Context: an optimization exercise on an open-source flow, tuned for small area and few clock cycles. The choices shown serve that exercise and are no tape-out recipe.
In this exercise RTL edits were held to simulation tests only and were not proved equivalent to the original.
The series may have gaps, and a smaller design here may also do less where the tests do not look.

`flow/config.mk`:
```
export PLATFORM = sky130hd
export DESIGN_NAME = Apply
export DESIGN_NICKNAME = Apply
export VERILOG_FILES = /design/flow/design.v
export SDC_FILE = /design/flow/constraint.sdc
export NUM_CORES = 4
export LEC_CHECK = 0
export CAP_MARGIN = 20
export CORE_MARGIN = 2
export CORE_UTILIZATION = 40
export PLACE_DENSITY = 0.6
export SLEW_MARGIN = 20
```
`flow/constraint.sdc`:
```
create_clock -name core_clock -period 10.0 [get_ports {clk}]
set_input_delay 2.0000 -clock core_clock [delete_from_list [all_inputs] [get_ports {clk}]]
set_output_delay 2.0000 -clock core_clock [all_outputs]
set_load 0.01 [all_outputs]
```
`flow/design.v`:
```
`timescale 10 ns / 10 ns
module BufferedPipeline #(parameter
		DATA_END = 0
	)(
		input wire validIn,  
		input wire [DATA_END:0] dataIn,  
		input wire busyIn,	  
		input wire validOut,  
		output wire busyOut,  
		output wire [DATA_END:0] currentData,  
		output wire validData,  
		output wire memoryTransfer,  
		input clk,
		input reset
	);
reg [DATA_END:0] inputData,storedData;
reg validInput,validStored;
assign busyOut = validStored;  
assign validData = validInput;
assign currentData = inputData;  
assign memoryTransfer = (validOut & !busyIn);  
always @(posedge clk)
begin
	if(!validInput)  
	begin
		if(validIn)
		begin
			inputData <= dataIn;
			validInput <= 1'b1;
		end
	end
	else if(memoryTransfer)  
	begin
		if(validStored)  
		begin
			inputData <= storedData;
			storedData <= 0;  
			validStored <= 1'b0;
		end
		else if(validIn)  
		begin
			inputData <= dataIn;
			validInput <= 1'b1;  
		end
		else 
		begin
			validInput <= 1'b0;  
			inputData <= 0;
		end
	end
	else if(validIn & !validStored)  
	begin
		storedData <= dataIn;
		validStored <= 1'b1; 
	end
	if(reset)
	begin
		validInput <= 1'b0;
		validStored <= 1'b0;
		inputData <= 0;
		storedData <= 0;
	end
end
endmodule
module MultiCycleBufferedPipeline #(parameter
		DATA_END = 0,
		MAXIMUM_CYCLES_BITS = 8
	)(
		input wire validIn,
		input wire [DATA_END:0] dataIn,
		input wire busyIn,
		output wire busyOut,
		output wire [DATA_END:0] currentData,
		output wire validData,
		output wire [MAXIMUM_CYCLES_BITS-1:0] currentCycles,
		input  wire [MAXIMUM_CYCLES_BITS-1:0] maximumCycles,
		input wire increment,		 
		output wire memoryTransfer,  
		output wire earlyEnd,
		output wire validOut, 		 
		input clk,
		input reset
	);
reg [MAXIMUM_CYCLES_BITS-1:0] cycleCounter;
assign currentCycles = cycleCounter;
assign validOut = (validData & (earlyEnd | (cycleCounter == maximumCycles)));
assign earlyEnd = ((cycleCounter + 1 == maximumCycles) & increment & !busyIn);
BufferedPipeline #(.DATA_END(DATA_END)) pipeline(
		.validIn(validIn),
		.dataIn(dataIn),
		.busyIn(busyIn),
		.validOut(earlyEnd | validOut),  
		.busyOut(busyOut),
		.currentData(currentData),
		.validData(validData),
		.memoryTransfer(memoryTransfer),
		.clk(clk),
		.reset(reset)
	);
always @(posedge clk)
begin
	if(increment)
	begin
		cycleCounter <= cycleCounter + 1;
	end
	if(reset | memoryTransfer | earlyEnd)  
	begin
		cycleCounter <= 0;
	end
end
endmodule
module FSMBufferedPipeline #(parameter
		DATA_END = 0,
		MAXIMUM_STATE_BITS = 8
	)(
		input wire validIn,
		input wire [DATA_END:0] dataIn,
		input wire busyIn,
		output wire busyOut,
		output wire [DATA_END:0] currentData,
		output wire validData,
		output reg [MAXIMUM_STATE_BITS-1:0] currentState,
		input  wire [MAXIMUM_STATE_BITS-1:0] nextState,
		output wire memoryTransfer,  
		input wire validOut,
		input clk,
		input reset
	);
BufferedPipeline #(.DATA_END(DATA_END)) pipeline(
		.validIn(validIn),
		.dataIn(dataIn),
		.busyIn(busyIn),
		.validOut(validOut), 
		.busyOut(busyOut),
		.currentData(currentData),
		.validData(validData),
		.memoryTransfer(memoryTransfer),
		.clk(clk),
		.reset(reset)
	);
wire cannotProgress = (validOut & busyIn);
always @(posedge clk)
begin
	if(validData & !cannotProgress)  
	begin
		currentState <= nextState;
	end
	if(reset)
	begin
		currentState <= 0;
	end
end
endmodule
`timescale 10 ns / 10 ns
module AndTerminalCase(
		input wire [29:0] f,
		input wire [29:0] g,
		output wire hit,
		output reg [29:0] result
	);
wire equal_f_zero,equal_g_zero,equal_negate,equal_f_g,equal_g_one,equal_f_one;
assign equal_f_zero = (f == 30'h3fffffff);
assign equal_g_zero = (g == 30'h3fffffff);
assign equal_negate = ((f[29:1] == g[29:1] && f[0] != g[0]));
assign equal_f_g = (f == g);
assign equal_g_one = (g == 30'h3ffffffe);
assign equal_f_one = (f == 30'h3ffffffe);
wire return_zero,return_f,return_g;
assign return_zero = (equal_f_zero | equal_g_zero | equal_negate);
assign return_f = (equal_f_g | equal_g_one);
assign return_g = equal_f_one;
assign hit = (return_zero | return_f | return_g);
always @*
begin
	casez({return_zero,return_f,return_g})  
	3'b000: begin
		result = 30'h00000000;  
	end
	3'b001: begin
		result = g;
	end
	3'b01?: begin
		result = f;
	end
	3'b1??: begin
		result = 30'h3fffffff;
	end
	endcase
end
endmodule
`timescale 10 ns / 10 ns
module ExistTerminalCase(
		input wire [29:0] f,
		input wire [10-1:0] top,
		input wire [10-1:0] cubeLastVar,
		output wire hit,
		output wire [29:0] result
	);
wire topBigger,equal_f_zero,equal_f_one;
assign topBigger = (top > cubeLastVar);
assign equal_f_zero = (f == 30'h3fffffff);
assign equal_f_one = (f == 30'h3ffffffe);
assign hit = (topBigger | equal_f_zero | equal_f_one);
assign result = f;
endmodule
module ExistTerminalCaseNoVar(
		input wire [29:0] f,
		output wire hit,
		output wire [29:0] result
	);
wire equal_f_zero,equal_f_one;
assign equal_f_zero = (f == 30'h3fffffff);
assign equal_f_one = (f == 30'h3ffffffe);
assign hit = (equal_f_zero | equal_f_one);
assign result = f;
endmodule
`timescale 10 ns / 10 ns
module AbstractTerminalCase(
		input wire [29:0] f,
		input wire [29:0] g,
		output wire hit,
		output wire [29:0] result
	);
wire equal_f_zero,equal_g_zero,equal_negate,equal_f_one,equal_g_one;
assign equal_f_zero = (f == 30'h3fffffff);
assign equal_g_zero = (g == 30'h3fffffff);
assign equal_negate = ((f[29:1] == g[29:1] && f[0] != g[0]));
assign equal_f_one = (f == 30'h3ffffffe);
assign equal_g_one = (g == 30'h3ffffffe);
wire return_zero,return_one;
assign return_zero = (equal_f_zero | equal_g_zero | equal_negate);
assign return_one = (equal_f_one && equal_g_one);
assign hit = (return_zero | return_one);
assign result = return_one ? 30'h3ffffffe : 30'h3fffffff;
endmodule
`timescale 10 ns / 10 ns
module ApplySimpleCasesNoVar(
		input wire [(2-1):0] typeIn,
		input wire [29:0] f,
		input wire [29:0] g,
		output reg [(2-1):0] outType,
		output reg [29:0] outF,
		output reg [29:0] outG,
		output reg hit,
		output reg [29:0] result
	);
wire equal_f_one,equal_f_g,equal_g_one;
assign equal_f_one = (f == 30'h3ffffffe);
assign equal_f_g = (f == g);
assign equal_g_one = (g == 30'h3ffffffe);
wire typeEqualAbstract,transformExistG,transformExistF;
assign typeEqualAbstract = (typeIn == 2);
assign transformExistG = (equal_f_one | equal_f_g);
assign transformExistF = equal_g_one;
reg checkExistGSimpleCase;
always @*
begin
	checkExistGSimpleCase = 0;
	casez({typeEqualAbstract,transformExistG,transformExistF})
	4'b11?: begin
		checkExistGSimpleCase = 1;
		outF = g;
		outG = 30'h3fffffff;  
		outType = 1;
	end
	4'b101:begin
		outF = f; 
		outG = 30'h3fffffff;  
		outType = 1;
	end
	default:begin
		outF = f;
		outG = g;
		outType = typeIn;
	end
	endcase
end
wire andHit;
wire [29:0] andResult;
AndTerminalCase terminalAnd(
		.f(f),
		.g(g),
		.hit(andHit),
		.result(andResult));
wire existHit;
wire [29:0] existResult;
ExistTerminalCaseNoVar terminalExist(
		.f(f),
		.hit(existHit),
		.result(existResult));
wire transformedExistHit;
wire [29:0] transformedExistResult;
ExistTerminalCaseNoVar transformedTerminalExist(  
		.f(g),
		.hit(transformedExistHit),
		.result(transformedExistResult));
wire abstractHit;
wire [29:0] abstractResult;
AbstractTerminalCase terminalAbstract(
		.f(f),
		.g(g),
		.hit(abstractHit),
		.result(abstractResult));
wire existFinalHit;
wire [29:0] existFinalResult;
assign existFinalHit = (checkExistGSimpleCase ? transformedExistHit : existHit);
assign existFinalResult = (checkExistGSimpleCase ? transformedExistResult : existResult);
always @*
begin
	case(typeIn)
		0:begin
			hit = andHit;
			result = andResult;
		end
		1:begin
			hit = existFinalHit;
			result = existFinalResult;
		end
		2:begin
			hit = abstractHit;
			result = abstractResult;
		end
		3:begin
			hit = (f == 30'h3fffffff | f == 30'h3ffffffe);
			result = f;
		end
		default:begin
			hit = 1'b0;
			result = 30'h00000000;  
		end
	endcase
end
endmodule
`timescale 10 ns / 10 ns
module ApplySimpleCases(
		input wire [(2-1):0] typeIn,
		input wire [29:0] f,
		input wire [29:0] g,
		input wire [10-1:0] top,
		input wire [10-1:0] cubeLastVar,
		output reg [(2-1):0]  outType,
		output reg [29:0] outF,
		output reg [29:0] outG,
		output reg hit,
		output reg [29:0] result
	);
wire topBigger,equal_f_one,equal_f_g,equal_g_one;
assign topBigger = (top > cubeLastVar);
assign equal_f_one = (f == 30'h3ffffffe);
assign equal_f_g = (f == g);
assign equal_g_one = (g == 30'h3ffffffe);
wire typeEqualAbstract,transformAnd,transformExistG,transformExistF;
assign typeEqualAbstract = (typeIn == 2);
assign transformAnd = topBigger;
assign transformExistG = (equal_f_one | equal_f_g);
assign transformExistF = equal_g_one;
reg checkExistGSimpleCase;
always @*
begin
	checkExistGSimpleCase = 0;
	casez({typeEqualAbstract,transformAnd,transformExistG,transformExistF})
	4'b11??: begin
		outF = f;
		outG = g;
		outType = 0;
	end
	4'b101?: begin
		checkExistGSimpleCase = 1;
		outF = g;
		outG = 30'h3fffffff;  
		outType = 1;
	end
	4'b1001:begin
		outF = f; 
		outG = 30'h3fffffff;  
		outType = 1;
	end
	default:begin
		outF = f;
		outG = g;
		outType = typeIn;
	end
	endcase
end
wire andHit;
wire [29:0] andResult;
AndTerminalCase terminalAnd(
		.f(f),
		.g(g),
		.hit(andHit),
		.result(andResult));
wire existHit;
wire [29:0] existResult;
ExistTerminalCase terminalExist(
		.f(f),
		.top(top),
		.cubeLastVar(cubeLastVar),
		.hit(existHit),
		.result(existResult));
wire transformedExistHit;
wire [29:0] transformedExistResult;
ExistTerminalCase transformedTerminalExist(  
		.f(g),
		.top(top),
		.cubeLastVar(cubeLastVar),
		.hit(transformedExistHit),
		.result(transformedExistResult));
wire abstractHit;
wire [29:0] abstractResult;
AbstractTerminalCase terminalAbstract(
		.f(f),
		.g(g),
		.hit(abstractHit),
		.result(abstractResult));
wire existFinalHit;
wire [29:0] existFinalResult;
assign existFinalHit = (checkExistGSimpleCase ? transformedExistHit : existHit);
assign existFinalResult = (checkExistGSimpleCase ? transformedExistResult : existResult);
always @*
begin
	case(typeIn)
		0:begin
			hit = andHit;
			result = andResult;
		end
		1:begin
			hit = existFinalHit;
			result = existFinalResult;
		end
		2:begin
			hit = abstractHit;
			result = abstractResult;
		end
		3:begin
			hit = (f == 30'h3fffffff | f == 30'h3ffffffe);
			result = f;
		end
		default:begin
			hit = 1'b0;
			result = 30'h00000000;  
		end
	endcase
end
endmodule
`timescale 10 ns / 10 ns
module Apply (
		input wire [29:0] f,
		input wire [29:0] g,
		input wire [(2-1):0]  typeIn,
		input wire valid,
		input wire negate,
		input [2:0] index,
		output wire applyBusy,
		output wire simpleCaseHit,
		output wire [29:0] simpleCaseResult,
		output wire [29:0] fn,
		output wire [29:0] fnv,
		output wire [29:0] gn,
		output wire [29:0] gnv,
		output wire quantifyOut,
		output wire [29:0] outF,
		output wire [29:0] outG,
		output wire [(2-1):0] outType,
		output wire [10-1:0] topOut,
		output wire validOut,
		output wire negateOut,
		input wire applyBusyIn,
		output wire [2:0] outIndex,
		input wire insertValueIntoSimpleCache,
		input wire [18-1:0] simpleCacheIndex,
		input wire [2-1:0] simpleCacheValue, 
		input wire [15:0] avs_config_address, 
		input wire avs_config_write,
		input wire [31:0] avs_config_writedata,
		input wire avs_config_read,
		output wire [31:0] avs_config_readdata,
		output wire avs_config_readdatavalid,
		output wire avs_config_waitrequest,
		output reg [127:0] aso_var_request_data,
		input wire aso_var_request_ready,
		output reg aso_var_request_valid,
		output reg [127:0] aso_node_request_data,
		input wire aso_node_request_ready,
		output reg aso_node_request_valid,
		output reg [127:0] aso_cache_request_data,
		input wire aso_cache_request_ready,
		output reg aso_cache_request_valid,
		input wire [95:0] asi_result_data,
		input wire [1:0] asi_result_channel,
		output wire asi_result_ready,
		input wire asi_result_valid,
		input wire [15:0] asi_var_data,
		output wire asi_var_ready,
		input wire asi_var_valid,
		input wire clk,
		input wire reset
	);
assign avs_config_waitrequest = 1'b0;
assign asi_var_ready = 1'b1;
assign asi_result_ready = 1'b1;
reg [10-1:0] cubeLastVar;
reg [31:0] quantify [1:0];  
reg [1:0] simpleCache [63:0];  
reg [10-1:0] nextVar [63:0];  
reg doInsertValueIntoSimpleCache;
reg [18-1:0] storedSimpleCacheIndex;
reg [2-1:0] storedSimpleCacheValue; 
always @(posedge clk)
begin
	doInsertValueIntoSimpleCache <= insertValueIntoSimpleCache;
	storedSimpleCacheIndex <= simpleCacheIndex;
	storedSimpleCacheValue <= simpleCacheValue; 
	if(doInsertValueIntoSimpleCache)
	begin
		simpleCache[storedSimpleCacheIndex[5:0]] <= storedSimpleCacheValue;
	end
	if(reset)
	begin
		doInsertValueIntoSimpleCache <= 0;
		storedSimpleCacheIndex <= 0;
		storedSimpleCacheValue <= 0;
	end
end
reg hpsPerformWrite;
reg hpsCubeLastVarOperation;
reg [15:0] hpsQuantifyIndex;
reg [31:0] valueToWriteOrRead,quantifyValueRead;
reg hpsPerformRead;
reg hpsReturnData;
reg quantifyDoRead,hpsPerformNextVarRead;
reg hpsPerformNextVarWrite;
reg [10-1:0] hpsNextVarIndex,valueForNextVar,hpsNextVarIndexToRead;
localparam 	SET_CUBE_LAST_VAR = 15'h0005,
			SET_QUANTIFY = 128,
			SET_NEXT_VAR = 256;
always @(posedge clk)
begin
	hpsPerformWrite <= 1'b0;
	hpsCubeLastVarOperation <= 1'b0;
	hpsQuantifyIndex <= 0;
	valueToWriteOrRead <= 0;
	hpsPerformRead <= 1'b0;
	hpsReturnData <= 1'b0;
	quantifyDoRead <= 0;
	hpsPerformNextVarWrite <= 1'b0;
	hpsPerformNextVarRead <= 1'b0;
	if(avs_config_write)
	begin
		if(avs_config_address >= SET_NEXT_VAR)
		begin
			hpsPerformNextVarWrite <= 1'b1;
			hpsNextVarIndex <= avs_config_address - SET_NEXT_VAR;
			valueForNextVar <= avs_config_writedata; 
		end
		else if(avs_config_address >= SET_QUANTIFY)
		begin
			hpsPerformWrite <= 1'b1;
			hpsQuantifyIndex <= avs_config_address - SET_QUANTIFY;
			valueToWriteOrRead <= avs_config_writedata;
		end
		else 
		if(avs_config_address == SET_CUBE_LAST_VAR)
		begin
			hpsPerformWrite <= 1'b1;
			hpsCubeLastVarOperation <= 1'b1;
			valueToWriteOrRead <= avs_config_writedata;
		end
	end
	if(hpsPerformNextVarWrite)
	begin
		nextVar[hpsNextVarIndex[5:0]] <= valueForNextVar;
	end
	if(avs_config_read)
	begin
		if(avs_config_address >= SET_NEXT_VAR)
		begin
			hpsPerformNextVarRead <= 1'b1;
			hpsNextVarIndexToRead <= avs_config_address - SET_NEXT_VAR;
		end
		else if(avs_config_address >= SET_QUANTIFY)
		begin
			hpsPerformRead <= 1'b1;
			hpsQuantifyIndex <= avs_config_address - SET_QUANTIFY;
		end
		else if(avs_config_address == SET_CUBE_LAST_VAR)
		begin
			hpsPerformRead <= 1'b1;
			hpsCubeLastVarOperation <= 1'b1;
		end
	end
	if(hpsPerformNextVarRead)
	begin
		hpsReturnData <= 1'b1;
		valueToWriteOrRead <= nextVar[hpsNextVarIndexToRead[5:0]];
	end
	if(hpsPerformWrite)
	begin
		if(hpsCubeLastVarOperation)
		begin
			cubeLastVar <= valueToWriteOrRead[11:0];
		end
		else 
		begin
			quantify[hpsQuantifyIndex[0]] <= valueToWriteOrRead;	
		end
	end
	else
	if(hpsPerformRead)
	begin
		if(hpsCubeLastVarOperation)
		begin
			hpsReturnData <= 1'b1;
			valueToWriteOrRead <= cubeLastVar;
		end
		else 
		begin
			quantifyValueRead <= quantify[hpsQuantifyIndex[0]];	
			quantifyDoRead <= 1;
		end
	end
	if(quantifyDoRead)
	begin
		hpsReturnData <= 1'b1;
		valueToWriteOrRead <= quantifyValueRead;
	end
	if(reset)
	begin
		quantifyValueRead <= 0;
		hpsNextVarIndex <= 0;
		valueForNextVar <= 0;
		hpsNextVarIndexToRead <= 0;
	end
end
assign avs_config_readdata = hpsReturnData ? valueToWriteOrRead : 0;
assign avs_config_readdatavalid = hpsReturnData;
reg [66:0] apply_input;
always @*
begin
	apply_input = 0;
	apply_input[2:0] = index;
	apply_input[3:3] = negate;
	apply_input[33:4] = f;
	apply_input[63:34] = g;
	apply_input[66:64] = typeIn;
end
wire stage_1_validData;
wire stage_21_busy;
wire [66:0] stage_1_data;
BufferedPipeline #(.DATA_END(66)) stage_1(
		.validIn(valid),
		.busyOut(applyBusy),
		.busyIn(stage_21_busy),
		.dataIn(apply_input),
		.validData(stage_1_validData),
		.currentData(stage_1_data),
		.memoryTransfer(),
		.validOut(stage_1_validData),
		.clk(clk),
		.reset(reset)
	);
wire [29:0] stage_1_f = stage_1_data[33:4];
wire [29:0] stage_1_g = stage_1_data[63:34];
wire [(2-1):0] stage_1_type = stage_1_data[66:64];
wire [29:0] stage_1_simpleResult;
wire stage_1_hit;
wire [(2-1):0] stage_1_typeOut;
wire [29:0] stage_1_fOut,stage_1_gOut;
ApplySimpleCasesNoVar stage_1_simple_case_no_var(
		.typeIn(stage_1_type),
		.f(stage_1_f),
		.g(stage_1_g),
		.outType(stage_1_typeOut),
		.outF(stage_1_fOut),
		.outG(stage_1_gOut),
		.hit(stage_1_hit),
		.result(stage_1_simpleResult)
	);
wire stage_1_f_bigger = (stage_1_f > stage_1_g);
wire stage_1_reorder = (stage_1_typeOut != 1 && stage_1_typeOut != 3);
wire [29:0] stage_1_finalF = (stage_1_reorder & stage_1_f_bigger) ? stage_1_gOut : stage_1_fOut;
wire [29:0] stage_1_finalG = (stage_1_reorder & stage_1_f_bigger) ? stage_1_fOut : stage_1_gOut;
reg [97:0] stage_12_data;
always @*
begin
	stage_12_data = 0;
	stage_12_data[2:0] = stage_1_data[2:0];
	stage_12_data[3:3] = stage_1_data[3:3];
	stage_12_data[33:4] = stage_1_finalF;
	stage_12_data[63:34] = stage_1_finalG;
	stage_12_data[66:64] = stage_1_typeOut;
	stage_12_data[96:67] = stage_1_simpleResult;
	stage_12_data[97:97] = stage_1_hit;
end
wire stage_2_validData;
wire stage_32_busy;
wire [97:0] stage_2_data;
reg stage_2_validOut;
wire [3:0] stage_2_state;
reg [3:0] stage_2_next_state;
FSMBufferedPipeline #(.DATA_END(97),.MAXIMUM_STATE_BITS(4)) stage_2(
		.validIn(stage_1_validData),
		.busyOut(stage_21_busy),
		.busyIn(stage_32_busy),
		.dataIn(stage_12_data),
		.validData(stage_2_validData),
		.currentData(stage_2_data),
		.currentState(stage_2_state),
		.nextState(stage_2_next_state),
		.memoryTransfer(),
		.validOut(stage_2_validOut),
		.clk(clk),
		.reset(reset)
	);
wire stage_2_responseValid = asi_var_valid;
reg [10-1:0] stage_2_stored_f_var,stage_2_stored_g_var;
reg stage_2_storeFirstRegister,stage_2_storeSecondRegister,stage_2_clearStoredRegisters;
always @(posedge clk)
begin
	if(stage_2_storeFirstRegister)
	begin
		stage_2_stored_f_var <= asi_var_data;
	end
	if(stage_2_storeSecondRegister)
	begin
		stage_2_stored_g_var <= asi_var_data;
	end
	if(stage_2_clearStoredRegisters)
	begin
		stage_2_stored_f_var <= 12'hfff;  
		stage_2_stored_g_var <= 12'hfff;
	end
	if(reset)
	begin
		stage_2_stored_f_var <= 0;
		stage_2_stored_g_var <= 0;
	end
end
wire stage_2_simpleCase = stage_2_data[97:97];
wire [29:0] stage_2_f = stage_2_data[33:4];
wire [29:0] stage_2_g = stage_2_data[63:34];
wire [(2-1):0] stage_2_type = stage_2_data[66:64];
always @*
begin
	stage_2_validOut = 1'b0;
	stage_2_next_state = 0;
	aso_var_request_data = 0;
	aso_var_request_valid = 0;
	stage_2_storeFirstRegister = 1'b0;
	stage_2_storeSecondRegister = 1'b0;
	stage_2_clearStoredRegisters = 1'b0;
	if(stage_2_validData)
	begin
		stage_2_next_state = stage_2_state;  
		casez(stage_2_state)
		4'b0000:begin  
			stage_2_clearStoredRegisters = 1'b1;
			if(stage_2_simpleCase)
			begin
				stage_2_validOut = 1'b1;
				stage_2_next_state = 0;
			end
			else
			begin
				aso_var_request_valid = 1'b1;
				aso_var_request_data[31:3] = stage_2_f[29:1];
				aso_var_request_data[2:0] = 3'b010;
				if(aso_var_request_ready)
				begin
					stage_2_next_state[0] = 1;  
					if(stage_2_type == 1 | stage_2_type == 3)
					begin
						stage_2_next_state[1] = 1;  
					end
				end
			end
		end
		4'b0001: begin  
			aso_var_request_valid = 1'b1;
			aso_var_request_data[31:3] = stage_2_g[29:1];
			aso_var_request_data[2:0] = 3'b010;
			if(stage_2_responseValid)
			begin
				stage_2_storeFirstRegister = 1'b1;
				stage_2_next_state[2] = 1;  
			end
			if(aso_var_request_ready)
			begin
				stage_2_next_state[1] = 1;  
			end
		end
		4'b001?: begin  
			if(stage_2_responseValid)
			begin
				stage_2_storeFirstRegister = 1'b1;
				stage_2_next_state[2] = 1;  
				if(stage_2_type == 1 | stage_2_type == 3)
				begin
					stage_2_next_state[3] = 1;  
				end
			end
		end
		4'b010?: begin  
			aso_var_request_valid = 1'b1;
			aso_var_request_data[31:3] = stage_2_g[29:1];
			aso_var_request_data[2:0] = 3'b010;
			if(aso_var_request_ready)
			begin
				stage_2_next_state[1] = 1;  
			end
		end
		4'b011?: begin  
			if(stage_2_responseValid)
			begin
				stage_2_storeSecondRegister = 1'b1;
				stage_2_next_state[3] = 1;  
			end
		end
		4'b1???: begin  
			stage_2_next_state = 0;
			stage_2_validOut = 1'b1;
		end
		endcase
	end
end
reg [109:0] stage_23_data;
wire [10-1:0] stage_2_top = (stage_2_stored_f_var < stage_2_stored_g_var ? stage_2_stored_f_var : stage_2_stored_g_var);
always @*
begin
	stage_23_data = 0;	
	stage_23_data[97:0] = stage_2_data;
	stage_23_data[109:100] = stage_2_top;
	stage_23_data[98:98] = (stage_2_stored_f_var == stage_2_top);
	stage_23_data[99:99] = (stage_2_stored_g_var == stage_2_top);
end
wire [109:0] stage_3_data;
wire stage_3_validData;
wire stage_43_busy;
BufferedPipeline #(.DATA_END(109)) stage_3(
		.validIn(stage_2_validOut),
		.dataIn(stage_23_data),
		.busyIn(stage_43_busy),
		.validOut(stage_3_validData),  
		.busyOut(stage_32_busy),
		.currentData(stage_3_data),
		.validData(stage_3_validData),
		.memoryTransfer(),
		.clk(clk),
		.reset(reset)
	);
wire [10-1:0] stage_3_top = stage_3_data[109:100];
wire [(2-1):0] stage_3_type = stage_3_data[66:64];
wire [29:0] stage_3_f = stage_3_data[33:4];
wire [29:0] stage_3_g = stage_3_data[63:34];
wire [29:0] stage_3_outF,stage_3_outG,stage_3_simpleResult;
wire [(2-1):0] stage_3_typeOut;
wire stage_3_hit;
ApplySimpleCases stage_3_simple_case(
		.typeIn(stage_3_type),
		.f(stage_3_f),
		.g(stage_3_g),
		.top(stage_3_top),
		.cubeLastVar(cubeLastVar),
		.outType(stage_3_typeOut),
		.outF(stage_3_outF),
		.outG(stage_3_outG),
		.hit(stage_3_hit),
		.result(stage_3_simpleResult)
	);
reg [120:0] stage_34_data;
wire [31:0] stage_3_quantifyData = quantify[stage_3_top[5]];
always @*
begin
	stage_34_data = 0;
	stage_34_data[109:0] = stage_3_data;
	stage_34_data[33:4] = stage_3_outF;
	stage_34_data[63:34] = stage_3_outG;
	stage_34_data[66:64] = stage_3_typeOut;
	stage_34_data[97:97] = stage_3_hit;  
	stage_34_data[96:67] = stage_3_simpleResult;
	stage_34_data[110:110] = stage_3_quantifyData[stage_3_top[4:0]];
	stage_34_data[120:111] = nextVar[stage_3_top[5:0]];
end
wire [120:0] stage_4_data;
wire stage_4_validData;
wire stage_54_busy;
BufferedPipeline #(.DATA_END(120)) stage_4(
		.validIn(stage_3_validData),
		.dataIn(stage_34_data),
		.busyIn(stage_54_busy),
		.validOut(stage_4_validData),  
		.busyOut(stage_43_busy),
		.currentData(stage_4_data),
		.validData(stage_4_validData),
		.memoryTransfer(),
		.clk(clk),
		.reset(reset)
	);
wire [29:0] stage_4_f = stage_4_data[33:4];
wire [29:0] stage_4_g = stage_4_data[63:34];
wire [(2-1):0] stage_4_type = stage_4_data[66:64];
wire stage_4_stored_quantify = stage_4_data[110:110];
wire [10-1:0] stage_4_top = stage_4_data[109:100];
wire [10-1:0] stage_4_nextTop = stage_4_data[120:111];
wire stage_4_quantify = (stage_4_type == 0 | stage_4_type == 3 ? 1'b0 : stage_4_stored_quantify);
reg [130:0] stage_45_data;
always @*
begin
	stage_45_data = 0;	
	stage_45_data[109:0] = stage_4_data[109:0];
	stage_45_data[110:110] = stage_4_quantify;
	stage_45_data[130:113] = ((stage_4_f + stage_4_g + stage_4_type) ^ stage_4_quantify);
	stage_45_data[112:111] = ((^stage_4_f) * 2 + (^stage_4_g) + stage_4_type + stage_4_quantify);
	stage_45_data[109:100] = (stage_4_type == 3 ? stage_4_nextTop : stage_4_top);
end
wire [130:0] stage_5_data;
wire stage_5_validData;
wire stage_65_busy;
BufferedPipeline #(.DATA_END(130)) stage_5(
		.validIn(stage_4_validData),
		.dataIn(stage_45_data),
		.busyIn(stage_65_busy),
		.validOut(stage_5_validData),  
		.busyOut(stage_54_busy),
		.currentData(stage_5_data),
		.validData(stage_5_validData),
		.memoryTransfer(),
		.clk(clk),
		.reset(reset)
	);
wire [18-1:0] stage_5_hashIndex = stage_5_data[130:113];
reg [132:0] stage_56_data;
always @*
begin
	stage_56_data = 0;	
	stage_56_data[130:0] = stage_5_data;
	stage_56_data[132:131] = simpleCache[stage_5_hashIndex[5:0]];
end
wire stage_6_validData;
wire stage_76_busy;
wire [132:0] stage_6_data;
reg stage_6_validOut;
wire [1:0] stage_6_state;
reg [1:0] stage_6_next_state;
FSMBufferedPipeline #(.DATA_END(132),.MAXIMUM_STATE_BITS(2)) stage_6(
		.validIn(stage_5_validData),
		.busyOut(stage_65_busy),
		.busyIn(stage_76_busy),
		.dataIn(stage_56_data),
		.validData(stage_6_validData),
		.currentData(stage_6_data),
		.currentState(stage_6_state),
		.nextState(stage_6_next_state),
		.memoryTransfer(),
		.validOut(stage_6_validOut),
		.clk(clk),
		.reset(reset)
	);
localparam [1:0] STAGE_6_ID = 2'b10;
wire stage_6_responseValid = (asi_result_valid & asi_result_channel == STAGE_6_ID);
reg [95:0] stage_6_storedCacheEntry;
reg stage_6_storeRegister;
always @(posedge clk)
begin
	if(stage_6_storeRegister)
	begin
		stage_6_storedCacheEntry <= asi_result_data;
	end
	if(reset)
	begin
		stage_6_storedCacheEntry <= 0;
	end
end
wire stage_6_simpleCase = stage_6_data[97:97];
wire [18-1:0] stage_6_cache_hash = stage_6_data[130:113];
wire [2-1:0] stage_6_simpleHash = stage_6_data[112:111];
wire [2-1:0] stage_6_storedSimpleHash = stage_6_data[132:131];
always @*
begin
	stage_6_validOut = 1'b0;
	stage_6_next_state = 0;
	aso_cache_request_data = 0;
	aso_cache_request_valid = 0;
	stage_6_storeRegister = 1'b0;
	if(stage_6_validData)
	begin
		stage_6_next_state = stage_6_state;  
		casez(stage_6_state)
		4'b00:begin  
			if(stage_6_simpleCase | stage_6_simpleHash != stage_6_storedSimpleHash)  
			begin
				stage_6_validOut = 1'b1;
				stage_6_next_state = 0;
			end
			else
			begin
				aso_cache_request_valid = 1'b1;
				aso_cache_request_data[31:3] = stage_6_cache_hash;
				aso_cache_request_data[2:0] = 3'b011;
				if(aso_cache_request_ready)
				begin
					stage_6_next_state[0] = 1;
				end
			end
		end
		4'b01: begin  
			if(stage_6_responseValid)
			begin
				stage_6_storeRegister = 1'b1;
				stage_6_next_state[1] = 1;  
			end
		end
		4'b1?: begin  
			stage_6_next_state = 0;
			stage_6_validOut = 1'b1;
		end
		endcase
	end
end
wire [29:0] stage_6_f = stage_6_data[33:4];
wire [29:0] stage_6_g = stage_6_data[63:34];
wire [(2-1):0] stage_6_type = stage_6_data[66:64];
wire stage_6_quantify = stage_6_data[110:110];
wire [29:0] stage_6_cache_result = stage_6_storedCacheEntry[93:64];
wire stage_6_equal_f = (stage_6_f == stage_6_storedCacheEntry[29:0]);
wire stage_6_equal_g = (stage_6_g == stage_6_storedCacheEntry[61:32]);
wire stage_6_equal_type = (stage_6_type == stage_6_storedCacheEntry[95:94]);
wire stage_6_equal_quantify = (stage_6_quantify == stage_6_storedCacheEntry[30:30]);
wire stage_6_equal_to_cache_entry = (stage_6_equal_f & stage_6_equal_g & stage_6_equal_type & stage_6_equal_quantify);
reg [132:0] stage_67_data;
always @*
begin
	stage_67_data = stage_6_data;	
	if(stage_6_equal_to_cache_entry & !stage_6_simpleCase & stage_6_simpleHash == stage_6_storedSimpleHash)
	begin
		stage_67_data[97:97] = 1;
		stage_67_data[96:67] = stage_6_cache_result;
	end
end
wire stage_7_validData;
wire [132:0] stage_7_data;
reg stage_7_validOut;
wire [3:0] stage_7_state;
reg [3:0] stage_7_next_state;
FSMBufferedPipeline #(.DATA_END(132),.MAXIMUM_STATE_BITS(4)) stage_7(
		.validIn(stage_6_validOut),
		.busyOut(stage_76_busy),
		.busyIn(applyBusyIn),
		.dataIn(stage_67_data),
		.validData(stage_7_validData),
		.currentData(stage_7_data),
		.currentState(stage_7_state),
		.nextState(stage_7_next_state),
		.memoryTransfer(),
		.validOut(stage_7_validOut),
		.clk(clk),
		.reset(reset)
	);
localparam [1:0] STAGE_7_ID = 2'b01;
wire stage_7_responseValid = (asi_result_valid & asi_result_channel == STAGE_7_ID);
wire [29:0] stage_7_f,stage_7_g;
assign stage_7_f = stage_7_data[33:4];
assign stage_7_g = stage_7_data[63:34];
wire stage_7_fetchF = stage_7_data[98:98];
wire stage_7_fetchG = stage_7_data[99:99];
reg [64-1:0] stage_7_stored_f_node,stage_7_stored_g_node;
reg stage_7_storeFirstRegister,stage_7_storeSecondRegister,stage_7_clearStoredRegisters;
wire stage_7_simpleCase = stage_7_data[97:97];
always @(posedge clk)
begin
	if(stage_7_storeFirstRegister)
	begin
		stage_7_stored_f_node <= asi_result_data;
	end
	if(stage_7_storeSecondRegister)
	begin
		stage_7_stored_g_node <= asi_result_data;
	end
	if(stage_7_clearStoredRegisters)
	begin
		stage_7_stored_f_node <= {2'b0,stage_7_f,2'b0,stage_7_f};
		stage_7_stored_g_node <= {2'b0,stage_7_g,2'b0,stage_7_g};
	end
	if(reset)
	begin
		stage_7_stored_f_node <= 0;
		stage_7_stored_g_node <= 0;
	end
end
always @*
begin
	stage_7_validOut = 1'b0;
	stage_7_next_state = 0;
	aso_node_request_data = 0;
	aso_node_request_valid = 0;
	stage_7_storeFirstRegister = 1'b0;
	stage_7_storeSecondRegister = 1'b0;
	stage_7_clearStoredRegisters = 1'b0;
	if(stage_7_validData)
	begin
		stage_7_next_state = stage_7_state;  
		casez(stage_7_state)
		4'b0000:begin  
			stage_7_clearStoredRegisters = 1'b1;
			if(stage_7_simpleCase)
			begin
				stage_7_validOut = 1'b1;
				stage_7_next_state = 0;
			end
			else
			begin
				aso_node_request_valid = 1'b1;
				aso_node_request_data[2:0] = 3'b001;  
				if(stage_7_fetchF)
				begin
					aso_node_request_data[31:3] = stage_7_f[29:1];
					if(aso_node_request_ready)
					begin
						stage_7_next_state[0] = 1;
					end
				end
				else 
				begin 
					aso_node_request_data[31:3] = stage_7_g[29:1];
					if(aso_node_request_ready)
					begin
						stage_7_next_state[0] = 1;
						stage_7_next_state[2] = 1;
						stage_7_next_state[1] = 1;
					end
				end
			end
		end
		4'b0001: begin  
			if(stage_7_fetchG)
			begin
				aso_node_request_valid = 1'b1;
				aso_node_request_data[31:3] = stage_7_g[29:1];
				aso_node_request_data[2:0] = 3'b001;
				if(aso_node_request_ready)
				begin
					stage_7_next_state[1] = 1;  
				end
			end
			if(stage_7_responseValid)
			begin
				stage_7_storeFirstRegister = 1'b1;
				stage_7_next_state[2] = 1;  
			end
		end
		4'b001?: begin  
			if(stage_7_responseValid)
			begin
				stage_7_storeFirstRegister = 1'b1;
				stage_7_next_state[2] = 1;  
			end
		end
		4'b010?: begin  
			if(stage_7_fetchG)
			begin
				aso_node_request_valid = 1'b1;
				aso_node_request_data[31:3] = stage_7_g[29:1];
				aso_node_request_data[2:0] = 3'b001;
				if(aso_node_request_ready)
				begin
					stage_7_next_state[1] = 1;  
				end
			end
			else 
			begin
				stage_7_next_state[1] = 1;
				stage_7_next_state[3] = 1;
			end
		end
		4'b011?: begin  
			if(stage_7_responseValid)
			begin
				stage_7_storeSecondRegister = 1'b1;
				stage_7_next_state[3] = 1;  
			end
		end
		4'b1???: begin  
			stage_7_next_state = 0;
			stage_7_validOut = 1'b1;
		end
		endcase
	end
end
wire [1:0] stage_7_type = stage_7_data[66:64];
wire stage_7_negateF = (stage_7_f[0]);
wire [29:0] stage_7_finalFn = {stage_7_stored_f_node[61:33],stage_7_stored_f_node[32] ^ (stage_7_fetchF & stage_7_negateF)};
wire [29:0] stage_7_finalFnv = {stage_7_stored_f_node[29:1],stage_7_stored_f_node[0] ^ (stage_7_fetchF & stage_7_negateF)};
wire [29:0] stage_7_finalGn = {stage_7_stored_g_node[61:33],stage_7_stored_g_node[32] ^ (stage_7_fetchG & stage_7_g[0])};
wire [29:0] stage_7_finalGnv = {stage_7_stored_g_node[29:1],stage_7_stored_g_node[0] ^ (stage_7_fetchG & stage_7_g[0])};
assign simpleCaseHit = stage_7_simpleCase; 
assign simpleCaseResult = stage_7_data[96:67];
assign quantifyOut = stage_7_data[110:110];
assign outType = stage_7_type;
assign fn = stage_7_finalFn;
assign fnv = stage_7_finalFnv;
assign gn = stage_7_finalGn;
assign gnv = stage_7_finalGnv;
assign outF = stage_7_data[33:4];
assign outG = stage_7_data[63:34];
assign topOut = stage_7_data[109:100];
assign validOut = stage_7_validOut;
assign negateOut = stage_7_data[3:3];
assign outIndex = stage_7_data[2:0];
endmodule
```
`flow/run.sh`:
```
#!/bin/bash
# synth_recipe.tcl (not shown) runs the flow's synth.tcl, then flattens the netlist and writes it again
# the make line also repeats each setting of config.mk as NAME=value (left out here)
make -C /OpenROAD-flow-scripts/flow DESIGN_CONFIG=/design/flow/config.mk WORK_HOME=/design/flow/orfs CLKGATE_MAP_FILE= SYNTH_SCRIPT=/design/flow/synth_recipe.tcl finish
```
Figure 1. Sequential cells coloured by netlist name (run 1).
Scale bar: 200 um. Other sequential cells in the stronger grey, the rest of the logic in the fainter grey.
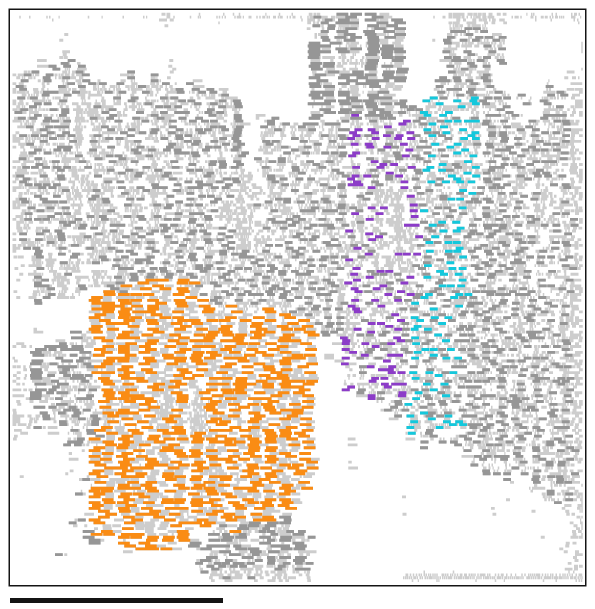
Key: `stage_6.pipeline.storedData` = cyan [placed flops 132]; `stage_5.storedData` = purple [placed flops 130]; `nextVar` = orange [placed flops 640]
Another 1724 sequential cells are not coloured.

Figure 2. Placed cells, one colour a class (run 1).
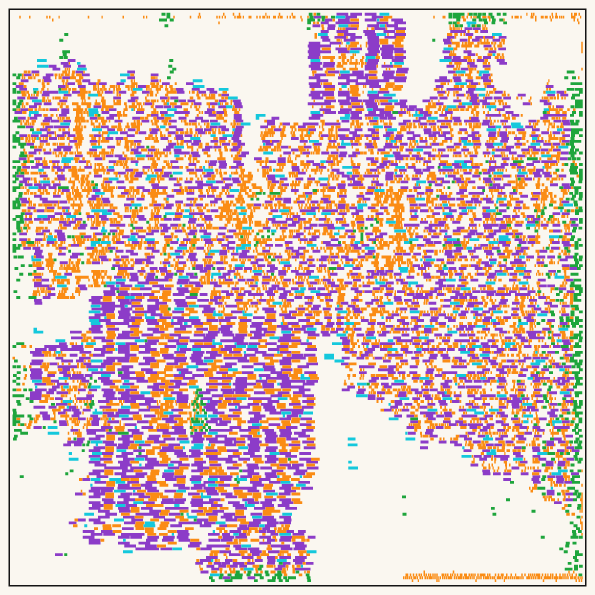
Key: clock drivers and dummy loads = cyan [cells 521, share of their area 7.7%]; remaining logic cells = orange [cells 7170, share of their area 38%]; registers = purple [cells 2626, share of their area 48%]; remaining buffers and delay cells = green [cells 760, share of their area 5.8%]

Figure 3. Clock routing (run 1).
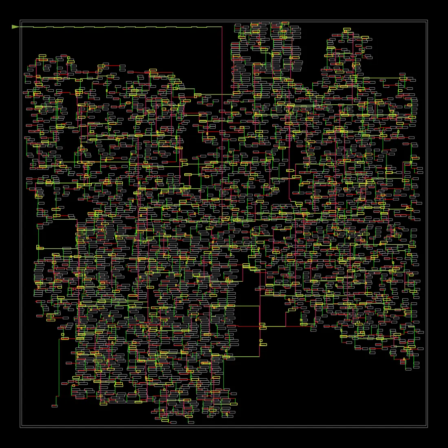
clock latency (worst-skew pair): 0.93 ns
clock buffer count: 415

==> results.yml, run 1 <==
status:
  outcome: "no timing/DRC/antenna violations"
synth:
  yosysWarnings: 13
  ys_types: 87
  synthArstFlopShare: 0
  synth_top_family_by_area: "compound AO/OA/AOI/OAI gates"
  synthCells: 10900
  synth_area_um2: 115000
  seq_area_frac_synth: 0.528
  synthFlopType: "dfxtp_1"
  synthXorXnorAreaFrac: 0.0138
  synth_fa_ha_area_frac: 0.00991
  avgSynthCellArea_um2: 10.6
  synth_mux_area_frac: 0.107
  yosys_register_bits: 2626
setup_path:
  crit_type: "flop to primary output"
  cpMaxStageDelayCell: "nor4_1"
  critPathMaxStageDelay_ns: 0.64
  critical_path_required_ns: 8.00
  critPathLaunchType: "flop"
  worstPathCellList: "nor4_1, nor2b_1, o21a_1, a21boi_2, buf_4, a22o_1, clkdlybuf4s50_1"
  end_kind: "primary output"
floorplan:
  std_cell_rows: 197
  die-area_um2: 293000
  io_pins: 913
  die_w_um: 541
  die_h_um: 541
timing:
  finalHoldViolCount: 0
  rsz0062_at_grt: "false"
  max_freq_mhz: 167
  setup_viol: 0
  max_slew.worst_pin.slew_ns: 1.20
  period_needed_ns: 5.98
  fin_skew_ns: 0.0941
  drv_slew: 0
  relSlewSlack: 0.200
  setup_tns_ns: 0
  hold_ws_ns: 0.379
routing:
  postRouteAntennaNets: 0
  first_iter_violations: 9761
  num_vias: 88300
  vias_per_cell: 5.94
  post-route-drc-count: 0
  wire_per_inst_um: 24.7
  dr.pass1.iters: 6
  totalWireLength_um: 367000
grt:
  antenna_found_initial: 16
  grt_pass1_wl_um: 541000
  grt-ovfl-total: 0
  grt_max_degree: 209
  track_usage: 0.239
clock_tree:
  cts_resized: 0
  clock_path_buffers: 4
  cts-htree-levels: 5
  cts-root-buf: "clkbuf_16"
  cts_buffers: 290
  cts_setup_buffers: 0
  clock_sink_count: 2626
  cts_tree: "yes"
placed_design:
  dpl_cell_area_um2: 122000
  numPortBuffers: 584
  gp_congestion: 0.895
layout:
  mostFrequentLayoutCell: "dfxtp_1"
  layout_common_cells: "dfxtp_1, nor2_1, nand2_1"
  fin_util: 0.458
  nets: 11200
  area_growth_syn_to_layout_pct: 14.0
  fillers: 26300
  final_area_um2: 132000
  drive_gt1_frac: 0.112
run:
  cap_violations: 0
Testbench counts for the RTL of run 1, summed over its fixed seeds: cycles 26,729.
run 1: cell usage after synthesis, types with 175 or more instances:
library cell,instances,area share
nor3_1,494,0.021
a22oi_1,476,0.031
a21oi_1,505,0.022
buf_4,437,0.028
dfxtp_1,1784,0.31
clkbuf_1,811,0.026
o21ai_0,310,0.013
a31oi_1,175,0.0095
nand2_1,904,0.029
mux4_2,473,0.092
edfxtp_1,842,0.22
a221oi_1,438,0.033
nor2_1,1506,0.049
run 1: kinds of logic (layout without fill, tap and decap cells):
logic type | count (synthesis) | in the layout
adders and majority gates | 89 | 89
and+or+nand+nor | 3315 | 3315
muxes | 642 | 642
other | 2 | 313
AOI/OAI and AO/OA | 2544 | 2544
DFF | 2626 | 2626
xor gates and xnor gates | 182 | 182
buffers and inverters | 1493 | 1372
run 1: worst paths after layout:
kind | startpoint | end | slack (ns) | cells after the start
max | stage_7.currentState[1]$_SDFFE_PP0P_ | aso_node_request_data[27] | 4.02 | 7
min | valueToWriteOrRead[13]$_DFF_P_ | quantify[0][13]$_DFFE_PP_ | 0.38 | 0
max reg2reg | stage_1.inputData[46]$_SDFFE_PP0P_ | stage_2.pipeline.inputData[8]$_SDFFE_PP0P_ | 5.54 | 11
min reg2reg | valueToWriteOrRead[13]$_DFF_P_ | quantify[0][13]$_DFFE_PP_ | 0.38 | 0
run 1: registers in the layout, indices dropped and copies added, names as in the netlist, 64 cells and up, named ones only:
name and count:
nextVar 640, quantify 64, simpleCache 128, stage_1.inputData 66, stage_1.storedData 66, stage_2.pipeline.inputData 67
stage_2.pipeline.storedData 67, stage_3.inputData 78, stage_3.storedData 78, stage_4.inputData 120, stage_4.storedData 120, stage_5.inputData 130
stage_5.storedData 130, stage_6.pipeline.inputData 132, stage_6.pipeline.storedData 132, stage_6_storedCacheEntry 93, stage_7.pipeline.inputData 110, stage_7.pipeline.storedData 110
run 1: per-stage QoR:
stage,cells,worst slack [ns]
after detailed placement,14300,4.85
after floorplan,11200,5.82
final,14900,4.02
after CTS,14900,3.98
after global placement,14300,4.74
after global routing,14900,3.92
run 1: critical path: cells and delay by family (launching register included):
family	cells	cell delay [ns]
AND/OR/NAND/NOR	2	0.85
AO/OA/AOI/OAI	3	0.85
flip-flops	1	0.39
buffers and inverters	2	0.95
run 1: routing by layer:
layer  track usage  wire (um)
met5             0         40
met2         0.359     162000
met3        0.0435      32300
met1         0.342     157000
met4        0.0931      14800
run 1: cell type report:
| class | instances | area [um2] | area share |
|---|---|---|---|
| antenna | 6 | 15.0 | 0.000114 |
| clock buffer | 415 | 8500 | 0.0646 |
| clock inverter | 106 | 1230 | 0.00932 |
| inverter | 91 | 347 | 0.00263 |
| multi-input combinational | 7079 | 48400 | 0.368 |
| sequential | 2626 | 61000 | 0.464 |
| tap | 3781 | 4730 | 0.0359 |
| timing repair buffer | 760 | 7340 | 0.0557 |
## Run 2: files that changed since run 1, shown whole
==> flow/design.v <==
`timescale 10 ns / 10 ns
module BufferedPipeline #(parameter
		DATA_END = 0
	)(
		input wire validIn,  
		input wire [DATA_END:0] dataIn,  
		input wire busyIn,	  
		input wire validOut,  
		output wire busyOut,  
		output wire [DATA_END:0] currentData,  
		output wire validData,  
		output wire memoryTransfer,  
		input clk,
		input reset
	);
reg [DATA_END:0] inputData,storedData;
reg validInput,validStored;
assign busyOut = validStored;  
assign validData = validInput;
assign currentData = inputData;  
assign memoryTransfer = (validOut & !busyIn);  
always @(posedge clk)
begin
	if(!validInput)  
	begin
		if(validIn)
		begin
			inputData <= dataIn;
			validInput <= 1'b1;
		end
	end
	else if(memoryTransfer)  
	begin
		if(validStored)  
		begin
			inputData <= storedData;
			storedData <= 0;  
			validStored <= 1'b0;
		end
		else if(validIn)  
		begin
			inputData <= dataIn;
			validInput <= 1'b1;  
		end
		else 
		begin
			validInput <= 1'b0;  
			inputData <= 0;
		end
	end
	else if(validIn & !validStored)  
	begin
		storedData <= dataIn;
		validStored <= 1'b1; 
	end
	if(reset)
	begin
		validInput <= 1'b0;
		validStored <= 1'b0;
		inputData <= 0;
		storedData <= 0;
	end
end
endmodule
module MultiCycleBufferedPipeline #(parameter
		DATA_END = 0,
		MAXIMUM_CYCLES_BITS = 8
	)(
		input wire validIn,
		input wire [DATA_END:0] dataIn,
		input wire busyIn,
		output wire busyOut,
		output wire [DATA_END:0] currentData,
		output wire validData,
		output wire [MAXIMUM_CYCLES_BITS-1:0] currentCycles,
		input  wire [MAXIMUM_CYCLES_BITS-1:0] maximumCycles,
		input wire increment,		 
		output wire memoryTransfer,  
		output wire earlyEnd,
		output wire validOut, 		 
		input clk,
		input reset
	);
reg [MAXIMUM_CYCLES_BITS-1:0] cycleCounter;
assign currentCycles = cycleCounter;
assign validOut = (validData & (earlyEnd | (cycleCounter == maximumCycles)));
assign earlyEnd = ((cycleCounter + 1 == maximumCycles) & increment & !busyIn);
BufferedPipeline #(.DATA_END(DATA_END)) pipeline(
		.validIn(validIn),
		.dataIn(dataIn),
		.busyIn(busyIn),
		.validOut(earlyEnd | validOut),  
		.busyOut(busyOut),
		.currentData(currentData),
		.validData(validData),
		.memoryTransfer(memoryTransfer),
		.clk(clk),
		.reset(reset)
	);
always @(posedge clk)
begin
	if(increment)
	begin
		cycleCounter <= cycleCounter + 1;
	end
	if(reset | memoryTransfer | earlyEnd)  
	begin
		cycleCounter <= 0;
	end
end
endmodule
module FSMBufferedPipeline #(parameter
		DATA_END = 0,
		MAXIMUM_STATE_BITS = 8
	)(
		input wire validIn,
		input wire [DATA_END:0] dataIn,
		input wire busyIn,
		output wire busyOut,
		output wire [DATA_END:0] currentData,
		output wire validData,
		output reg [MAXIMUM_STATE_BITS-1:0] currentState,
		input  wire [MAXIMUM_STATE_BITS-1:0] nextState,
		output wire memoryTransfer,  
		input wire validOut,
		input clk,
		input reset
	);
BufferedPipeline #(.DATA_END(DATA_END)) pipeline(
		.validIn(validIn),
		.dataIn(dataIn),
		.busyIn(busyIn),
		.validOut(validOut), 
		.busyOut(busyOut),
		.currentData(currentData),
		.validData(validData),
		.memoryTransfer(memoryTransfer),
		.clk(clk),
		.reset(reset)
	);
wire cannotProgress = (validOut & busyIn);
always @(posedge clk)
begin
	if(validData & !cannotProgress)  
	begin
		currentState <= nextState;
	end
	if(reset)
	begin
		currentState <= 0;
	end
end
endmodule
`timescale 10 ns / 10 ns
module AndTerminalCase(
		input wire [29:0] f,
		input wire [29:0] g,
		output wire hit,
		output reg [29:0] result
	);
wire equal_f_zero,equal_g_zero,equal_negate,equal_f_g,equal_g_one,equal_f_one;
assign equal_f_zero = (f == 30'h3fffffff);
assign equal_g_zero = (g == 30'h3fffffff);
assign equal_negate = ((f[29:1] == g[29:1] && f[0] != g[0]));
assign equal_f_g = (f == g);
assign equal_g_one = (g == 30'h3ffffffe);
assign equal_f_one = (f == 30'h3ffffffe);
wire return_zero,return_f,return_g;
assign return_zero = (equal_f_zero | equal_g_zero | equal_negate);
assign return_f = (equal_f_g | equal_g_one);
assign return_g = equal_f_one;
assign hit = (return_zero | return_f | return_g);
always @*
begin
	casez({return_zero,return_f,return_g})  
	3'b000: begin
		result = 30'h00000000;  
	end
	3'b001: begin
		result = g;
	end
	3'b01?: begin
		result = f;
	end
	3'b1??: begin
		result = 30'h3fffffff;
	end
	endcase
end
endmodule
`timescale 10 ns / 10 ns
module ExistTerminalCase(
		input wire [29:0] f,
		input wire [10-1:0] top,
		input wire [10-1:0] cubeLastVar,
		output wire hit,
		output wire [29:0] result
	);
wire topBigger,equal_f_zero,equal_f_one;
assign topBigger = (top > cubeLastVar);
assign equal_f_zero = (f == 30'h3fffffff);
assign equal_f_one = (f == 30'h3ffffffe);
assign hit = (topBigger | equal_f_zero | equal_f_one);
assign result = f;
endmodule
module ExistTerminalCaseNoVar(
		input wire [29:0] f,
		output wire hit,
		output wire [29:0] result
	);
wire equal_f_zero,equal_f_one;
assign equal_f_zero = (f == 30'h3fffffff);
assign equal_f_one = (f == 30'h3ffffffe);
assign hit = (equal_f_zero | equal_f_one);
assign result = f;
endmodule
`timescale 10 ns / 10 ns
module AbstractTerminalCase(
		input wire [29:0] f,
		input wire [29:0] g,
		output wire hit,
		output wire [29:0] result
	);
wire equal_f_zero,equal_g_zero,equal_negate,equal_f_one,equal_g_one;
assign equal_f_zero = (f == 30'h3fffffff);
assign equal_g_zero = (g == 30'h3fffffff);
assign equal_negate = ((f[29:1] == g[29:1] && f[0] != g[0]));
assign equal_f_one = (f == 30'h3ffffffe);
assign equal_g_one = (g == 30'h3ffffffe);
wire return_zero,return_one;
assign return_zero = (equal_f_zero | equal_g_zero | equal_negate);
assign return_one = (equal_f_one && equal_g_one);
assign hit = (return_zero | return_one);
assign result = return_one ? 30'h3ffffffe : 30'h3fffffff;
endmodule
`timescale 10 ns / 10 ns
module ApplySimpleCasesNoVar(
		input wire [(2-1):0] typeIn,
		input wire [29:0] f,
		input wire [29:0] g,
		output reg [(2-1):0] outType,
		output reg [29:0] outF,
		output reg [29:0] outG,
		output reg hit,
		output reg [29:0] result
	);
wire equal_f_one,equal_f_g,equal_g_one;
assign equal_f_one = (f == 30'h3ffffffe);
assign equal_f_g = (f == g);
assign equal_g_one = (g == 30'h3ffffffe);
wire typeEqualAbstract,transformExistG,transformExistF;
assign typeEqualAbstract = (typeIn == 2);
assign transformExistG = (equal_f_one | equal_f_g);
assign transformExistF = equal_g_one;
reg checkExistGSimpleCase;
always @*
begin
	checkExistGSimpleCase = 0;
	casez({typeEqualAbstract,transformExistG,transformExistF})
	4'b11?: begin
		checkExistGSimpleCase = 1;
		outF = g;
		outG = 30'h3fffffff;  
		outType = 1;
	end
	4'b101:begin
		outF = f; 
		outG = 30'h3fffffff;  
		outType = 1;
	end
	default:begin
		outF = f;
		outG = g;
		outType = typeIn;
	end
	endcase
end
wire andHit;
wire [29:0] andResult;
AndTerminalCase terminalAnd(
		.f(f),
		.g(g),
		.hit(andHit),
		.result(andResult));
wire existHit;
wire [29:0] existResult;
ExistTerminalCaseNoVar terminalExist(
		.f(f),
		.hit(existHit),
		.result(existResult));
wire transformedExistHit;
wire [29:0] transformedExistResult;
ExistTerminalCaseNoVar transformedTerminalExist(  
		.f(g),
		.hit(transformedExistHit),
		.result(transformedExistResult));
wire abstractHit;
wire [29:0] abstractResult;
AbstractTerminalCase terminalAbstract(
		.f(f),
		.g(g),
		.hit(abstractHit),
		.result(abstractResult));
wire existFinalHit;
wire [29:0] existFinalResult;
assign existFinalHit = (checkExistGSimpleCase ? transformedExistHit : existHit);
assign existFinalResult = (checkExistGSimpleCase ? transformedExistResult : existResult);
always @*
begin
	case(typeIn)
		0:begin
			hit = andHit;
			result = andResult;
		end
		1:begin
			hit = existFinalHit;
			result = existFinalResult;
		end
		2:begin
			hit = abstractHit;
			result = abstractResult;
		end
		3:begin
			hit = (f == 30'h3fffffff | f == 30'h3ffffffe);
			result = f;
		end
		default:begin
			hit = 1'b0;
			result = 30'h00000000;  
		end
	endcase
end
endmodule
`timescale 10 ns / 10 ns
module ApplySimpleCases(
		input wire [(2-1):0] typeIn,
		input wire [29:0] f,
		input wire [29:0] g,
		input wire [10-1:0] top,
		input wire [10-1:0] cubeLastVar,
		output reg [(2-1):0]  outType,
		output reg [29:0] outF,
		output reg [29:0] outG,
		output reg hit,
		output reg [29:0] result
	);
wire topBigger,equal_f_one,equal_f_g,equal_g_one;
assign topBigger = (top > cubeLastVar);
assign equal_f_one = (f == 30'h3ffffffe);
assign equal_f_g = (f == g);
assign equal_g_one = (g == 30'h3ffffffe);
wire typeEqualAbstract,transformAnd,transformExistG,transformExistF;
assign typeEqualAbstract = (typeIn == 2);
assign transformAnd = topBigger;
assign transformExistG = (equal_f_one | equal_f_g);
assign transformExistF = equal_g_one;
reg checkExistGSimpleCase;
always @*
begin
	checkExistGSimpleCase = 0;
	casez({typeEqualAbstract,transformAnd,transformExistG,transformExistF})
	4'b11??: begin
		outF = f;
		outG = g;
		outType = 0;
	end
	4'b101?: begin
		checkExistGSimpleCase = 1;
		outF = g;
		outG = 30'h3fffffff;  
		outType = 1;
	end
	4'b1001:begin
		outF = f; 
		outG = 30'h3fffffff;  
		outType = 1;
	end
	default:begin
		outF = f;
		outG = g;
		outType = typeIn;
	end
	endcase
end
wire andHit;
wire [29:0] andResult;
AndTerminalCase terminalAnd(
		.f(f),
		.g(g),
		.hit(andHit),
		.result(andResult));
wire existHit;
wire [29:0] existResult;
ExistTerminalCase terminalExist(
		.f(f),
		.top(top),
		.cubeLastVar(cubeLastVar),
		.hit(existHit),
		.result(existResult));
wire transformedExistHit;
wire [29:0] transformedExistResult;
ExistTerminalCase transformedTerminalExist(  
		.f(g),
		.top(top),
		.cubeLastVar(cubeLastVar),
		.hit(transformedExistHit),
		.result(transformedExistResult));
wire abstractHit;
wire [29:0] abstractResult;
AbstractTerminalCase terminalAbstract(
		.f(f),
		.g(g),
		.hit(abstractHit),
		.result(abstractResult));
wire existFinalHit;
wire [29:0] existFinalResult;
assign existFinalHit = (checkExistGSimpleCase ? transformedExistHit : existHit);
assign existFinalResult = (checkExistGSimpleCase ? transformedExistResult : existResult);
always @*
begin
	case(typeIn)
		0:begin
			hit = andHit;
			result = andResult;
		end
		1:begin
			hit = existFinalHit;
			result = existFinalResult;
		end
		2:begin
			hit = abstractHit;
			result = abstractResult;
		end
		3:begin
			hit = (f == 30'h3fffffff | f == 30'h3ffffffe);
			result = f;
		end
		default:begin
			hit = 1'b0;
			result = 30'h00000000;  
		end
	endcase
end
endmodule
`timescale 10 ns / 10 ns
module Apply (
		input wire [29:0] f,
		input wire [29:0] g,
		input wire [(2-1):0]  typeIn,
		input wire valid,
		input wire negate,
		input [2:0] index,
		output wire applyBusy,
		output wire simpleCaseHit,
		output wire [29:0] simpleCaseResult,
		output wire [29:0] fn,
		output wire [29:0] fnv,
		output wire [29:0] gn,
		output wire [29:0] gnv,
		output wire quantifyOut,
		output wire [29:0] outF,
		output wire [29:0] outG,
		output wire [(2-1):0] outType,
		output wire [10-1:0] topOut,
		output wire validOut,
		output wire negateOut,
		input wire applyBusyIn,
		output wire [2:0] outIndex,
		input wire insertValueIntoSimpleCache,
		input wire [18-1:0] simpleCacheIndex,
		input wire [2-1:0] simpleCacheValue,
		input wire [15:0] avs_config_address,
		input wire avs_config_write,
		input wire [31:0] avs_config_writedata,
		input wire avs_config_read,
		output wire [31:0] avs_config_readdata,
		output wire avs_config_readdatavalid,
		output wire avs_config_waitrequest,
		output reg [127:0] aso_var_request_data,
		input wire aso_var_request_ready,
		output reg aso_var_request_valid,
		output reg [127:0] aso_node_request_data,
		input wire aso_node_request_ready,
		output reg aso_node_request_valid,
		output reg [127:0] aso_cache_request_data,
		input wire aso_cache_request_ready,
		output reg aso_cache_request_valid,
		input wire [95:0] asi_result_data,
		input wire [1:0] asi_result_channel,
		output wire asi_result_ready,
		input wire asi_result_valid,
		input wire [15:0] asi_var_data,
		output wire asi_var_ready,
		input wire asi_var_valid,
		input wire clk,
		input wire reset
	);
localparam LN = 3;        
localparam NSLOT = 1 << LN;
localparam LD = 2;        
localparam ND = 1 << LD;
assign avs_config_waitrequest = 1'b0;
assign asi_var_ready = 1'b1;
assign asi_result_ready = 1'b1;
reg [10-1:0] cubeLastVar;
reg [31:0] quantify [1:0];
reg [1:0] simpleCache [63:0];
reg [10-1:0] nextVar [63:0];
always @(posedge clk)
begin
	if(insertValueIntoSimpleCache)
		simpleCache[simpleCacheIndex[5:0]] <= simpleCacheValue;
end
wire cfgNext = (avs_config_address[15:8] != 0);
wire cfgQuant = !cfgNext & avs_config_address[7];
wire cfgCube = (avs_config_address == 16'd5);
always @(posedge clk)
begin
	if(avs_config_write)
	begin
		if(cfgNext)
			nextVar[avs_config_address[5:0]] <= avs_config_writedata[9:0];
		else if(cfgQuant)
			quantify[avs_config_address[0]] <= avs_config_writedata;
		else if(cfgCube)
			cubeLastVar <= avs_config_writedata[9:0];
	end
end
wire [10-1:0] vTop;
wire [5:0] tableAddr = avs_config_read ? {(cfgQuant ? avs_config_address[0] : avs_config_address[5]), avs_config_address[4:0]} : vTop[5:0];
wire [10-1:0] nextVarRead = nextVar[tableAddr];
wire [31:0] quantWord = quantify[tableAddr[5]];
wire quantBit = quantWord[vTop[4:0]];
reg readValid;
reg [31:0] readData;
always @(posedge clk)
begin
	readValid <= avs_config_read & (cfgNext | cfgQuant | cfgCube);
	if(cfgNext)
		readData <= {22'b0, nextVarRead};
	else if(cfgQuant)
		readData <= quantWord;
	else
		readData <= {22'b0, cubeLastVar};
	if(reset)
		readValid <= 1'b0;
end
assign avs_config_readdata = readData;
assign avs_config_readdatavalid = readValid;
wire [29:0] sF [0:NSLOT-1];   
wire [29:0] sG [0:NSLOT-1];
wire [(2-1):0] sTy [0:NSLOT-1];   
wire sNeg [0:NSLOT-1];
wire [2:0] sIdx [0:NSLOT-1];
wire [10-1:0] sTop [0:NSLOT-1];   
wire sFF [0:NSLOT-1];
wire sFG [0:NSLOT-1];
wire sTB [0:NSLOT-1];             
wire sQ [0:NSLOT-1];
wire sHit [0:NSLOT-1];            
wire sHitC [0:NSLOT-1];           
wire sAlloc [0:NSLOT-1];
wire sVDone [0:NSLOT-1];
wire sPDone [0:NSLOT-1];
wire sCPend [0:NSLOT-1];
reg [LN-1:0] tail, head, pvp;
localparam [29:0] ZERO = 30'h3fffffff;
localparam [29:0] ONE = 30'h3ffffffe;
reg s1v, s1st;
reg [29:0] s1f, s1g;
reg [(2-1):0] s1ty;
reg s1neg;
reg [2:0] s1idx;
wire eqFZ = (s1f == ZERO);
wire eqGZ = (s1g == ZERO);
wire eqFO = (s1f == ONE);
wire eqGO = (s1g == ONE);
wire eqFG = (s1f == s1g);
wire eqNeg = (s1f[29:1] == s1g[29:1] && s1f[0] != s1g[0]);
reg s1_hit;
reg [29:0] s1_result, s1_fOut, s1_gOut;
reg [(2-1):0] s1_type;
always @*
begin
	s1_hit = 1'b0;
	s1_result = s1f;
	s1_type = s1ty;
	s1_fOut = s1f;
	s1_gOut = s1g;
	case(s1ty)
	0: begin
		s1_hit = eqFZ | eqGZ | eqNeg | eqFG | eqGO | eqFO;
		s1_result = (eqFZ | eqGZ | eqNeg) ? ZERO : (eqFG | eqGO) ? s1f : s1g;
	end
	2: begin
		s1_hit = eqFZ | eqGZ | eqNeg | (eqFO & eqGO);
		s1_result = (eqFO & eqGO) ? ONE : ZERO;
		if(eqFO | eqFG)
		begin
			s1_type = 1;
			s1_fOut = s1g;
			s1_gOut = ZERO;
		end
		else if(eqGO)
		begin
			s1_type = 1;
			s1_gOut = ZERO;
		end
	end
	default: begin  
		s1_hit = eqFZ | eqFO;
	end
	endcase
end
wire s1_need2 = !s1_type[0];     
wire s1_swap = s1_need2 & (s1f > s1g);
wire [29:0] s1_finalF = s1_swap ? s1_gOut : s1_fOut;
wire [29:0] s1_finalG = s1_swap ? s1_fOut : s1_gOut;
reg [LN:0] tq [0:NSLOT-1];
reg [LN-1:0] tqHead, tqTail;
wire robFull = sAlloc[tail];
reg s1push, s1done;
always @*
begin
	s1push = 1'b0;
	s1done = 1'b0;
	aso_var_request_valid = 1'b0;
	aso_var_request_data = 0;
	aso_var_request_data[2:0] = 3'b010;
	aso_var_request_data[31:3] = s1st ? s1_finalG[29:1] : s1_finalF[29:1];
	if(s1v)
	begin
		if(!s1st)
		begin
			if(s1_hit)
			begin
				s1push = !robFull;
				s1done = !robFull;
			end
			else
			begin
				aso_var_request_valid = !robFull;
				if(aso_var_request_ready & !robFull)
				begin
					s1push = 1'b1;
					s1done = !s1_need2;
				end
			end
		end
		else
		begin
			aso_var_request_valid = 1'b1;
			s1done = aso_var_request_ready;
		end
	end
end
assign applyBusy = s1v & !s1done;
always @(posedge clk)
begin
	if(s1push & !s1done)
		s1st <= 1'b1;
	if(s1done)
	begin
		s1v <= 1'b0;
		s1st <= 1'b0;
	end
	if(valid & !applyBusy)
	begin
		s1v <= 1'b1;
		s1st <= 1'b0;
		s1f <= f;
		s1g <= g;
		s1ty <= typeIn;
		s1neg <= negate;
		s1idx <= index;
	end
	if(reset)
	begin
		s1v <= 1'b0;
		s1st <= 1'b0;
	end
end
reg vFirst;
reg [10-1:0] vTmp;
wire [LN-1:0] vSlot = tq[tqHead][LN-1:0];
wire vNeed2 = tq[tqHead][LN];
wire vLast = asi_var_valid & (!vNeed2 | vFirst);
wire [10-1:0] vF = vNeed2 ? vTmp : asi_var_data[9:0];
wire [10-1:0] vG = vNeed2 ? asi_var_data[9:0] : 10'h3ff;
assign vTop = (vF < vG) ? vF : vG;
wire vTB = (vTop > cubeLastVar);
wire [(2-1):0] vTy = sTy[vSlot];
wire vQ = quantBit & ((vTy == 1) | ((vTy == 2) & !vTB));
wire [10-1:0] vTopOut = (vTy == 3) ? nextVarRead : vTop;
always @(posedge clk)
begin
	if(asi_var_valid & vNeed2 & !vFirst)
	begin
		vFirst <= 1'b1;
		vTmp <= asi_var_data[9:0];
	end
	if(vLast)
	begin
		vFirst <= 1'b0;
		tqHead <= tqHead + 1'b1;
	end
	if(s1push & !s1_hit)
	begin
		tq[tqTail] <= {s1_need2, tail};
		tqTail <= tqTail + 1'b1;
	end
	if(reset)
	begin
		vFirst <= 1'b0;
		tqHead <= 0;
		tqTail <= 0;
	end
end
wire pValid = sAlloc[pvp] & !sPDone[pvp];
wire [29:0] pF = sF[pvp];
wire [29:0] pG = sG[pvp];
wire [(2-1):0] pTy1 = sTy[pvp];
wire pTB = sTB[pvp];
wire pQ = sQ[pvp];
wire pFF = sFF[pvp];
wire pFG = sFG[pvp];
wire pHit3 = (pTy1 == 1) & pTB;
wire [(2-1):0] pTy = ((pTy1 == 2) & pTB) ? 0 : pTy1;
wire [18-1:0] pHash = ((pF + pG + pTy) ^ pQ);
wire [1:0] pSimpleHash = ((^pF) * 2 + (^pG) + pTy + pQ);
wire pNeedC = (pSimpleHash == simpleCache[pHash[5:0]]);
reg [LN-1:0] cq [0:NSLOT-1];
reg [LN-1:0] cqHead, cqTail;
reg [LD:0] nCredit;     
wire nSpace = (nCredit != ND);
reg pCDone, pNFDone, pNGDone;
reg pAdvance, pCIssue, pNIssue, pNIsF, pFirst;
always @*
begin
	pAdvance = 1'b0;
	pCIssue = 1'b0;
	pNIssue = 1'b0;
	pFirst = 1'b0;
	pNIsF = pFF & !pNFDone;
	aso_cache_request_valid = 1'b0;
	aso_cache_request_data = 0;
	aso_cache_request_data[2:0] = 3'b011;
	aso_cache_request_data[3+18-1:3] = pHash;
	aso_node_request_valid = 1'b0;
	aso_node_request_data = 0;
	aso_node_request_data[2:0] = 3'b001;
	aso_node_request_data[31:3] = pNIsF ? pF[29:1] : pG[29:1];
	if(pValid)
	begin
		if(sHit[pvp] | (sVDone[pvp] & pHit3))
			pAdvance = 1'b1;
		else if(sVDone[pvp])
		begin
			pFirst = !(pCDone | pNFDone | pNGDone);
			aso_cache_request_valid = pNeedC & !pCDone;
			pCIssue = aso_cache_request_valid & aso_cache_request_ready;
			aso_node_request_valid = ((pFF & !pNFDone) | (pFG & !pNGDone)) & nSpace;
			pNIssue = aso_node_request_valid & aso_node_request_ready;
			pAdvance = (!pNeedC | pCDone | pCIssue) &
			           (!pFF | pNFDone | (pNIssue & pNIsF)) &
			           (!pFG | pNGDone | (pNIssue & !pNIsF));
		end
	end
end
always @(posedge clk)
begin
	if(pCIssue)
	begin
		pCDone <= 1'b1;
		cq[cqTail] <= pvp;
		cqTail <= cqTail + 1'b1;
	end
	if(pNIssue)
	begin
		if(pNIsF)
			pNFDone <= 1'b1;
		else
			pNGDone <= 1'b1;
	end
	if(cAns)
		cqHead <= cqHead + 1'b1;
	if(pAdvance)
	begin
		pvp <= pvp + 1'b1;
		pCDone <= 1'b0;
		pNFDone <= 1'b0;
		pNGDone <= 1'b0;
	end
	if(reset)
	begin
		pvp <= 0;
		pCDone <= 1'b0;
		pNFDone <= 1'b0;
		pNGDone <= 1'b0;
		cqHead <= 0;
		cqTail <= 0;
	end
end
wire cAns = asi_result_valid & (asi_result_channel == 2'b10);
wire [LN-1:0] cSlot = cq[cqHead];
wire [(2-1):0] cTy = ((sTy[cSlot] == 2) & sTB[cSlot]) ? 0 : sTy[cSlot];
wire cEqual = (sF[cSlot] == asi_result_data[29:0]) & (sG[cSlot] == asi_result_data[61:32]) &
              (cTy == asi_result_data[95:94]) & (sQ[cSlot] == asi_result_data[30]);
wire nAns = asi_result_valid & (asi_result_channel == 2'b01);
reg [59:0] nBuf [0:ND-1];
reg [LD-1:0] nHead, nTail;
reg [LD:0] nCount;      
always @(posedge clk)
begin
	if(nAns)
	begin
		nBuf[nTail] <= {asi_result_data[61:32], asi_result_data[29:0]};
		nTail <= nTail + 1'b1;
	end
	if(reset)
		nTail <= 0;
end
wire [29:0] hF = sF[head];
wire [29:0] hG = sG[head];
wire [(2-1):0] hTy1 = sTy[head];
wire hTB = sTB[head];
wire hHit = sHit[head] | ((hTy1 == 1) & hTB);
wire hFF = sFF[head];
wire hFG = sFG[head];
wire [1:0] hNeed = hHit ? 2'd0 : ({1'b0, hFF} + {1'b0, hFG});
wire hReady = sAlloc[head] & sPDone[head] & !sCPend[head] & (nCount >= {{(LD-1){1'b0}}, hNeed});
assign validOut = hReady;
wire deliver = hReady & !applyBusyIn;
wire [59:0] n0 = nBuf[nHead];
wire [59:0] n1 = nBuf[nHead + 1'b1];
wire [59:0] fNode = hFF ? n0 : {hF, hF};
wire [59:0] gNode = hFG ? (hFF ? n1 : n0) : {hG, hG};
wire fNeg = hFF & hF[0];
wire gNeg = hFG & hG[0];
assign simpleCaseHit = hHit | sHitC[head];
assign simpleCaseResult = hF;
assign fn = {fNode[59:31], fNode[30] ^ fNeg};
assign fnv = {fNode[29:1], fNode[0] ^ fNeg};
assign gn = {gNode[59:31], gNode[30] ^ gNeg};
assign gnv = {gNode[29:1], gNode[0] ^ gNeg};
assign quantifyOut = sQ[head];
assign outF = hF;
assign outG = hG;
assign outType = ((hTy1 == 2) & hTB) ? 0 : hTy1;
assign topOut = sTop[head];
assign negateOut = sNeg[head];
assign outIndex = sIdx[head];
wire [1:0] nPop = deliver ? hNeed : 2'd0;
always @(posedge clk)
begin
	nHead <= nHead + nPop;
	nCount <= nCount + nAns - nPop;
	nCredit <= nCredit + pNIssue - nPop;
	if(deliver)
		head <= head + 1'b1;
	if(s1push)
		tail <= tail + 1'b1;
	if(reset)
	begin
		nHead <= 0;
		nCount <= 0;
		nCredit <= 0;
		head <= 0;
		tail <= 0;
	end
end
genvar i;
generate
for(i = 0; i < NSLOT; i = i + 1)
begin : slot
	wire pushHere = s1push & (tail == i);
	wire varHere = vLast & (vSlot == i);
	wire cacheHere = cAns & (cSlot == i);
	reg [29:0] rF, rG;
	reg [(2-1):0] rTy;
	reg rNeg, rFF, rFG, rTB, rQ, rHit, rHitC, rAlloc, rVDone, rPDone, rCPend;
	reg [2:0] rIdx;
	reg [10-1:0] rTop;
	assign sF[i] = rF;
	assign sG[i] = rG;
	assign sTy[i] = rTy;
	assign sNeg[i] = rNeg;
	assign sIdx[i] = rIdx;
	assign sTop[i] = rTop;
	assign sFF[i] = rFF;
	assign sFG[i] = rFG;
	assign sTB[i] = rTB;
	assign sQ[i] = rQ;
	assign sHit[i] = rHit;
	assign sHitC[i] = rHitC;
	assign sAlloc[i] = rAlloc;
	assign sVDone[i] = rVDone;
	assign sPDone[i] = rPDone;
	assign sCPend[i] = rCPend;
	always @(posedge clk)
	begin
		if(pushHere)
		begin
			rF <= s1_hit ? s1_result : s1_finalF;
			rG <= s1_finalG;
			rTy <= s1_type;
			rNeg <= s1neg;
			rIdx <= s1idx;
			rHit <= s1_hit;
			rHitC <= 1'b0;
			rVDone <= 1'b0;
			rPDone <= 1'b0;
			rCPend <= 1'b0;
			rTB <= 1'b0;
			rAlloc <= 1'b1;
		end
		if(varHere)
		begin
			rTop <= vTopOut;
			rFF <= (vF == vTop);
			rFG <= (vG == vTop);
			rTB <= vTB;
			rQ <= vQ;
			rVDone <= 1'b1;
		end
		if(pFirst & (pvp == i))
			rCPend <= pNeedC;
		if(pAdvance & (pvp == i))
			rPDone <= 1'b1;
		if(cacheHere)
		begin
			rCPend <= 1'b0;
			if(cEqual)
			begin
				rHitC <= 1'b1;
				rF <= asi_result_data[93:64];
			end
		end
		if(deliver & (head == i))
			rAlloc <= 1'b0;
		if(reset)
			rAlloc <= 1'b0;
	end
end
endgenerate
endmodule
==> results.yml, run 2 <==
timing:
  max_freq_mhz: 103
  fin_ws_ns: 0.262
  setup_tns_ns: 0
  rsz0062_at_grt: "false"
  max_slew.worst_pin.slew_ns: 1.32
  setup_viol: 0
  period_needed_ns: 9.74
  drv_slew: 0
  timing.final.crit_share: 0.974
  relSlewSlack: 0.114
  finalHoldViolCount: 0
layout:
  nets: 9579
  mostFrequentLayoutCell: "nand2_1"
  drive_gt1_frac: 0.135
  finalNonFillerCells: 12600
  largest_reg_flops: 640
  area_growth_syn_to_layout_pct: 15.9
  final_area_um2: 114000
  layout_common_cells: "nand2_1, edfxtp_1, clkdlybuf4s50_1"
grt:
  track_usage: 0.296
  met3_usage: 0.0779
  antenna_found_initial: 31
  grt_pass1_wl_um: 537000
  grt_use_met2: 0.457
  grt-ovfl-total: 0
  busiest_layer: "met2"
  use_met1: 0.364
  grt_max_degree: 121
  first_global_vias: 72900
synth:
  synthArstFlopShare: 0
  synth.largest_area_cell: "edfxtp_1"
  yosys_register_bits: 1978
  synth.most_common_cell: "nand2_1"
  synth_area_um2: 98600
  synth-compound-area-share: 0.123
  ys_types: 97
  synthCells: 8785
  synth_simple_gate_area_frac: 0.128
  synthFlopType: "edfxtp_1"
  yosys.area.top_type_share: 0.494
  synth_top_family_by_area: "simple AND/OR/NAND/NOR gates"
  synth_mux_area_frac: 0.0958
  avgSynthCellArea_um2: 11.2
  synth_commonest_cells: "nand2_1, edfxtp_1, nor2_1"
  synth_area_leaders: "edfxtp_1, dfxtp_1, nand2_1"
  yosysWarnings: 1
  synth_fa_ha_area_frac: 0.0161
  seq_area_frac_synth: 0.566
  synth_edf_count: 1622
  synthXorXnorAreaFrac: 0.0127
routing:
  wire_per_inst_um: 30.7
  dr.pass1.iters: 22
  vias_per_cell: 6.15
  num_vias: 77600
  post-route-drc-count: 0
  postRouteAntennaNets: 0
  first_iter_violations: 12000
  totalWireLength_um: 387000
setup_path:
  critical_path_required_ns: 8.00
  critPathLaunchType: "flop"
  crit_arrival_ns: 7.74
  end_kind: "primary output"
  crit_type: "flop to primary output"
  critPathMaxFanout: 29
  r2r_setup_slack_ns: 1.35
  reg2reg_depth: 26
clock_tree:
  cts-root-buf: "clkbuf_16"
  cts-htree-levels: 4
  clk_pin_slew_ns: 0.06
  cts_tree: "yes"
  clock_path_buffers: 3
  clock_latency_ns: 0.92
placed_design:
  dpl_cell_area_um2: 107000
  dp_slack_ns: 0.830
  dpl.hpwl_um: 256000
  gp_congestion: 0.992
  placed_cells: 12200
  numPortBuffers: 580
hold_path:
  holdPathStages: 2
  worstHoldPathType: "flop to flop"
floorplan:
  io_pins: 913
  die_h_um: 501
  design.core.area_um2: 245000
  die-area_um2: 251000
  initial_utilization: 0.402
  std_cell_rows: 182
  die_w_um: 501
run:
  cap_violations: 0
status:
  outcome: "no timing/DRC/antenna violations"
Testbench counts for the RTL of run 2, summed over its fixed seeds: cycles 11,866.
## run 2: changes by cell type in the layout (fill, tap and decap cells not counted), moves of 170 or more
| cell | change |
|---|---|
| dfxtp_1 | -1423 |
| nor2_1 | -1001 |
| edfxtp_1 | +780 |
| nand2_1 | +728 |
| nor3_1 | -413 |
| a221oi_1 | -382 |
| mux2_2 | +362 |
| a22oi_1 | -347 |
| mux4_2 | -335 |
| a21oi_1 | -248 |
| nand3_1 | +191 |
| a222oi_1 | +170 |
## run 2: what timing repair did
| item | CTS | global route |
|---|---|---|
| pin swaps | 1 | 1 |
| hold buffers | 0 | 0 |
| endpoints found under the setup margin | 1 | 2 |
| setup buffers | 1 | 0 |
| cloned | 0 | 1 |
| gates resized for setup | 1 | 4 |
## run 2: worst paths after layout
| kind | startpoint | to |
|---|---|---|
| worst max-delay path | pvp[1]$_SDFFE_PP0P_ | aso_cache_request_valid |
| worst min-delay path | slot[0].rVDone$_SDFFE_PP1P_ | slot[0].rVDone$_SDFFE_PP1P_ |
| worst max register to register | flop | slot[0].rQ$_DFFE_PP_ |
| worst min register to register | slot[0].rVDone$_SDFFE_PP1P_ | slot[0].rVDone$_SDFFE_PP1P_ |
## run 2: cell type report
| type | count | area [um2] |
|---|---|---|
| sequential | 1978 | 55900 |
| timing repair buffer | 839 | 7930 |
| antenna | 14 | 35.0 |
| multi-input combinational | 5977 | 38700 |
| clock inverter | 129 | 1330 |
| tap | 3220 | 4030 |
| clock buffer | 262 | 5700 |
| inverter | 192 | 731 |
| fill | 22100 | 131000 |
## run 2: layer usage
layer / vias up / part of all wire
li1: 33100 / -
met1: 38000 / 0.36
met2: 5280 / 0.44
met3: 1199 / 0.11
met4: 32 / 0.081
met5: - / 0.00056
## run 2: logic make-up after synthesis
family          Yosys count
other cells               2
xor+xnor                138
mux                     715
simple gates           2927
fa+ha+maj               123
flops                  1978
compound gates         1762
buf+inv                1140
## run 2: critical path: stages, from the launching register on
cell	delay, ns
dfxtp_2	0.52
ha_1	0.30
ha_4	0.61
buf_4	0.43
a222oi_1	0.12
a41o_1	0.42
inv_1	0.13
fa_1	0.45
ha_1	0.24
fa_1	0.80
and2_2	0.42
o21ai_0	0.15
a21oi_1	0.19
a222oi_1	0.14
and4_1	0.25
a41o_1	0.25
or4_1	0.39
and3_1	0.21
nand2_2	0.16
nor2_1	0.12
clkdlybuf4s50_1	0.50
## run 2: metrics by stage
| stage | hold slack [ns] | util |
|---|---|---|
| floorplan | 0.419 | - |
| global placement | 0.429 | 0.436 |
| detailed placement | 0.431 | 0.437 |
| CTS | 0.442 | 0.465 |
| global route | 0.456 | 0.466 |
| finish | 0.443 | 0.466 |
Figure 4. Clock routing (run 2).
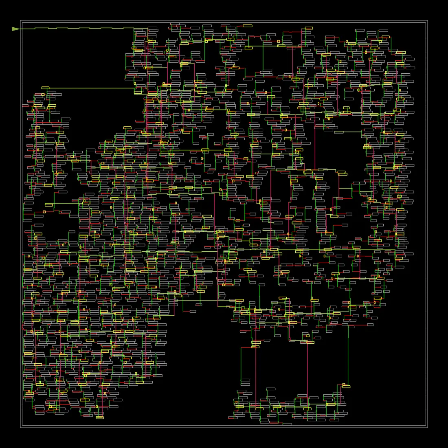
CTS Sinks: 1978
Layout Skew: 0.0830 ns
clock buffer count from CTS: 208

Figure 5. Wires at chosen ports, followed through buffers (run 2).
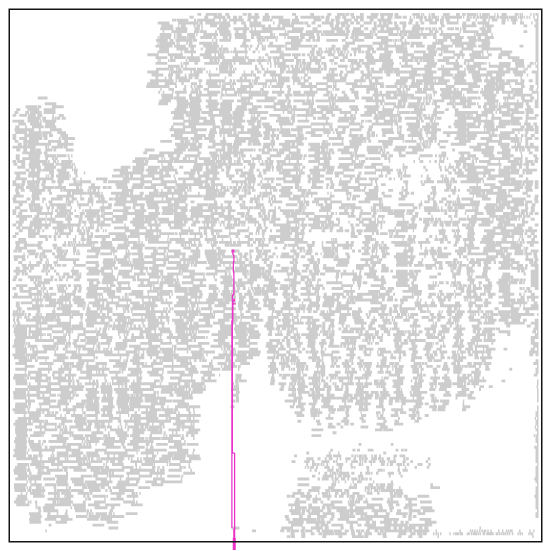
Key: `outType` = magenta [bits 2, direction output, edge bottom, end cells 2, buffers 3, wire 510 um]

--- run 3 (diff from run 2) ---
--- a/flow/design.v
+++ b/flow/design.v
@@ -733,8 +733,11 @@
 reg [LN-1:0] cqHead, cqTail;
 reg [LD:0] nCredit;     
 wire nSpace = (nCredit != ND);
-reg pCDone, pNFDone, pNGDone;
+reg pCDone, pNFDone, pNGDone, pEval, pNeedCR;
+reg [18-1:0] pHashR;
 reg pAdvance, pCIssue, pNIssue, pNIsF, pFirst;
+wire pNodesDone = (!pFF | pNFDone | (pNIssue & pNIsF)) &
+                  (!pFG | pNGDone | (pNIssue & !pNIsF));
 always @*
 begin
 	pAdvance = 1'b0;
@@ -745,7 +748,7 @@
 	aso_cache_request_valid = 1'b0;
 	aso_cache_request_data = 0;
 	aso_cache_request_data[2:0] = 3'b011;
-	aso_cache_request_data[3+18-1:3] = pHash;
+	aso_cache_request_data[3+18-1:3] = pHashR;
 	aso_node_request_valid = 1'b0;
 	aso_node_request_data = 0;
 	aso_node_request_data[2:0] = 3'b001;
@@ -756,19 +759,23 @@
 			pAdvance = 1'b1;
 		else if(sVDone[pvp])
 		begin
-			pFirst = !(pCDone | pNFDone | pNGDone);
-			aso_cache_request_valid = pNeedC & !pCDone;
+			pFirst = !pEval;
+			aso_cache_request_valid = pEval & pNeedCR & !pCDone;
 			pCIssue = aso_cache_request_valid & aso_cache_request_ready;
 			aso_node_request_valid = ((pFF & !pNFDone) | (pFG & !pNGDone)) & nSpace;
 			pNIssue = aso_node_request_valid & aso_node_request_ready;
-			pAdvance = (!pNeedC | pCDone | pCIssue) &
-			           (!pFF | pNFDone | (pNIssue & pNIsF)) &
-			           (!pFG | pNGDone | (pNIssue & !pNIsF));
+			pAdvance = (pEval ? (!pNeedCR | pCDone | pCIssue) : !pNeedC) & pNodesDone;
 		end
 	end
 end
 always @(posedge clk)
 begin
+	if(pFirst)
+	begin
+		pEval <= 1'b1;
+		pNeedCR <= pNeedC;
+		pHashR <= pHash;
+	end
 	if(pCIssue)
 	begin
 		pCDone <= 1'b1;
@@ -787,6 +794,7 @@
 	if(pAdvance)
 	begin
 		pvp <= pvp + 1'b1;
+		pEval <= 1'b0;
 		pCDone <= 1'b0;
 		pNFDone <= 1'b0;
 		pNGDone <= 1'b0;
@@ -794,6 +802,7 @@
 	if(reset)
 	begin
 		pvp <= 0;
+		pEval <= 1'b0;
 		pCDone <= 1'b0;
 		pNFDone <= 1'b0;
 		pNGDone <= 1'b0;
@@ -828,11 +837,13 @@
 wire hFF = sFF[head];
 wire hFG = sFG[head];
 wire [1:0] hNeed = hHit ? 2'd0 : ({1'b0, hFF} + {1'b0, hFG});
-wire hReady = sAlloc[head] & sPDone[head] & !sCPend[head] & (nCount >= {{(LD-1){1'b0}}, hNeed});
+wire [LD:0] nAvail = nCount + nAns;
+wire hReady = sAlloc[head] & sPDone[head] & !sCPend[head] & (nAvail >= {{(LD-1){1'b0}}, hNeed});
 assign validOut = hReady;
 wire deliver = hReady & !applyBusyIn;
-wire [59:0] n0 = nBuf[nHead];
-wire [59:0] n1 = nBuf[nHead + 1'b1];
+wire [59:0] nLive = {asi_result_data[61:32], asi_result_data[29:0]};
+wire [59:0] n0 = (nCount == 0) ? nLive : nBuf[nHead];
+wire [59:0] n1 = (nCount == 1) ? nLive : nBuf[nHead + 1'b1];
 wire [59:0] fNode = hFF ? n0 : {hF, hF};
 wire [59:0] gNode = hFG ? (hFF ? n1 : n0) : {hG, hG};
 wire fNeg = hFF & hF[0];
--- a/flow/config.mk
+++ b/flow/config.mk
@@ -8,5 +8,8 @@
 export CAP_MARGIN = 20
 export CORE_MARGIN = 2
 export CORE_UTILIZATION = 40
+export CTS_BUF_LIST = sky130_fd_sc_hd__clkbuf_16
+export CTS_CLUSTER_DIAMETER = 100
+export CTS_CLUSTER_SIZE = 24
 export PLACE_DENSITY = 0.6
 export SLEW_MARGIN = 20
==> results.yml, run 3 <==
timing:
  setup_viol: 0
  period_needed_ns: 8.58
  max_freq_mhz: 117
  fin_ws_ns: 1.42
  max_slew.worst_pin.slew_ns: 1.29
  drv_slew: 0
  rsz0062_at_grt: "false"
  fin_skew_ns: 0.103
  relSlewSlack: 0.137
  hold_ws_ns: 0.446
  timing.final.crit_share: 0.858
  setup_tns_ns: 0
  finalHoldViolCount: 0
layout:
  mostFrequentLayoutCell: "edfxtp_1"
  area_growth_syn_to_layout_pct: 12.3
  finalNonFillerCells: 12400
  nets: 9322
  drive_gt1_frac: 0.118
  multi_input_area_um2: 40700
  fillers: 22700
  largest_reg_flops: 640
  regArea_um2: 56400
  final_area_um2: 113000
  layout_common_cells: "edfxtp_1, nand2_1, nor2_1"
setup_path:
  critical_path_required_ns: 8.00
  crit_buf_inv: 4
  end_kind: "primary output"
  cp_top_family: "buffers and inverters"
  critPathMaxFanout: 89
  cpMostUsedCell: "buf_4"
  critPathMaxStageDelay_ns: 0.84
  worstPathCellList: "inv_1, ha_1, and2_4, nor3_1, nand2_4, buf_4, nand4_1, o21ai_4, buf_4, nand2_1, o21ai_0, clkdlybuf4s50_1"
  crit_arrival_ns: 6.58
  crit_type: "flop to primary output"
  cpMaxStageDelayCell: "and2_4"
  critPathLaunchType: "flop"
status:
  outcome: "no timing/DRC/antenna violations"
synth:
  synth.largest_area_cell: "edfxtp_1"
  synth_top_family_by_area: "multiplexers"
  synth_mux_area_frac: 0.130
  synth_commonest_cells: "edfxtp_1, nand2_1, nor2_1"
  synth_edf_count: 1641
  synth_fa_ha_area_frac: 0.0157
  seq_area_frac_synth: 0.560
  synthCells: 8615
  synthArstFlopShare: 0
  yosys.area.top_type_share: 0.489
  avgSynthCellArea_um2: 11.7
  yosysWarnings: 1
  synth_area_leaders: "edfxtp_1, dfxtp_1, nand2_1"
  ys_types: 93
  synth_simple_gate_area_frac: 0.104
  synthXorXnorAreaFrac: 0.0122
  synthFlopType: "edfxtp_1"
  yosys_register_bits: 1998
  synth.most_common_cell: "edfxtp_1"
  synth-compound-area-share: 0.124
  synth_area_um2: 101000
routing:
  dr.pass1.iters: 12
  vias_per_cell: 6.26
  wire_per_inst_um: 31.9
  postRouteAntennaNets: 0
  totalWireLength_um: 396000
  post-route-drc-count: 0
  num_vias: 77700
  first_iter_violations: 12300
floorplan:
  die-area_um2: 256000
  die_w_um: 506
  die_h_um: 506
  initial_utilization: 0.401
  io_pins: 913
  design.core.area_um2: 251000
  std_cell_rows: 184
grt:
  grt-ovfl-total: 0
  antenna_found_initial: 42
  first_global_vias: 71900
  track_usage: 0.296
  grt_pass1_wl_um: 548000
  grt_max_degree: 196
run:
  cap_violations: 0
clock_tree:
  clock_path_buffers: 3
  clock_latency_ns: 0.87
  cts-htree-levels: 3
  cts_tree: "yes"
  clk_pin_slew_ns: 0.09
  cts-root-buf: "clkbuf_16"
  hold_buffers: 0
  clock_sink_count: 1998
  cts_setup_buffers: 0
  cts_resized: 0
placed_design:
  gp_congestion: 1.02
  dpl_cell_area_um2: 110000
  numPortBuffers: 580
  placed_cells: 12200
  dp_slack_ns: 1.49
  dpl.hpwl_um: 270000
hold_path:
  worstHoldPathType: "flop to flop"
Testbench counts for the RTL of run 3, summed over its fixed seeds: cycles 11,769.
==> run 3: changes by cell type after synthesis, sizes merged, moves of 51 or more <==
cell / delta
a21oi: +98
a221oi: +52
a31oi: -95
inv: -51
mux2: +120
mux2i: +133
nand2: -479
nand3: -103
nand4: -97
nor2: +166
o21ai: +54
==> run 3: final cells by class <==
cell class / instances / share of cell area
tap: 3348 / 0.0370
multi-input combinational: 5860 / 0.359
clock inverter: 91 / 0.00674
clock buffer: 106 / 0.0234
antenna: 25 / 0.000553
sequential: 1998 / 0.499
timing repair buffer: 836 / 0.0695
inverter: 140 / 0.00468
==> run 3: through the flow <==
stage / utilization
finish: 0.451
global route: 0.451
CTS: 0.450
detailed placement: 0.437
global placement: 0.437
floorplan: -
==> run 3: worst min-delay path: cells and delay by family (launching register included) <==
kind / cells / cell delay (ns)
flip-flops: 1 / 0.32
AND/OR/NAND/NOR: 2 / 0.09
==> run 3: path summary, 6_finish.rpt <==
check | to | from | slack [ns] | depth (start not counted)
setup reg to reg | slot[4].rPDone$_SDFFE_PP1P_ | pvp[2]$_SDFFE_PP0P_ | 1.52 | 21
hold reg to reg | slot[4].rVDone$_SDFFE_PP1P_ | slot[4].rVDone$_SDFFE_PP1P_ | 0.45 | 2
setup / recovery | gnv[12] | head[0]$_SDFFE_PP0N_ | 1.42 | 12
hold / removal | slot[4].rVDone$_SDFFE_PP1P_ | slot[4].rVDone$_SDFFE_PP1P_ | 0.45 | 2
==> run 3: cell families after synthesis <==
logic type                 after synthesis
other                                    2
buffers and inverters                 1066
adders and majority gates              123
DFF                                   1998
AOI/OAI and AO/OA                     1843
and+or+nand+nor                       2437
xor gates and xnor gates               134
muxes                                 1012
==> run 3: layer usage <==
layer / global-route usage / up-vias / share of wire
met2: 0.450 / 5402 / 0.44
met4: 0.153 / 24 / 0.062
met3: 0.0705 / 1030 / 0.11
met1: 0.395 / 38500 / 0.38
li1: - / 32700 / -
met5: 0 / - / 0.00042
Figure 6. Sequential cells coloured by netlist name (run 3).
Scale bar: 200 um. Other sequential cells in the stronger grey, the rest of the logic in the fainter grey.
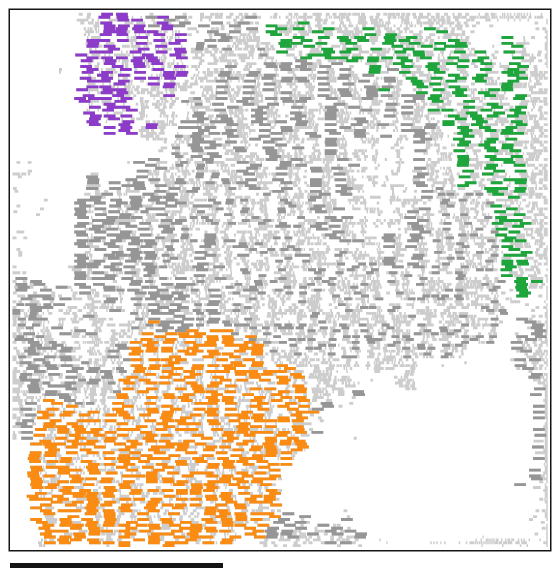
Key: `nBuf` = green [placed flops 240, where top right]; `simpleCache` = purple [placed flops 128, where top left]; `nextVar` = orange [placed flops 640]

Figure 7. Clock routing (run 3).
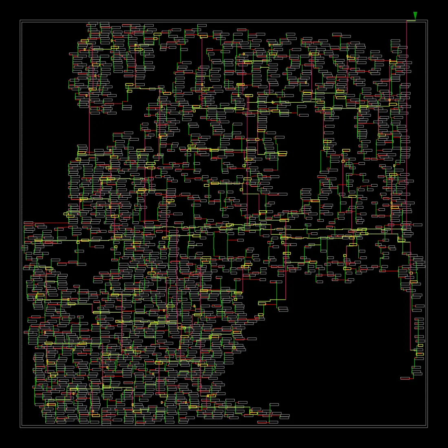
clock buffer count from CTS: 104
clock buffer count: 106

--- run 4 (diff from run 3) ---
--- a/flow/config.mk
+++ b/flow/config.mk
@@ -8,8 +8,8 @@
 export CAP_MARGIN = 20
 export CORE_MARGIN = 2
 export CORE_UTILIZATION = 40
-export CTS_BUF_LIST = sky130_fd_sc_hd__clkbuf_16
-export CTS_CLUSTER_DIAMETER = 100
-export CTS_CLUSTER_SIZE = 24
+export CTS_BUF_LIST = sky130_fd_sc_hd__clkbuf_8 sky130_fd_sc_hd__clkbuf_16
+export CTS_CLUSTER_DIAMETER = 80
+export CTS_CLUSTER_SIZE = 20
 export PLACE_DENSITY = 0.6
 export SLEW_MARGIN = 20
==> results.yml, run 4 <==
synth:
  yosys_register_bits: 1998
  ys_types: 93
  synthCells: 8615
  yosysWarnings: 1
  synthArstFlopShare: 0
  synth_commonest_cells: "edfxtp_1, nand2_1, nor2_1"
  avgSynthCellArea_um2: 11.7
  synth_edf_count: 1641
  seq_area_frac_synth: 0.560
  synth_area_leaders: "edfxtp_1, dfxtp_1, nand2_1"
  synth_area_um2: 101000
  yosys.area.top_type_share: 0.489
  synth.largest_area_cell: "edfxtp_1"
  synthFlopType: "edfxtp_1"
  synth.most_common_cell: "edfxtp_1"
timing:
  timing.final.crit_share: 0.856
  max_slew.worst_pin.slew_ns: 1.33
  drv_slew: 0
  rsz0062_at_grt: "false"
  setup_viol: 0
  period_needed_ns: 8.56
  max_freq_mhz: 117
  finalHoldViolCount: 0
  setup_tns_ns: 0
  relSlewSlack: 0.108
  hold_ws_ns: 0.447
  fin_skew_ns: 0.0776
clock_tree:
  clock_sink_count: 1998
  hold_buffers: 0
  clock_path_buffers: 3
  cts-htree-levels: 4
  cts_buffers: 134
  cts-root-buf: "clkbuf_16"
  cts_resized: 0
  clock_latency_ns: 0.88
  cts_setup_buffers: 0
  cts_tree: "yes"
  clk_pin_slew_ns: 0.08
layout:
  finalNonFillerCells: 12400
  fin_util: 0.455
  fillers: 22500
  nets: 9351
  largest_reg_flops: 640
  area_growth_syn_to_layout_pct: 13.3
  mostFrequentLayoutCell: "edfxtp_1"
  layout_common_cells: "edfxtp_1, nand2_1, nor2_1"
  drive_gt1_frac: 0.123
floorplan:
  io_pins: 913
  design.core.area_um2: 251000
  initial_utilization: 0.401
  die_w_um: 506
  std_cell_rows: 184
  die_h_um: 506
  die-area_um2: 256000
run:
  cap_violations: 0
routing:
  num_vias: 77700
  vias_per_cell: 6.26
  totalWireLength_um: 397000
  postRouteAntennaNets: 0
  wire_per_inst_um: 32.0
  first_iter_violations: 12300
  dr.pass1.iters: 12
  post-route-drc-count: 0
placed_design:
  dpl.hpwl_um: 270000
  placed_cells: 12200
  numPortBuffers: 580
  gp_congestion: 1.02
setup_path:
  critical_path.startpoint: "head[0]$_SDFFE_PP0N_"
  crit_arrival_ns: 6.56
  r2r_start: "pvp[2]$_SDFFE_PP0P_"
  end_kind: "primary output"
  critical_path_required_ns: 8.00
  critPathLaunchType: "flop"
  critPathMaxFanout: 89
  crit_type: "flop to primary output"
grt:
  antenna_found_initial: 38
  grt-ovfl-total: 0
  grt_max_degree: 196
  first_global_vias: 72400
  grt_pass1_wl_um: 549000
  track_usage: 0.298
hold_path:
  min_from: "slot[1].rVDone$_SDFFE_PP1P_"
  worstHoldPathType: "flop to flop"
status:
  outcome: "no timing/DRC/antenna violations"
run 4: cell counts after synthesis:
No cell type changed its count.
run 4: cells by family (layout without fill, tap and decap cells):
group / count (synthesis) / after routing / share of synthesized area
AND/OR/NAND/NOR: 2437 / 2437 / 0.104
multiplexers: 1012 / 1012 / 0.130
adder cells (fa/ha/maj): 123 / 123 / 0.0157
flip-flops: 1998 / 1998 / 0.560
buffers and inverters: 1066 / 1203 / 0.0536
XOR/XNOR: 134 / 134 / 0.0122
other: 2 / 325 / 0.0000745
AO/OA/AOI/OAI: 1843 / 1843 / 0.124
run 4: final cells by class:
type	count	area, um2	share of cell area
Multi-Input combinational cell	5860	40700	0.356
Clock buffer	136	3380	0.0296
Tap cell	3348	4190	0.0367
Sequential cell	1998	56400	0.494
Inverter	140	529	0.00464
Timing Repair Buffer	835	7860	0.0689
Clock inverter	92	1060	0.00931
Antenna cell	14	35.0	0.000307
run 4: critical path: stages, from the launching register on:
cell,delay (ns)
dfxtp_1,0.37
inv_1,0.14
ha_1,0.45
and2_4,0.83
nor3_1,0.17
nand2_4,0.44
buf_4,0.63
nand4_1,0.29
o21ai_4,0.18
buf_4,0.71
nand2_1,0.36
o21ai_0,0.33
clkdlybuf4s50_1,0.65
run 4: path summary, 6_finish.rpt:
check	endpoint	slack, ns	depth (start not counted)
worst min register to register	slot[1].rVDone$_SDFFE_PP1P_	0.45	2
worst min-delay path	slot[1].rVDone$_SDFFE_PP1P_	0.45	2
worst max register to register	slot[1].rPDone$_SDFFE_PP1P_	1.48	21
worst max-delay path	gnv[12]	1.44	12
run 4: stage by stage:
step                instance area, um2  worst slack, ns
floorplan                       102000             2.12
global route                    114000             1.22
finish                          114000             1.44
global placement                110000             1.58
CTS                             114000             1.49
detailed placement              110000             1.49
run 4: per-layer routing:
layer  share of wire  up-vias  routed length (um)  global-route usage
met5         0.00058        -                 229                   0
met4           0.062       30               24600               0.156
met3            0.12     1071               46800              0.0774
met2            0.44     5387              173000               0.450
met1            0.38    38500              152000               0.393
li1                -    32700                   -                   -
Figure 8. Sequential cells coloured by netlist name (run 4).
Scale bar: 200 um. Other sequential cells in the stronger grey, the rest of the logic in the fainter grey.
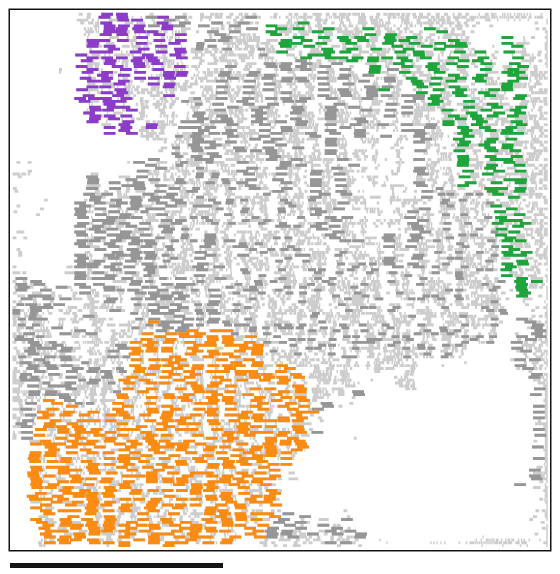
Key: `simpleCache` = purple [placed flops 128, where top left]; `nBuf` = green [placed flops 240, where top right]; `nextVar` = orange [placed flops 640]

Figure 9. Wires at chosen ports, followed through buffers (run 4).
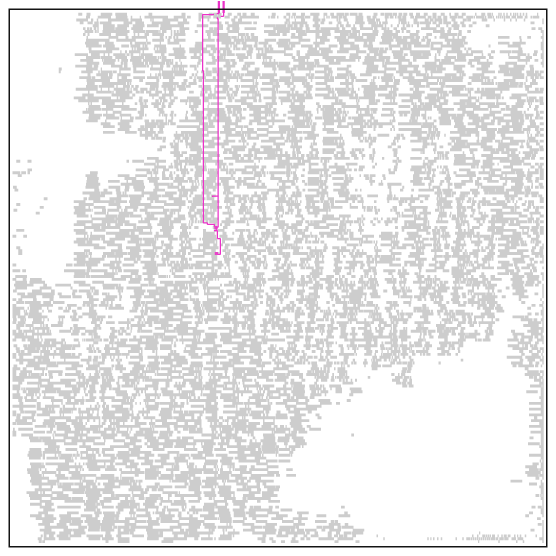
Key: `outType` = magenta [bits 2, direction output, edge top, end cells 2, buffers 3, wire 476 um]

--- run 5 (diff from run 4) ---
--- a/flow/design.v
+++ b/flow/design.v
@@ -716,14 +716,17 @@
 		tqTail <= 0;
 	end
 end
-wire pValid = sAlloc[pvp] & !sPDone[pvp];
-wire [29:0] pF = sF[pvp];
-wire [29:0] pG = sG[pvp];
-wire [(2-1):0] pTy1 = sTy[pvp];
-wire pTB = sTB[pvp];
-wire pQ = sQ[pvp];
-wire pFF = sFF[pvp];
-wire pFG = sFG[pvp];
+wire cAns = asi_result_valid & (asi_result_channel == 2'b10);
+wire [LN-1:0] cSlot;
+wire [LN-1:0] rdSlot = cAns ? cSlot : pvp;
+wire pValid = sAlloc[pvp] & !sPDone[pvp] & !cAns;
+wire [29:0] pF = sF[rdSlot];
+wire [29:0] pG = sG[rdSlot];
+wire [(2-1):0] pTy1 = sTy[rdSlot];
+wire pTB = sTB[rdSlot];
+wire pQ = sQ[rdSlot];
+wire pFF = sFF[rdSlot];
+wire pFG = sFG[rdSlot];
 wire pHit3 = (pTy1 == 1) & pTB;
 wire [(2-1):0] pTy = ((pTy1 == 2) & pTB) ? 0 : pTy1;
 wire [18-1:0] pHash = ((pF + pG + pTy) ^ pQ);
@@ -810,11 +813,9 @@
 		cqTail <= 0;
 	end
 end
-wire cAns = asi_result_valid & (asi_result_channel == 2'b10);
-wire [LN-1:0] cSlot = cq[cqHead];
-wire [(2-1):0] cTy = ((sTy[cSlot] == 2) & sTB[cSlot]) ? 0 : sTy[cSlot];
-wire cEqual = (sF[cSlot] == asi_result_data[29:0]) & (sG[cSlot] == asi_result_data[61:32]) &
-              (cTy == asi_result_data[95:94]) & (sQ[cSlot] == asi_result_data[30]);
+assign cSlot = cq[cqHead];
+wire cEqual = (pF == asi_result_data[29:0]) & (pG == asi_result_data[61:32]) &
+              (pTy == asi_result_data[95:94]) & (pQ == asi_result_data[30]);
 wire nAns = asi_result_valid & (asi_result_channel == 2'b01);
 reg [59:0] nBuf [0:ND-1];
 reg [LD-1:0] nHead, nTail;
--- a/flow/config.mk
+++ b/flow/config.mk
@@ -8,8 +8,8 @@
 export CAP_MARGIN = 20
 export CORE_MARGIN = 2
 export CORE_UTILIZATION = 40
-export CTS_BUF_LIST = sky130_fd_sc_hd__clkbuf_8 sky130_fd_sc_hd__clkbuf_16
-export CTS_CLUSTER_DIAMETER = 80
-export CTS_CLUSTER_SIZE = 20
+export CTS_BUF_LIST = sky130_fd_sc_hd__clkbuf_16
+export CTS_CLUSTER_DIAMETER = 100
+export CTS_CLUSTER_SIZE = 24
 export PLACE_DENSITY = 0.6
 export SLEW_MARGIN = 20
==> results.yml, run 5 <==
clock_tree:
  clock_path_buffers: 3
  hold_buffers: 0
  clk_pin_slew_ns: 0.09
  cts-root-buf: "clkbuf_16"
  cts_setup_buffers: 0
  cts_tree: "yes"
  cts_resized: 0
  cts-htree-levels: 3
  cts_buffers: 102
  clock_latency_ns: 0.84
floorplan:
  die_w_um: 500
  std_cell_rows: 182
  die-area_um2: 250000
  initial_utilization: 0.401
  die_h_um: 500
  design.core.area_um2: 245000
  io_pins: 913
synth:
  synth_edf_count: 1641
  yosysWarnings: 1
  synth-compound-area-share: 0.103
  synth_simple_gate_area_frac: 0.0934
  synth_mux_area_frac: 0.146
  seq_area_frac_synth: 0.573
  ys_types: 103
  synth_commonest_cells: "edfxtp_1, nand2_1, mux2_2"
  yosys.area.top_type_share: 0.501
  synthFlopType: "edfxtp_1"
  avgSynthCellArea_um2: 12.4
  synth.largest_area_cell: "edfxtp_1"
  yosys_register_bits: 1998
  synth_area_leaders: "edfxtp_1, dfxtp_1, mux2_2"
  synthCells: 7962
  synth_top_family_by_area: "multiplexers"
  synth_area_um2: 98500
  synthXorXnorAreaFrac: 0.0146
  synth.most_common_cell: "edfxtp_1"
  synth_fa_ha_area_frac: 0.0161
  synthArstFlopShare: 0
layout:
  finalNonFillerCells: 11700
  largest_reg_flops: 640
  area_growth_syn_to_layout_pct: 12.1
  layout_common_cells: "edfxtp_1, nand2_1, mux2_2"
  fin_util: 0.450
  mostFrequentLayoutCell: "edfxtp_1"
  nets: 8706
  drive_gt1_frac: 0.145
timing:
  setup_viol: 0
  max_slew.worst_pin.slew_ns: 1.22
  setup_tns_ns: 0
  max_freq_mhz: 111
  drv_slew: 0
  timing.final.crit_share: 0.901
  finalHoldViolCount: 0
  rsz0062_at_grt: "false"
  period_needed_ns: 9.01
  relSlewSlack: 0.186
setup_path:
  r2r-end: "slot[6].rPDone$_SDFFE_PP1P_"
  end_kind: "primary output"
  critical_path_required_ns: 8.00
  reg2reg_depth: 20
  crit_type: "input pin to primary output"
  crit_arrival_ns: 7.01
  critPathMaxFanout: 30
  critPathLaunchType: "input pin"
  r2r_setup_slack_ns: 1.35
hold_path:
  min_from: "slot[3].rHitC$_DFF_P_"
  holdPathEnd: "slot[3].rHitC$_DFF_P_"
  holdPathStages: 2
  worstHoldPathType: "flop to flop"
grt:
  grt-ovfl-total: 0
  track_usage: 0.262
  grt_pass1_wl_um: 480000
  antenna_found_initial: 36
  grt_max_degree: 100
  first_global_vias: 65900
routing:
  postRouteAntennaNets: 0
  num_vias: 70000
  vias_per_cell: 6.01
  dr.pass1.iters: 10
  first_iter_violations: 9842
  post-route-drc-count: 0
  wire_per_inst_um: 29.3
  totalWireLength_um: 342000
placed_design:
  gp_congestion: 0.947
  placed_cells: 11400
  dpl.hpwl_um: 231000
  numPortBuffers: 580
status:
  outcome: "no timing/DRC/antenna violations"
run:
  cap_violations: 0
Testbench counts for the RTL of run 5, summed over its fixed seeds: cycles 11,869.
[run 5: area by class of cell]
type	instances	area [um2]
Clock inverter	90	757
Timing Repair Buffer	807	7680
Tap cell	3220	4030
Antenna cell	21	52.6
Multi-Input combinational cell	5274	38300
Inverter	141	544
Clock buffer	104	2600
Sequential cell	1998	56400
Fill cell	22000	135000
[run 5: worst max-delay path, cell delays in order]
cell and delay, ns:
clkdlybuf4s50_1 0.49, and3b_1 0.31, nor2_1 0.63, a21o_2 0.39, buf_12 0.30, nand2_1 0.16
o21ai_0 0.17, nor2_1 0.06, a31oi_1 0.35, or3_1 0.74, buf_4 0.39, mux2i_1 0.28
clkdlybuf4s50_1 0.68
[run 5: worst max path at each step]
stage | startpoint | endpoint | cells past startpoint
global route | asi_result_channel[0] | slot[6].rPDone$_SDFFE_PP1P_ | 27
detailed placement | asi_result_channel[0] | slot[6].rPDone$_SDFFE_PP1P_ | 23
global placement | asi_result_channel[1] | slot[6].rPDone$_SDFFE_PP1P_ | 21
finish | asi_result_channel[0] | aso_node_request_data[21] | 13
floorplan | asi_result_channel[0] | slot[0].rPDone$_SDFFE_PP1P_ | 27
CTS | asi_result_channel[0] | aso_node_request_data[21] | 13
[run 5: kinds of logic (layout without fill, tap and decap cells)]
family	count (synthesis)	in the layout
adder cells (fa/ha/maj)	123	123
AND/OR/NAND/NOR	2106	2106
multiplexers	1150	1150
other	2	332
flip-flops	1998	1998
buffers and inverters	999	1142
XOR/XNOR	162	162
AO/OA/AOI/OAI	1422	1422
[run 5: per-stage QoR]
| stage | instance area [um2] | hold WS (ns) | setup WS [ns] |
|---|---|---|---|
| final | 110000 | 0.450 | 0.994 |
| after global routing | 110000 | 0.464 | 0.876 |
| after CTS | 110000 | 0.447 | 1.20 |
| after detailed placement | 107000 | 0.432 | 0.351 |
| after global placement | 107000 | 0.426 | 0.402 |
| after floorplan | 99600 | 0.417 | 1.32 |
[run 5: per-layer routing]
layer	vias up	global-route usage	wire (um)
met5	-	0	84
met1	35000	0.353	135000
met2	4084	0.406	154000
li1	30200	-	-
met4	12	0.124	18000
met3	647	0.0537	34900
Figure 10. Sequential cells coloured by netlist name (run 5).
Scale bar: 200 um. Other sequential cells in the stronger grey, the rest of the logic in the fainter grey.
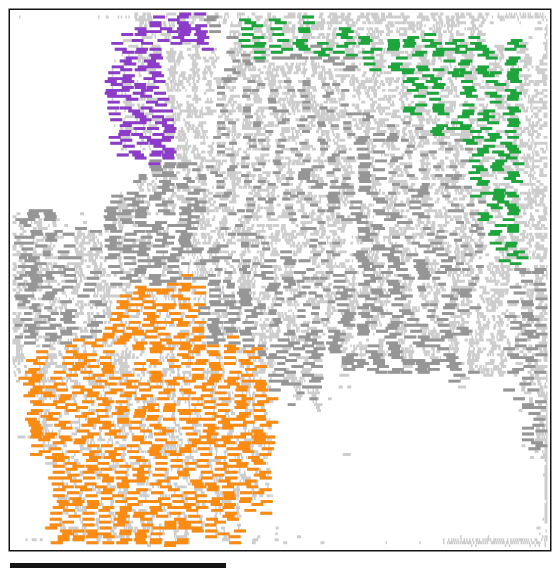
Key: `nBuf` = green [placed flops 240, where top right]; `simpleCache` = purple [placed flops 128, where top left]; `nextVar` = orange [placed flops 640]
Another 990 sequential cells are not coloured.

Figure 11. Clock routing (run 5).
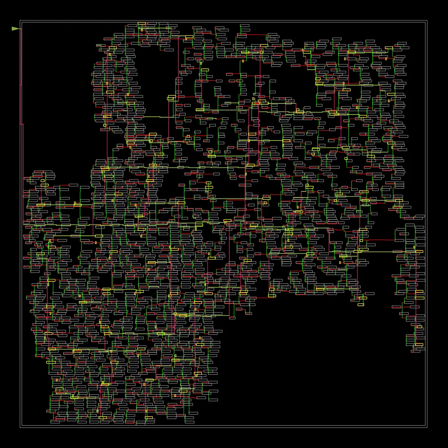
Layout Skew: 0.0725 ns
Seq Cell Count: 1998
CTS Sinks: 1998

--- run 6 (diff from run 5) ---
--- a/flow/design.v
+++ b/flow/design.v
@@ -564,6 +564,7 @@
 wire sPDone [0:NSLOT-1];
 wire sCPend [0:NSLOT-1];
 reg [LN-1:0] tail, head, pvp;
+wire cAns = asi_result_valid & (asi_result_channel == 2'b10);
 localparam [29:0] ZERO = 30'h3fffffff;
 localparam [29:0] ONE = 30'h3ffffffe;
 reg s1v, s1st;
@@ -634,13 +635,13 @@
 		begin
 			if(s1_hit)
 			begin
-				s1push = !robFull;
-				s1done = !robFull;
+				s1push = !robFull & !cAns;
+				s1done = !robFull & !cAns;
 			end
 			else
 			begin
-				aso_var_request_valid = !robFull;
-				if(aso_var_request_ready & !robFull)
+				aso_var_request_valid = !robFull & !cAns;
+				if(aso_var_request_ready & !robFull & !cAns)
 				begin
 					s1push = 1'b1;
 					s1done = !s1_need2;
@@ -716,7 +717,6 @@
 		tqTail <= 0;
 	end
 end
-wire cAns = asi_result_valid & (asi_result_channel == 2'b10);
 wire [LN-1:0] cSlot;
 wire [LN-1:0] rdSlot = cAns ? cSlot : pvp;
 wire pValid = sAlloc[pvp] & !sPDone[pvp] & !cAns;
@@ -814,6 +814,7 @@
 	end
 end
 assign cSlot = cq[cqHead];
+wire [29:0] fBus = cAns ? asi_result_data[93:64] : (s1_hit ? s1_result : s1_finalF);
 wire cEqual = (pF == asi_result_data[29:0]) & (pG == asi_result_data[61:32]) &
               (pTy == asi_result_data[95:94]) & (pQ == asi_result_data[30]);
 wire nAns = asi_result_valid & (asi_result_channel == 2'b01);
@@ -913,7 +914,7 @@
 	begin
 		if(pushHere)
 		begin
-			rF <= s1_hit ? s1_result : s1_finalF;
+			rF <= fBus;
 			rG <= s1_finalG;
 			rTy <= s1_type;
 			rNeg <= s1neg;
@@ -945,7 +946,7 @@
 			if(cEqual)
 			begin
 				rHitC <= 1'b1;
-				rF <= asi_result_data[93:64];
+				rF <= fBus;
 			end
 		end
 		if(deliver & (head == i))
==> results.yml, run 6 <==
timing:
  max_slew.worst_pin.slew_ns: 1.25
  fin_skew_ns: 0.0853
  fin_ws_ns: 0.672
  timing.final.crit_share: 0.933
  drv_slew: 0
  relSlewSlack: 0.159
  rsz0062_at_grt: "false"
  setup_tns_ns: 0
  period_needed_ns: 9.33
  setup_viol: 0
  max_freq_mhz: 107
  finalHoldViolCount: 0
routing:
  wire_per_inst_um: 29.9
  post-route-drc-count: 0
  postRouteAntennaNets: 0
  num_vias: 67800
  vias_per_cell: 6.01
  dr.pass1.iters: 9
  totalWireLength_um: 337000
  first_iter_violations: 10000
synth:
  synth_commonest_cells: "edfxtp_1, nand2_1, nor2_1"
  ys_types: 119
  synthCells: 7608
  avgSynthCellArea_um2: 12.5
  yosys_register_bits: 1998
  seq_area_frac_synth: 0.591
  synth_edf_count: 1641
  synthFlopType: "edfxtp_1"
  synth.largest_area_cell: "edfxtp_1"
  synthArstFlopShare: 0
  yosysWarnings: 1
  synth_area_leaders: "edfxtp_1, dfxtp_1, mux2_2"
  synth.most_common_cell: "edfxtp_1"
  synth_area_um2: 95500
  yosys.area.top_type_share: 0.516
clock_tree:
  clock_path_buffers: 3
  hold_buffers: 0
  clk_pin_slew_ns: 0.10
  cts-htree-levels: 3
  cts_buffers: 99
  clock_sink_count: 1998
  clock_latency_ns: 0.85
  cts_setup_buffers: 0
  cts_tree: "yes"
  cts_resized: 0
  cts-root-buf: "clkbuf_16"
setup_path:
  crit_arrival_ns: 9.99
  crit_buf_inv: 7
  critical_path_depth: 29
  r2r_setup_slack_ns: 0.99
  critical_path_required_ns: 10.66
  end_kind: "flop"
  cpMaxStageDelayCell: "xnor2_1"
  critPathLaunchType: "input pin"
  crit_type: "input pin to flop"
  critical_path.startpoint: "asi_result_channel[0]"
  critPathMaxFanout: 15
  endpoint: "pEval$_SDFFE_PP0P_"
  cpMostUsedCell: "buf_4"
  reg2reg_depth: 25
  critPathMaxStageDelay_ns: 0.83
  r2r-end: "pEval$_SDFFE_PP0P_"
  cp_top_family: "compound AO/OA/AOI/OAI gates"
placed_design:
  numPortBuffers: 580
  gp_congestion: 0.950
  dpl.hpwl_um: 231000
  dp_slack_ns: 0.273
layout:
  layout_common_cells: "edfxtp_1, nand2_1, nor2_1"
  drive_gt1_frac: 0.145
  area_growth_syn_to_layout_pct: 12.4
  largest_reg_flops: 640
  nets: 8405
  mostFrequentLayoutCell: "edfxtp_1"
grt:
  track_usage: 0.267
  first_global_vias: 63500
  grt_pass1_wl_um: 471000
  grt-ovfl-total: 0
  antenna_found_initial: 24
  grt_max_degree: 110
run:
  cap_violations: 0
hold_path:
  worstHoldPathType: "flop to flop"
  holdPathStages: 2
status:
  outcome: "no timing/DRC/antenna violations"
floorplan:
  design.core.area_um2: 238000
  die_h_um: 493
  die_w_um: 493
  std_cell_rows: 179
  initial_utilization: 0.402
  die-area_um2: 243000
  io_pins: 913
Testbench counts for the RTL of run 6, summed over its fixed seeds: cycles 11,857.
==> run 6: area by class of cell <==
type | instances | area (um2)
Timing Repair Buffer | 831 | 7800
Fill cell | 21400 | 130000
Tap cell | 3167 | 3960
Multi-Input combinational cell | 4952 | 35400
Antenna cell | 5 | 12.5
Inverter | 141 | 538
Sequential cell | 1998 | 56400
Clock buffer | 99 | 2480
Clock inverter | 88 | 617
==> run 6: per-stage QoR <==
step,cell area (um2),hold slack [ns],utilization,std cells
floorplan,96600,0.422,-,7917
detailed placement,104000,0.435,0.438,11100
finish,107000,0.457,0.451,11300
global placement,104000,0.430,0.438,11100
global route,107000,0.471,0.451,11300
CTS,107000,0.450,0.451,11300
==> run 6: kinds of logic (layout without fill, tap and decap cells) <==
group	after synthesis	count (layout)	synth area share
AOI/OAI and AO/OA	1296	1296	0.0989
xor gates and xnor gates	160	160	0.0152
adders and majority gates	123	123	0.0166
buffers and inverters	967	1159	0.0550
DFF	1998	1998	0.591
muxes	874	874	0.123
other	2	316	0.0000787
and+or+nand+nor	2188	2188	0.100
==> run 6: worst min-delay path by stage <==
| stage | from | endpoint | slack, ns |
|---|---|---|---|
| CTS | slot[3].rVDone$_SDFFE_PP1P_ | slot[3].rVDone$_SDFFE_PP1P_ | 0.45 |
| global placement | slot[3].rVDone$_SDFFE_PP1P_ | slot[3].rVDone$_SDFFE_PP1P_ | 0.43 |
| finish | slot[3].rVDone$_SDFFE_PP1P_ | slot[3].rVDone$_SDFFE_PP1P_ | 0.46 |
| global route | slot[3].rVDone$_SDFFE_PP1P_ | slot[3].rVDone$_SDFFE_PP1P_ | 0.47 |
| floorplan | slot[5].rVDone$_SDFFE_PP1P_ | slot[5].rVDone$_SDFFE_PP1P_ | 0.42 |
| detailed placement | slot[3].rVDone$_SDFFE_PP1P_ | slot[3].rVDone$_SDFFE_PP1P_ | 0.43 |
==> run 6: layer usage <==
metal  global-route usage  routed length (um)  part of all wire  vias to the layer above
met2                0.416              153000              0.45                     4184
met1                0.365              132000              0.39                    34000
met4                0.112               15800             0.047                       14
li1                     -                   -                 -                    28900
met5                    0                  95           0.00028                        -
met3               0.0524               36700              0.11                      651
==> run 6: worst register-to-register path: stages (launching register included) <==
cell      delay [ns]
dfxtp_1         1.00
mux2_1          0.43
mux4_2          0.69
a21oi_4         0.49
nand3_2         0.42
o22ai_1         0.39
o31ai_2         0.18
fa_1            0.58
inv_1           0.05
ha_1            0.21
fa_1            0.46
xnor2_1         0.83
buf_4           0.28
nand3_1         0.10
a31oi_1         0.15
o21ai_0         0.11
o22ai_1         0.20
nor4b_1         0.11
or2_1           0.26
o32ai_1         0.41
a31o_1          0.27
a211oi_2        0.09
buf_4           0.23
o32ai_4         0.64
buf_4           0.26
nor3_2          0.05
Figure 12. Wires at chosen ports, followed through buffers (run 6).
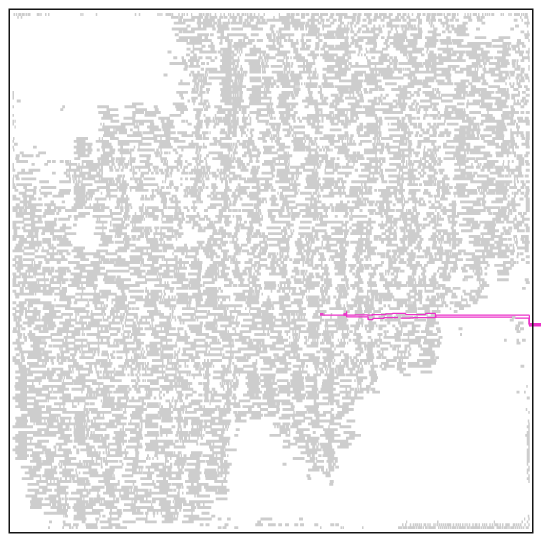
Key: `outType` = magenta [bits 2, direction output, edge right, end cells 2, buffers 2, wire 403 um]

Figure 13. Clock routing (run 6).
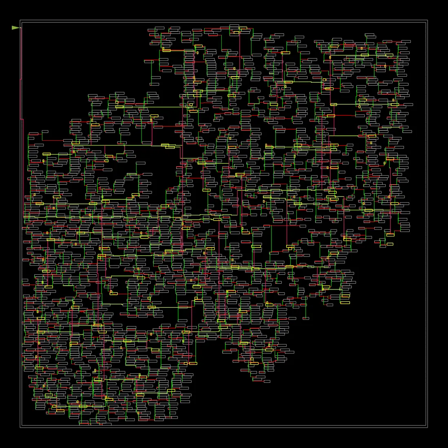
clock buffer count: 99

--- run 7 (diff from run 6) ---
--- a/flow/config.mk
+++ b/flow/config.mk
@@ -11,5 +11,5 @@
 export CTS_BUF_LIST = sky130_fd_sc_hd__clkbuf_16
 export CTS_CLUSTER_DIAMETER = 100
 export CTS_CLUSTER_SIZE = 24
-export PLACE_DENSITY = 0.6
+export PLACE_DENSITY = 0.7
 export SLEW_MARGIN = 20
==> results.yml, run 7 <==
status:
  outcome: "no timing/DRC/antenna violations"
grt:
  track_usage: 0.260
  grt_pass1_wl_um: 461000
  antenna_found_initial: 35
  first_global_vias: 63900
  grt-ovfl-total: 0
  grt_max_degree: 210
synth:
  yosys_register_bits: 1998
  seq_area_frac_synth: 0.591
  synth_top_family_by_area: "multiplexers"
  yosys.area.top_type_share: 0.516
  synthArstFlopShare: 0
  synth_edf_count: 1641
  yosysWarnings: 1
  synthFlopType: "edfxtp_1"
  synth_mux_area_frac: 0.123
  synth_simple_gate_area_frac: 0.100
  synth_area_um2: 95500
  ys_types: 119
  synth_commonest_cells: "edfxtp_1, nand2_1, nor2_1"
  synthXorXnorAreaFrac: 0.0152
  synth_area_leaders: "edfxtp_1, dfxtp_1, mux2_2"
  avgSynthCellArea_um2: 12.5
  synthCells: 7608
  synth_fa_ha_area_frac: 0.0166
  synth-compound-area-share: 0.0989
  synth.most_common_cell: "edfxtp_1"
  synth.largest_area_cell: "edfxtp_1"
clock_tree:
  clock_sink_count: 1998
  cts-htree-levels: 3
  clock_latency_ns: 0.84
  clock_path_buffers: 3
  cts_tree: "yes"
  cts_buffers: 98
  cts_setup_buffers: 0
  cts-root-buf: "clkbuf_16"
  hold_buffers: 0
  cts_resized: 0
  clk_pin_slew_ns: 0.10
routing:
  totalWireLength_um: 330000
  postRouteAntennaNets: 0
  wire_per_inst_um: 29.3
  first_iter_violations: 10500
  post-route-drc-count: 0
  num_vias: 68300
  vias_per_cell: 6.07
  dr.pass1.iters: 8
floorplan:
  die-area_um2: 243000
  initial_utilization: 0.402
  design.core.area_um2: 238000
  io_pins: 913
  die_w_um: 493
  die_h_um: 493
  std_cell_rows: 179
placed_design:
  gp_congestion: 0.962
  dpl.hpwl_um: 227000
  numPortBuffers: 580
  dpl_cell_area_um2: 104000
  placed_cells: 11100
  dp_slack_ns: 0.224
layout:
  drive_gt1_frac: 0.145
  nets: 8392
  area_growth_syn_to_layout_pct: 12.2
  mostFrequentLayoutCell: "edfxtp_1"
  layout_common_cells: "edfxtp_1, nand2_1, clkdlybuf4s50_1"
  final_area_um2: 107000
  largest_reg_flops: 640
  finalNonFillerCells: 11300
timing:
  finalHoldViolCount: 0
  relSlewSlack: 0.150
  setup_tns_ns: 0
  period_needed_ns: 9.25
  hold_ws_ns: 0.452
  max_slew.worst_pin.slew_ns: 1.26
  rsz0062_at_grt: "false"
  timing.final.crit_share: 0.925
  fin_skew_ns: 0.133
  drv_slew: 0
  setup_viol: 0
  fin_ws_ns: 0.746
  max_freq_mhz: 108
setup_path:
  crit_arrival_ns: 9.87
  critical_path_required_ns: 10.61
  cpMaxStageDelayCell: "o31ai_2"
  critPathLaunchType: "input pin"
  cpMostUsedCell: "mux2i_1"
  crit_type: "input pin to flop"
  critPathMaxFanout: 20
  critPathMaxStageDelay_ns: 0.77
  end_kind: "flop"
hold_path:
  worstHoldPathType: "flop to flop"
run:
  cap_violations: 0
run 7: cell counts after synthesis:
Identical to the previous run, type by type.
run 7: routing by layer:
metal	part of all wire	wire length, um	GRT usage
met5	0.00060	198	0
met4	0.053	17600	0.121
met3	0.13	42800	0.0703
met2	0.44	146000	0.396
met1	0.37	124000	0.345
run 7: layout make-up:
class | count | area [um2]
fill | 21100 | 131000
clock buffer | 98 | 2450
clock inverter | 74 | 526
multi-input combinational | 4952 | 35400
timing repair buffer | 819 | 7750
antenna | 9 | 22.5
tap | 3167 | 3960
inverter | 141 | 539
sequential | 1998 | 56400
run 7: stage by stage:
step                utilization
floorplan                     -
global placement          0.438
detailed placement        0.438
CTS                       0.450
global route              0.451
finish                    0.451
run 7: cell families (layout without fill, tap and decap cells):
group	after synthesis	count (layout)
XOR/XNOR	160	160
flip-flops	1998	1998
AND/OR/NAND/NOR	2188	2188
AO/OA/AOI/OAI	1296	1296
multiplexers	874	874
adder cells (fa/ha/maj)	123	123
buffers and inverters	967	1132
other	2	320
run 7: worst paths after layout:
path                               startpoint                           to  slack, ns  cells after the start
setup reg to reg                         flop          pvp[0]$_SDFFE_PP0P_       1.30                     23
hold / removal    slot[7].rVDone$_SDFFE_PP1P_  slot[7].rVDone$_SDFFE_PP1P_       0.45                      2
hold reg to reg   slot[7].rVDone$_SDFFE_PP1P_  slot[7].rVDone$_SDFFE_PP1P_       0.45                      2
setup / recovery        asi_result_channel[0]          pvp[0]$_SDFFE_PP0P_       0.75                     27
run 7: critical path: cells and delay by family:
family | cells | cell delay [ns]
adder cells (fa/ha/maj) | 2 | 0.72
XOR/XNOR | 2 | 1.02
AO/OA/AOI/OAI | 8 | 2.69
buffers and inverters | 5 | 1.46
multiplexers | 3 | 0.73
AND/OR/NAND/NOR | 7 | 1.19
Figure 14. Wires at chosen ports, followed through buffers (run 7).
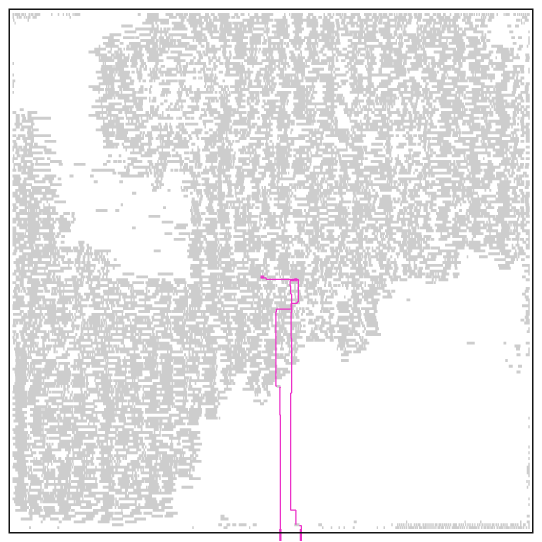
Key: `outType` = magenta [bits 2, direction output, edge bottom, end cells 2, buffers 2, wire 549 um]

Figure 15. Placed cells, one colour a class (run 7).
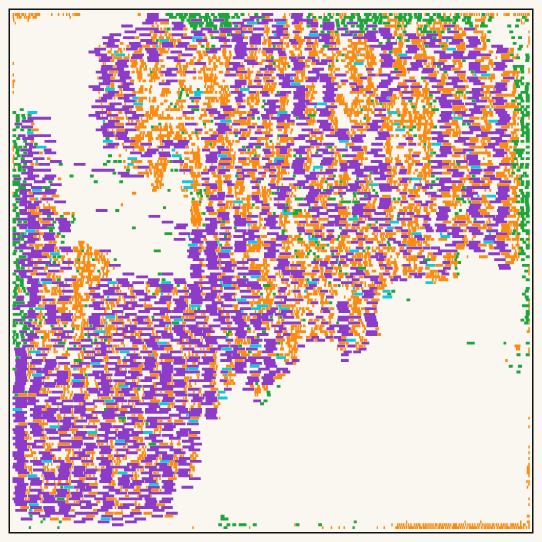
Key: remaining logic cells = orange [cells 5093, share of their area 35%]; registers = purple [cells 1998, share of their area 55%]; remaining buffers and delay cells = green [cells 819, share of their area 7.5%]; clock drivers and dummy loads = cyan [cells 172, share of their area 2.9%]

static timing again, ports no longer ideal:
No port has a modelled driver above. Below, the same layouts with a new extraction and two added sets of constraints.
Step 1 (the two cells are an assumption about what drives the block):
set clk [get_ports {clk}]
set_driving_cell -lib_cell sky130_fd_sc_hd__clkbuf_16 $clk
set_driving_cell -lib_cell sky130_fd_sc_hd__buf_2 [delete_from_list [all_inputs] $clk]
Step 2 moves the port delays by t, midway between the first and last clock arrival at a register: inputs arrive t later, outputs are due t later. That takes back most of the time a late clock gives input paths.
a / b / c = ideal / step 1 / step 2; a / b = the first two.
run	shift t [ns]	setup slack, ns	slew at the worst register clock pin (ns)	worst slew at a driven data input, ns	cell pins on the clock port's net
run 1	0.991	4.020 / 3.920 / 4.910	0.07 / 0.07	0.23	1
run 2	0.986	0.262 / 0.157 / 0.829	0.07 / 0.07	0.33	1
run 3	0.939	1.421 / 1.299 / 1.293	0.11 / 0.11	0.27	1
run 4	0.962	1.438 / 1.321 / 1.274	0.09 / 0.09	0.28	1
run 5	0.911	0.994 / 0.963 / 0.187	0.11 / 0.11	0.27	1
run 6	0.900	0.672 / 0.743 / -0.158	0.11 / 0.11	0.19	1
run 7	0.868	0.746 / 0.818 / -0.050	0.10 / 0.10	0.17	1
With both steps, setup timing fails in run 6 and run 7, where it was met with ideal ports. For run 6, which loses most, drivers alone change the setup slack by +0.071 ns; drivers and shift together by -0.830 ns.
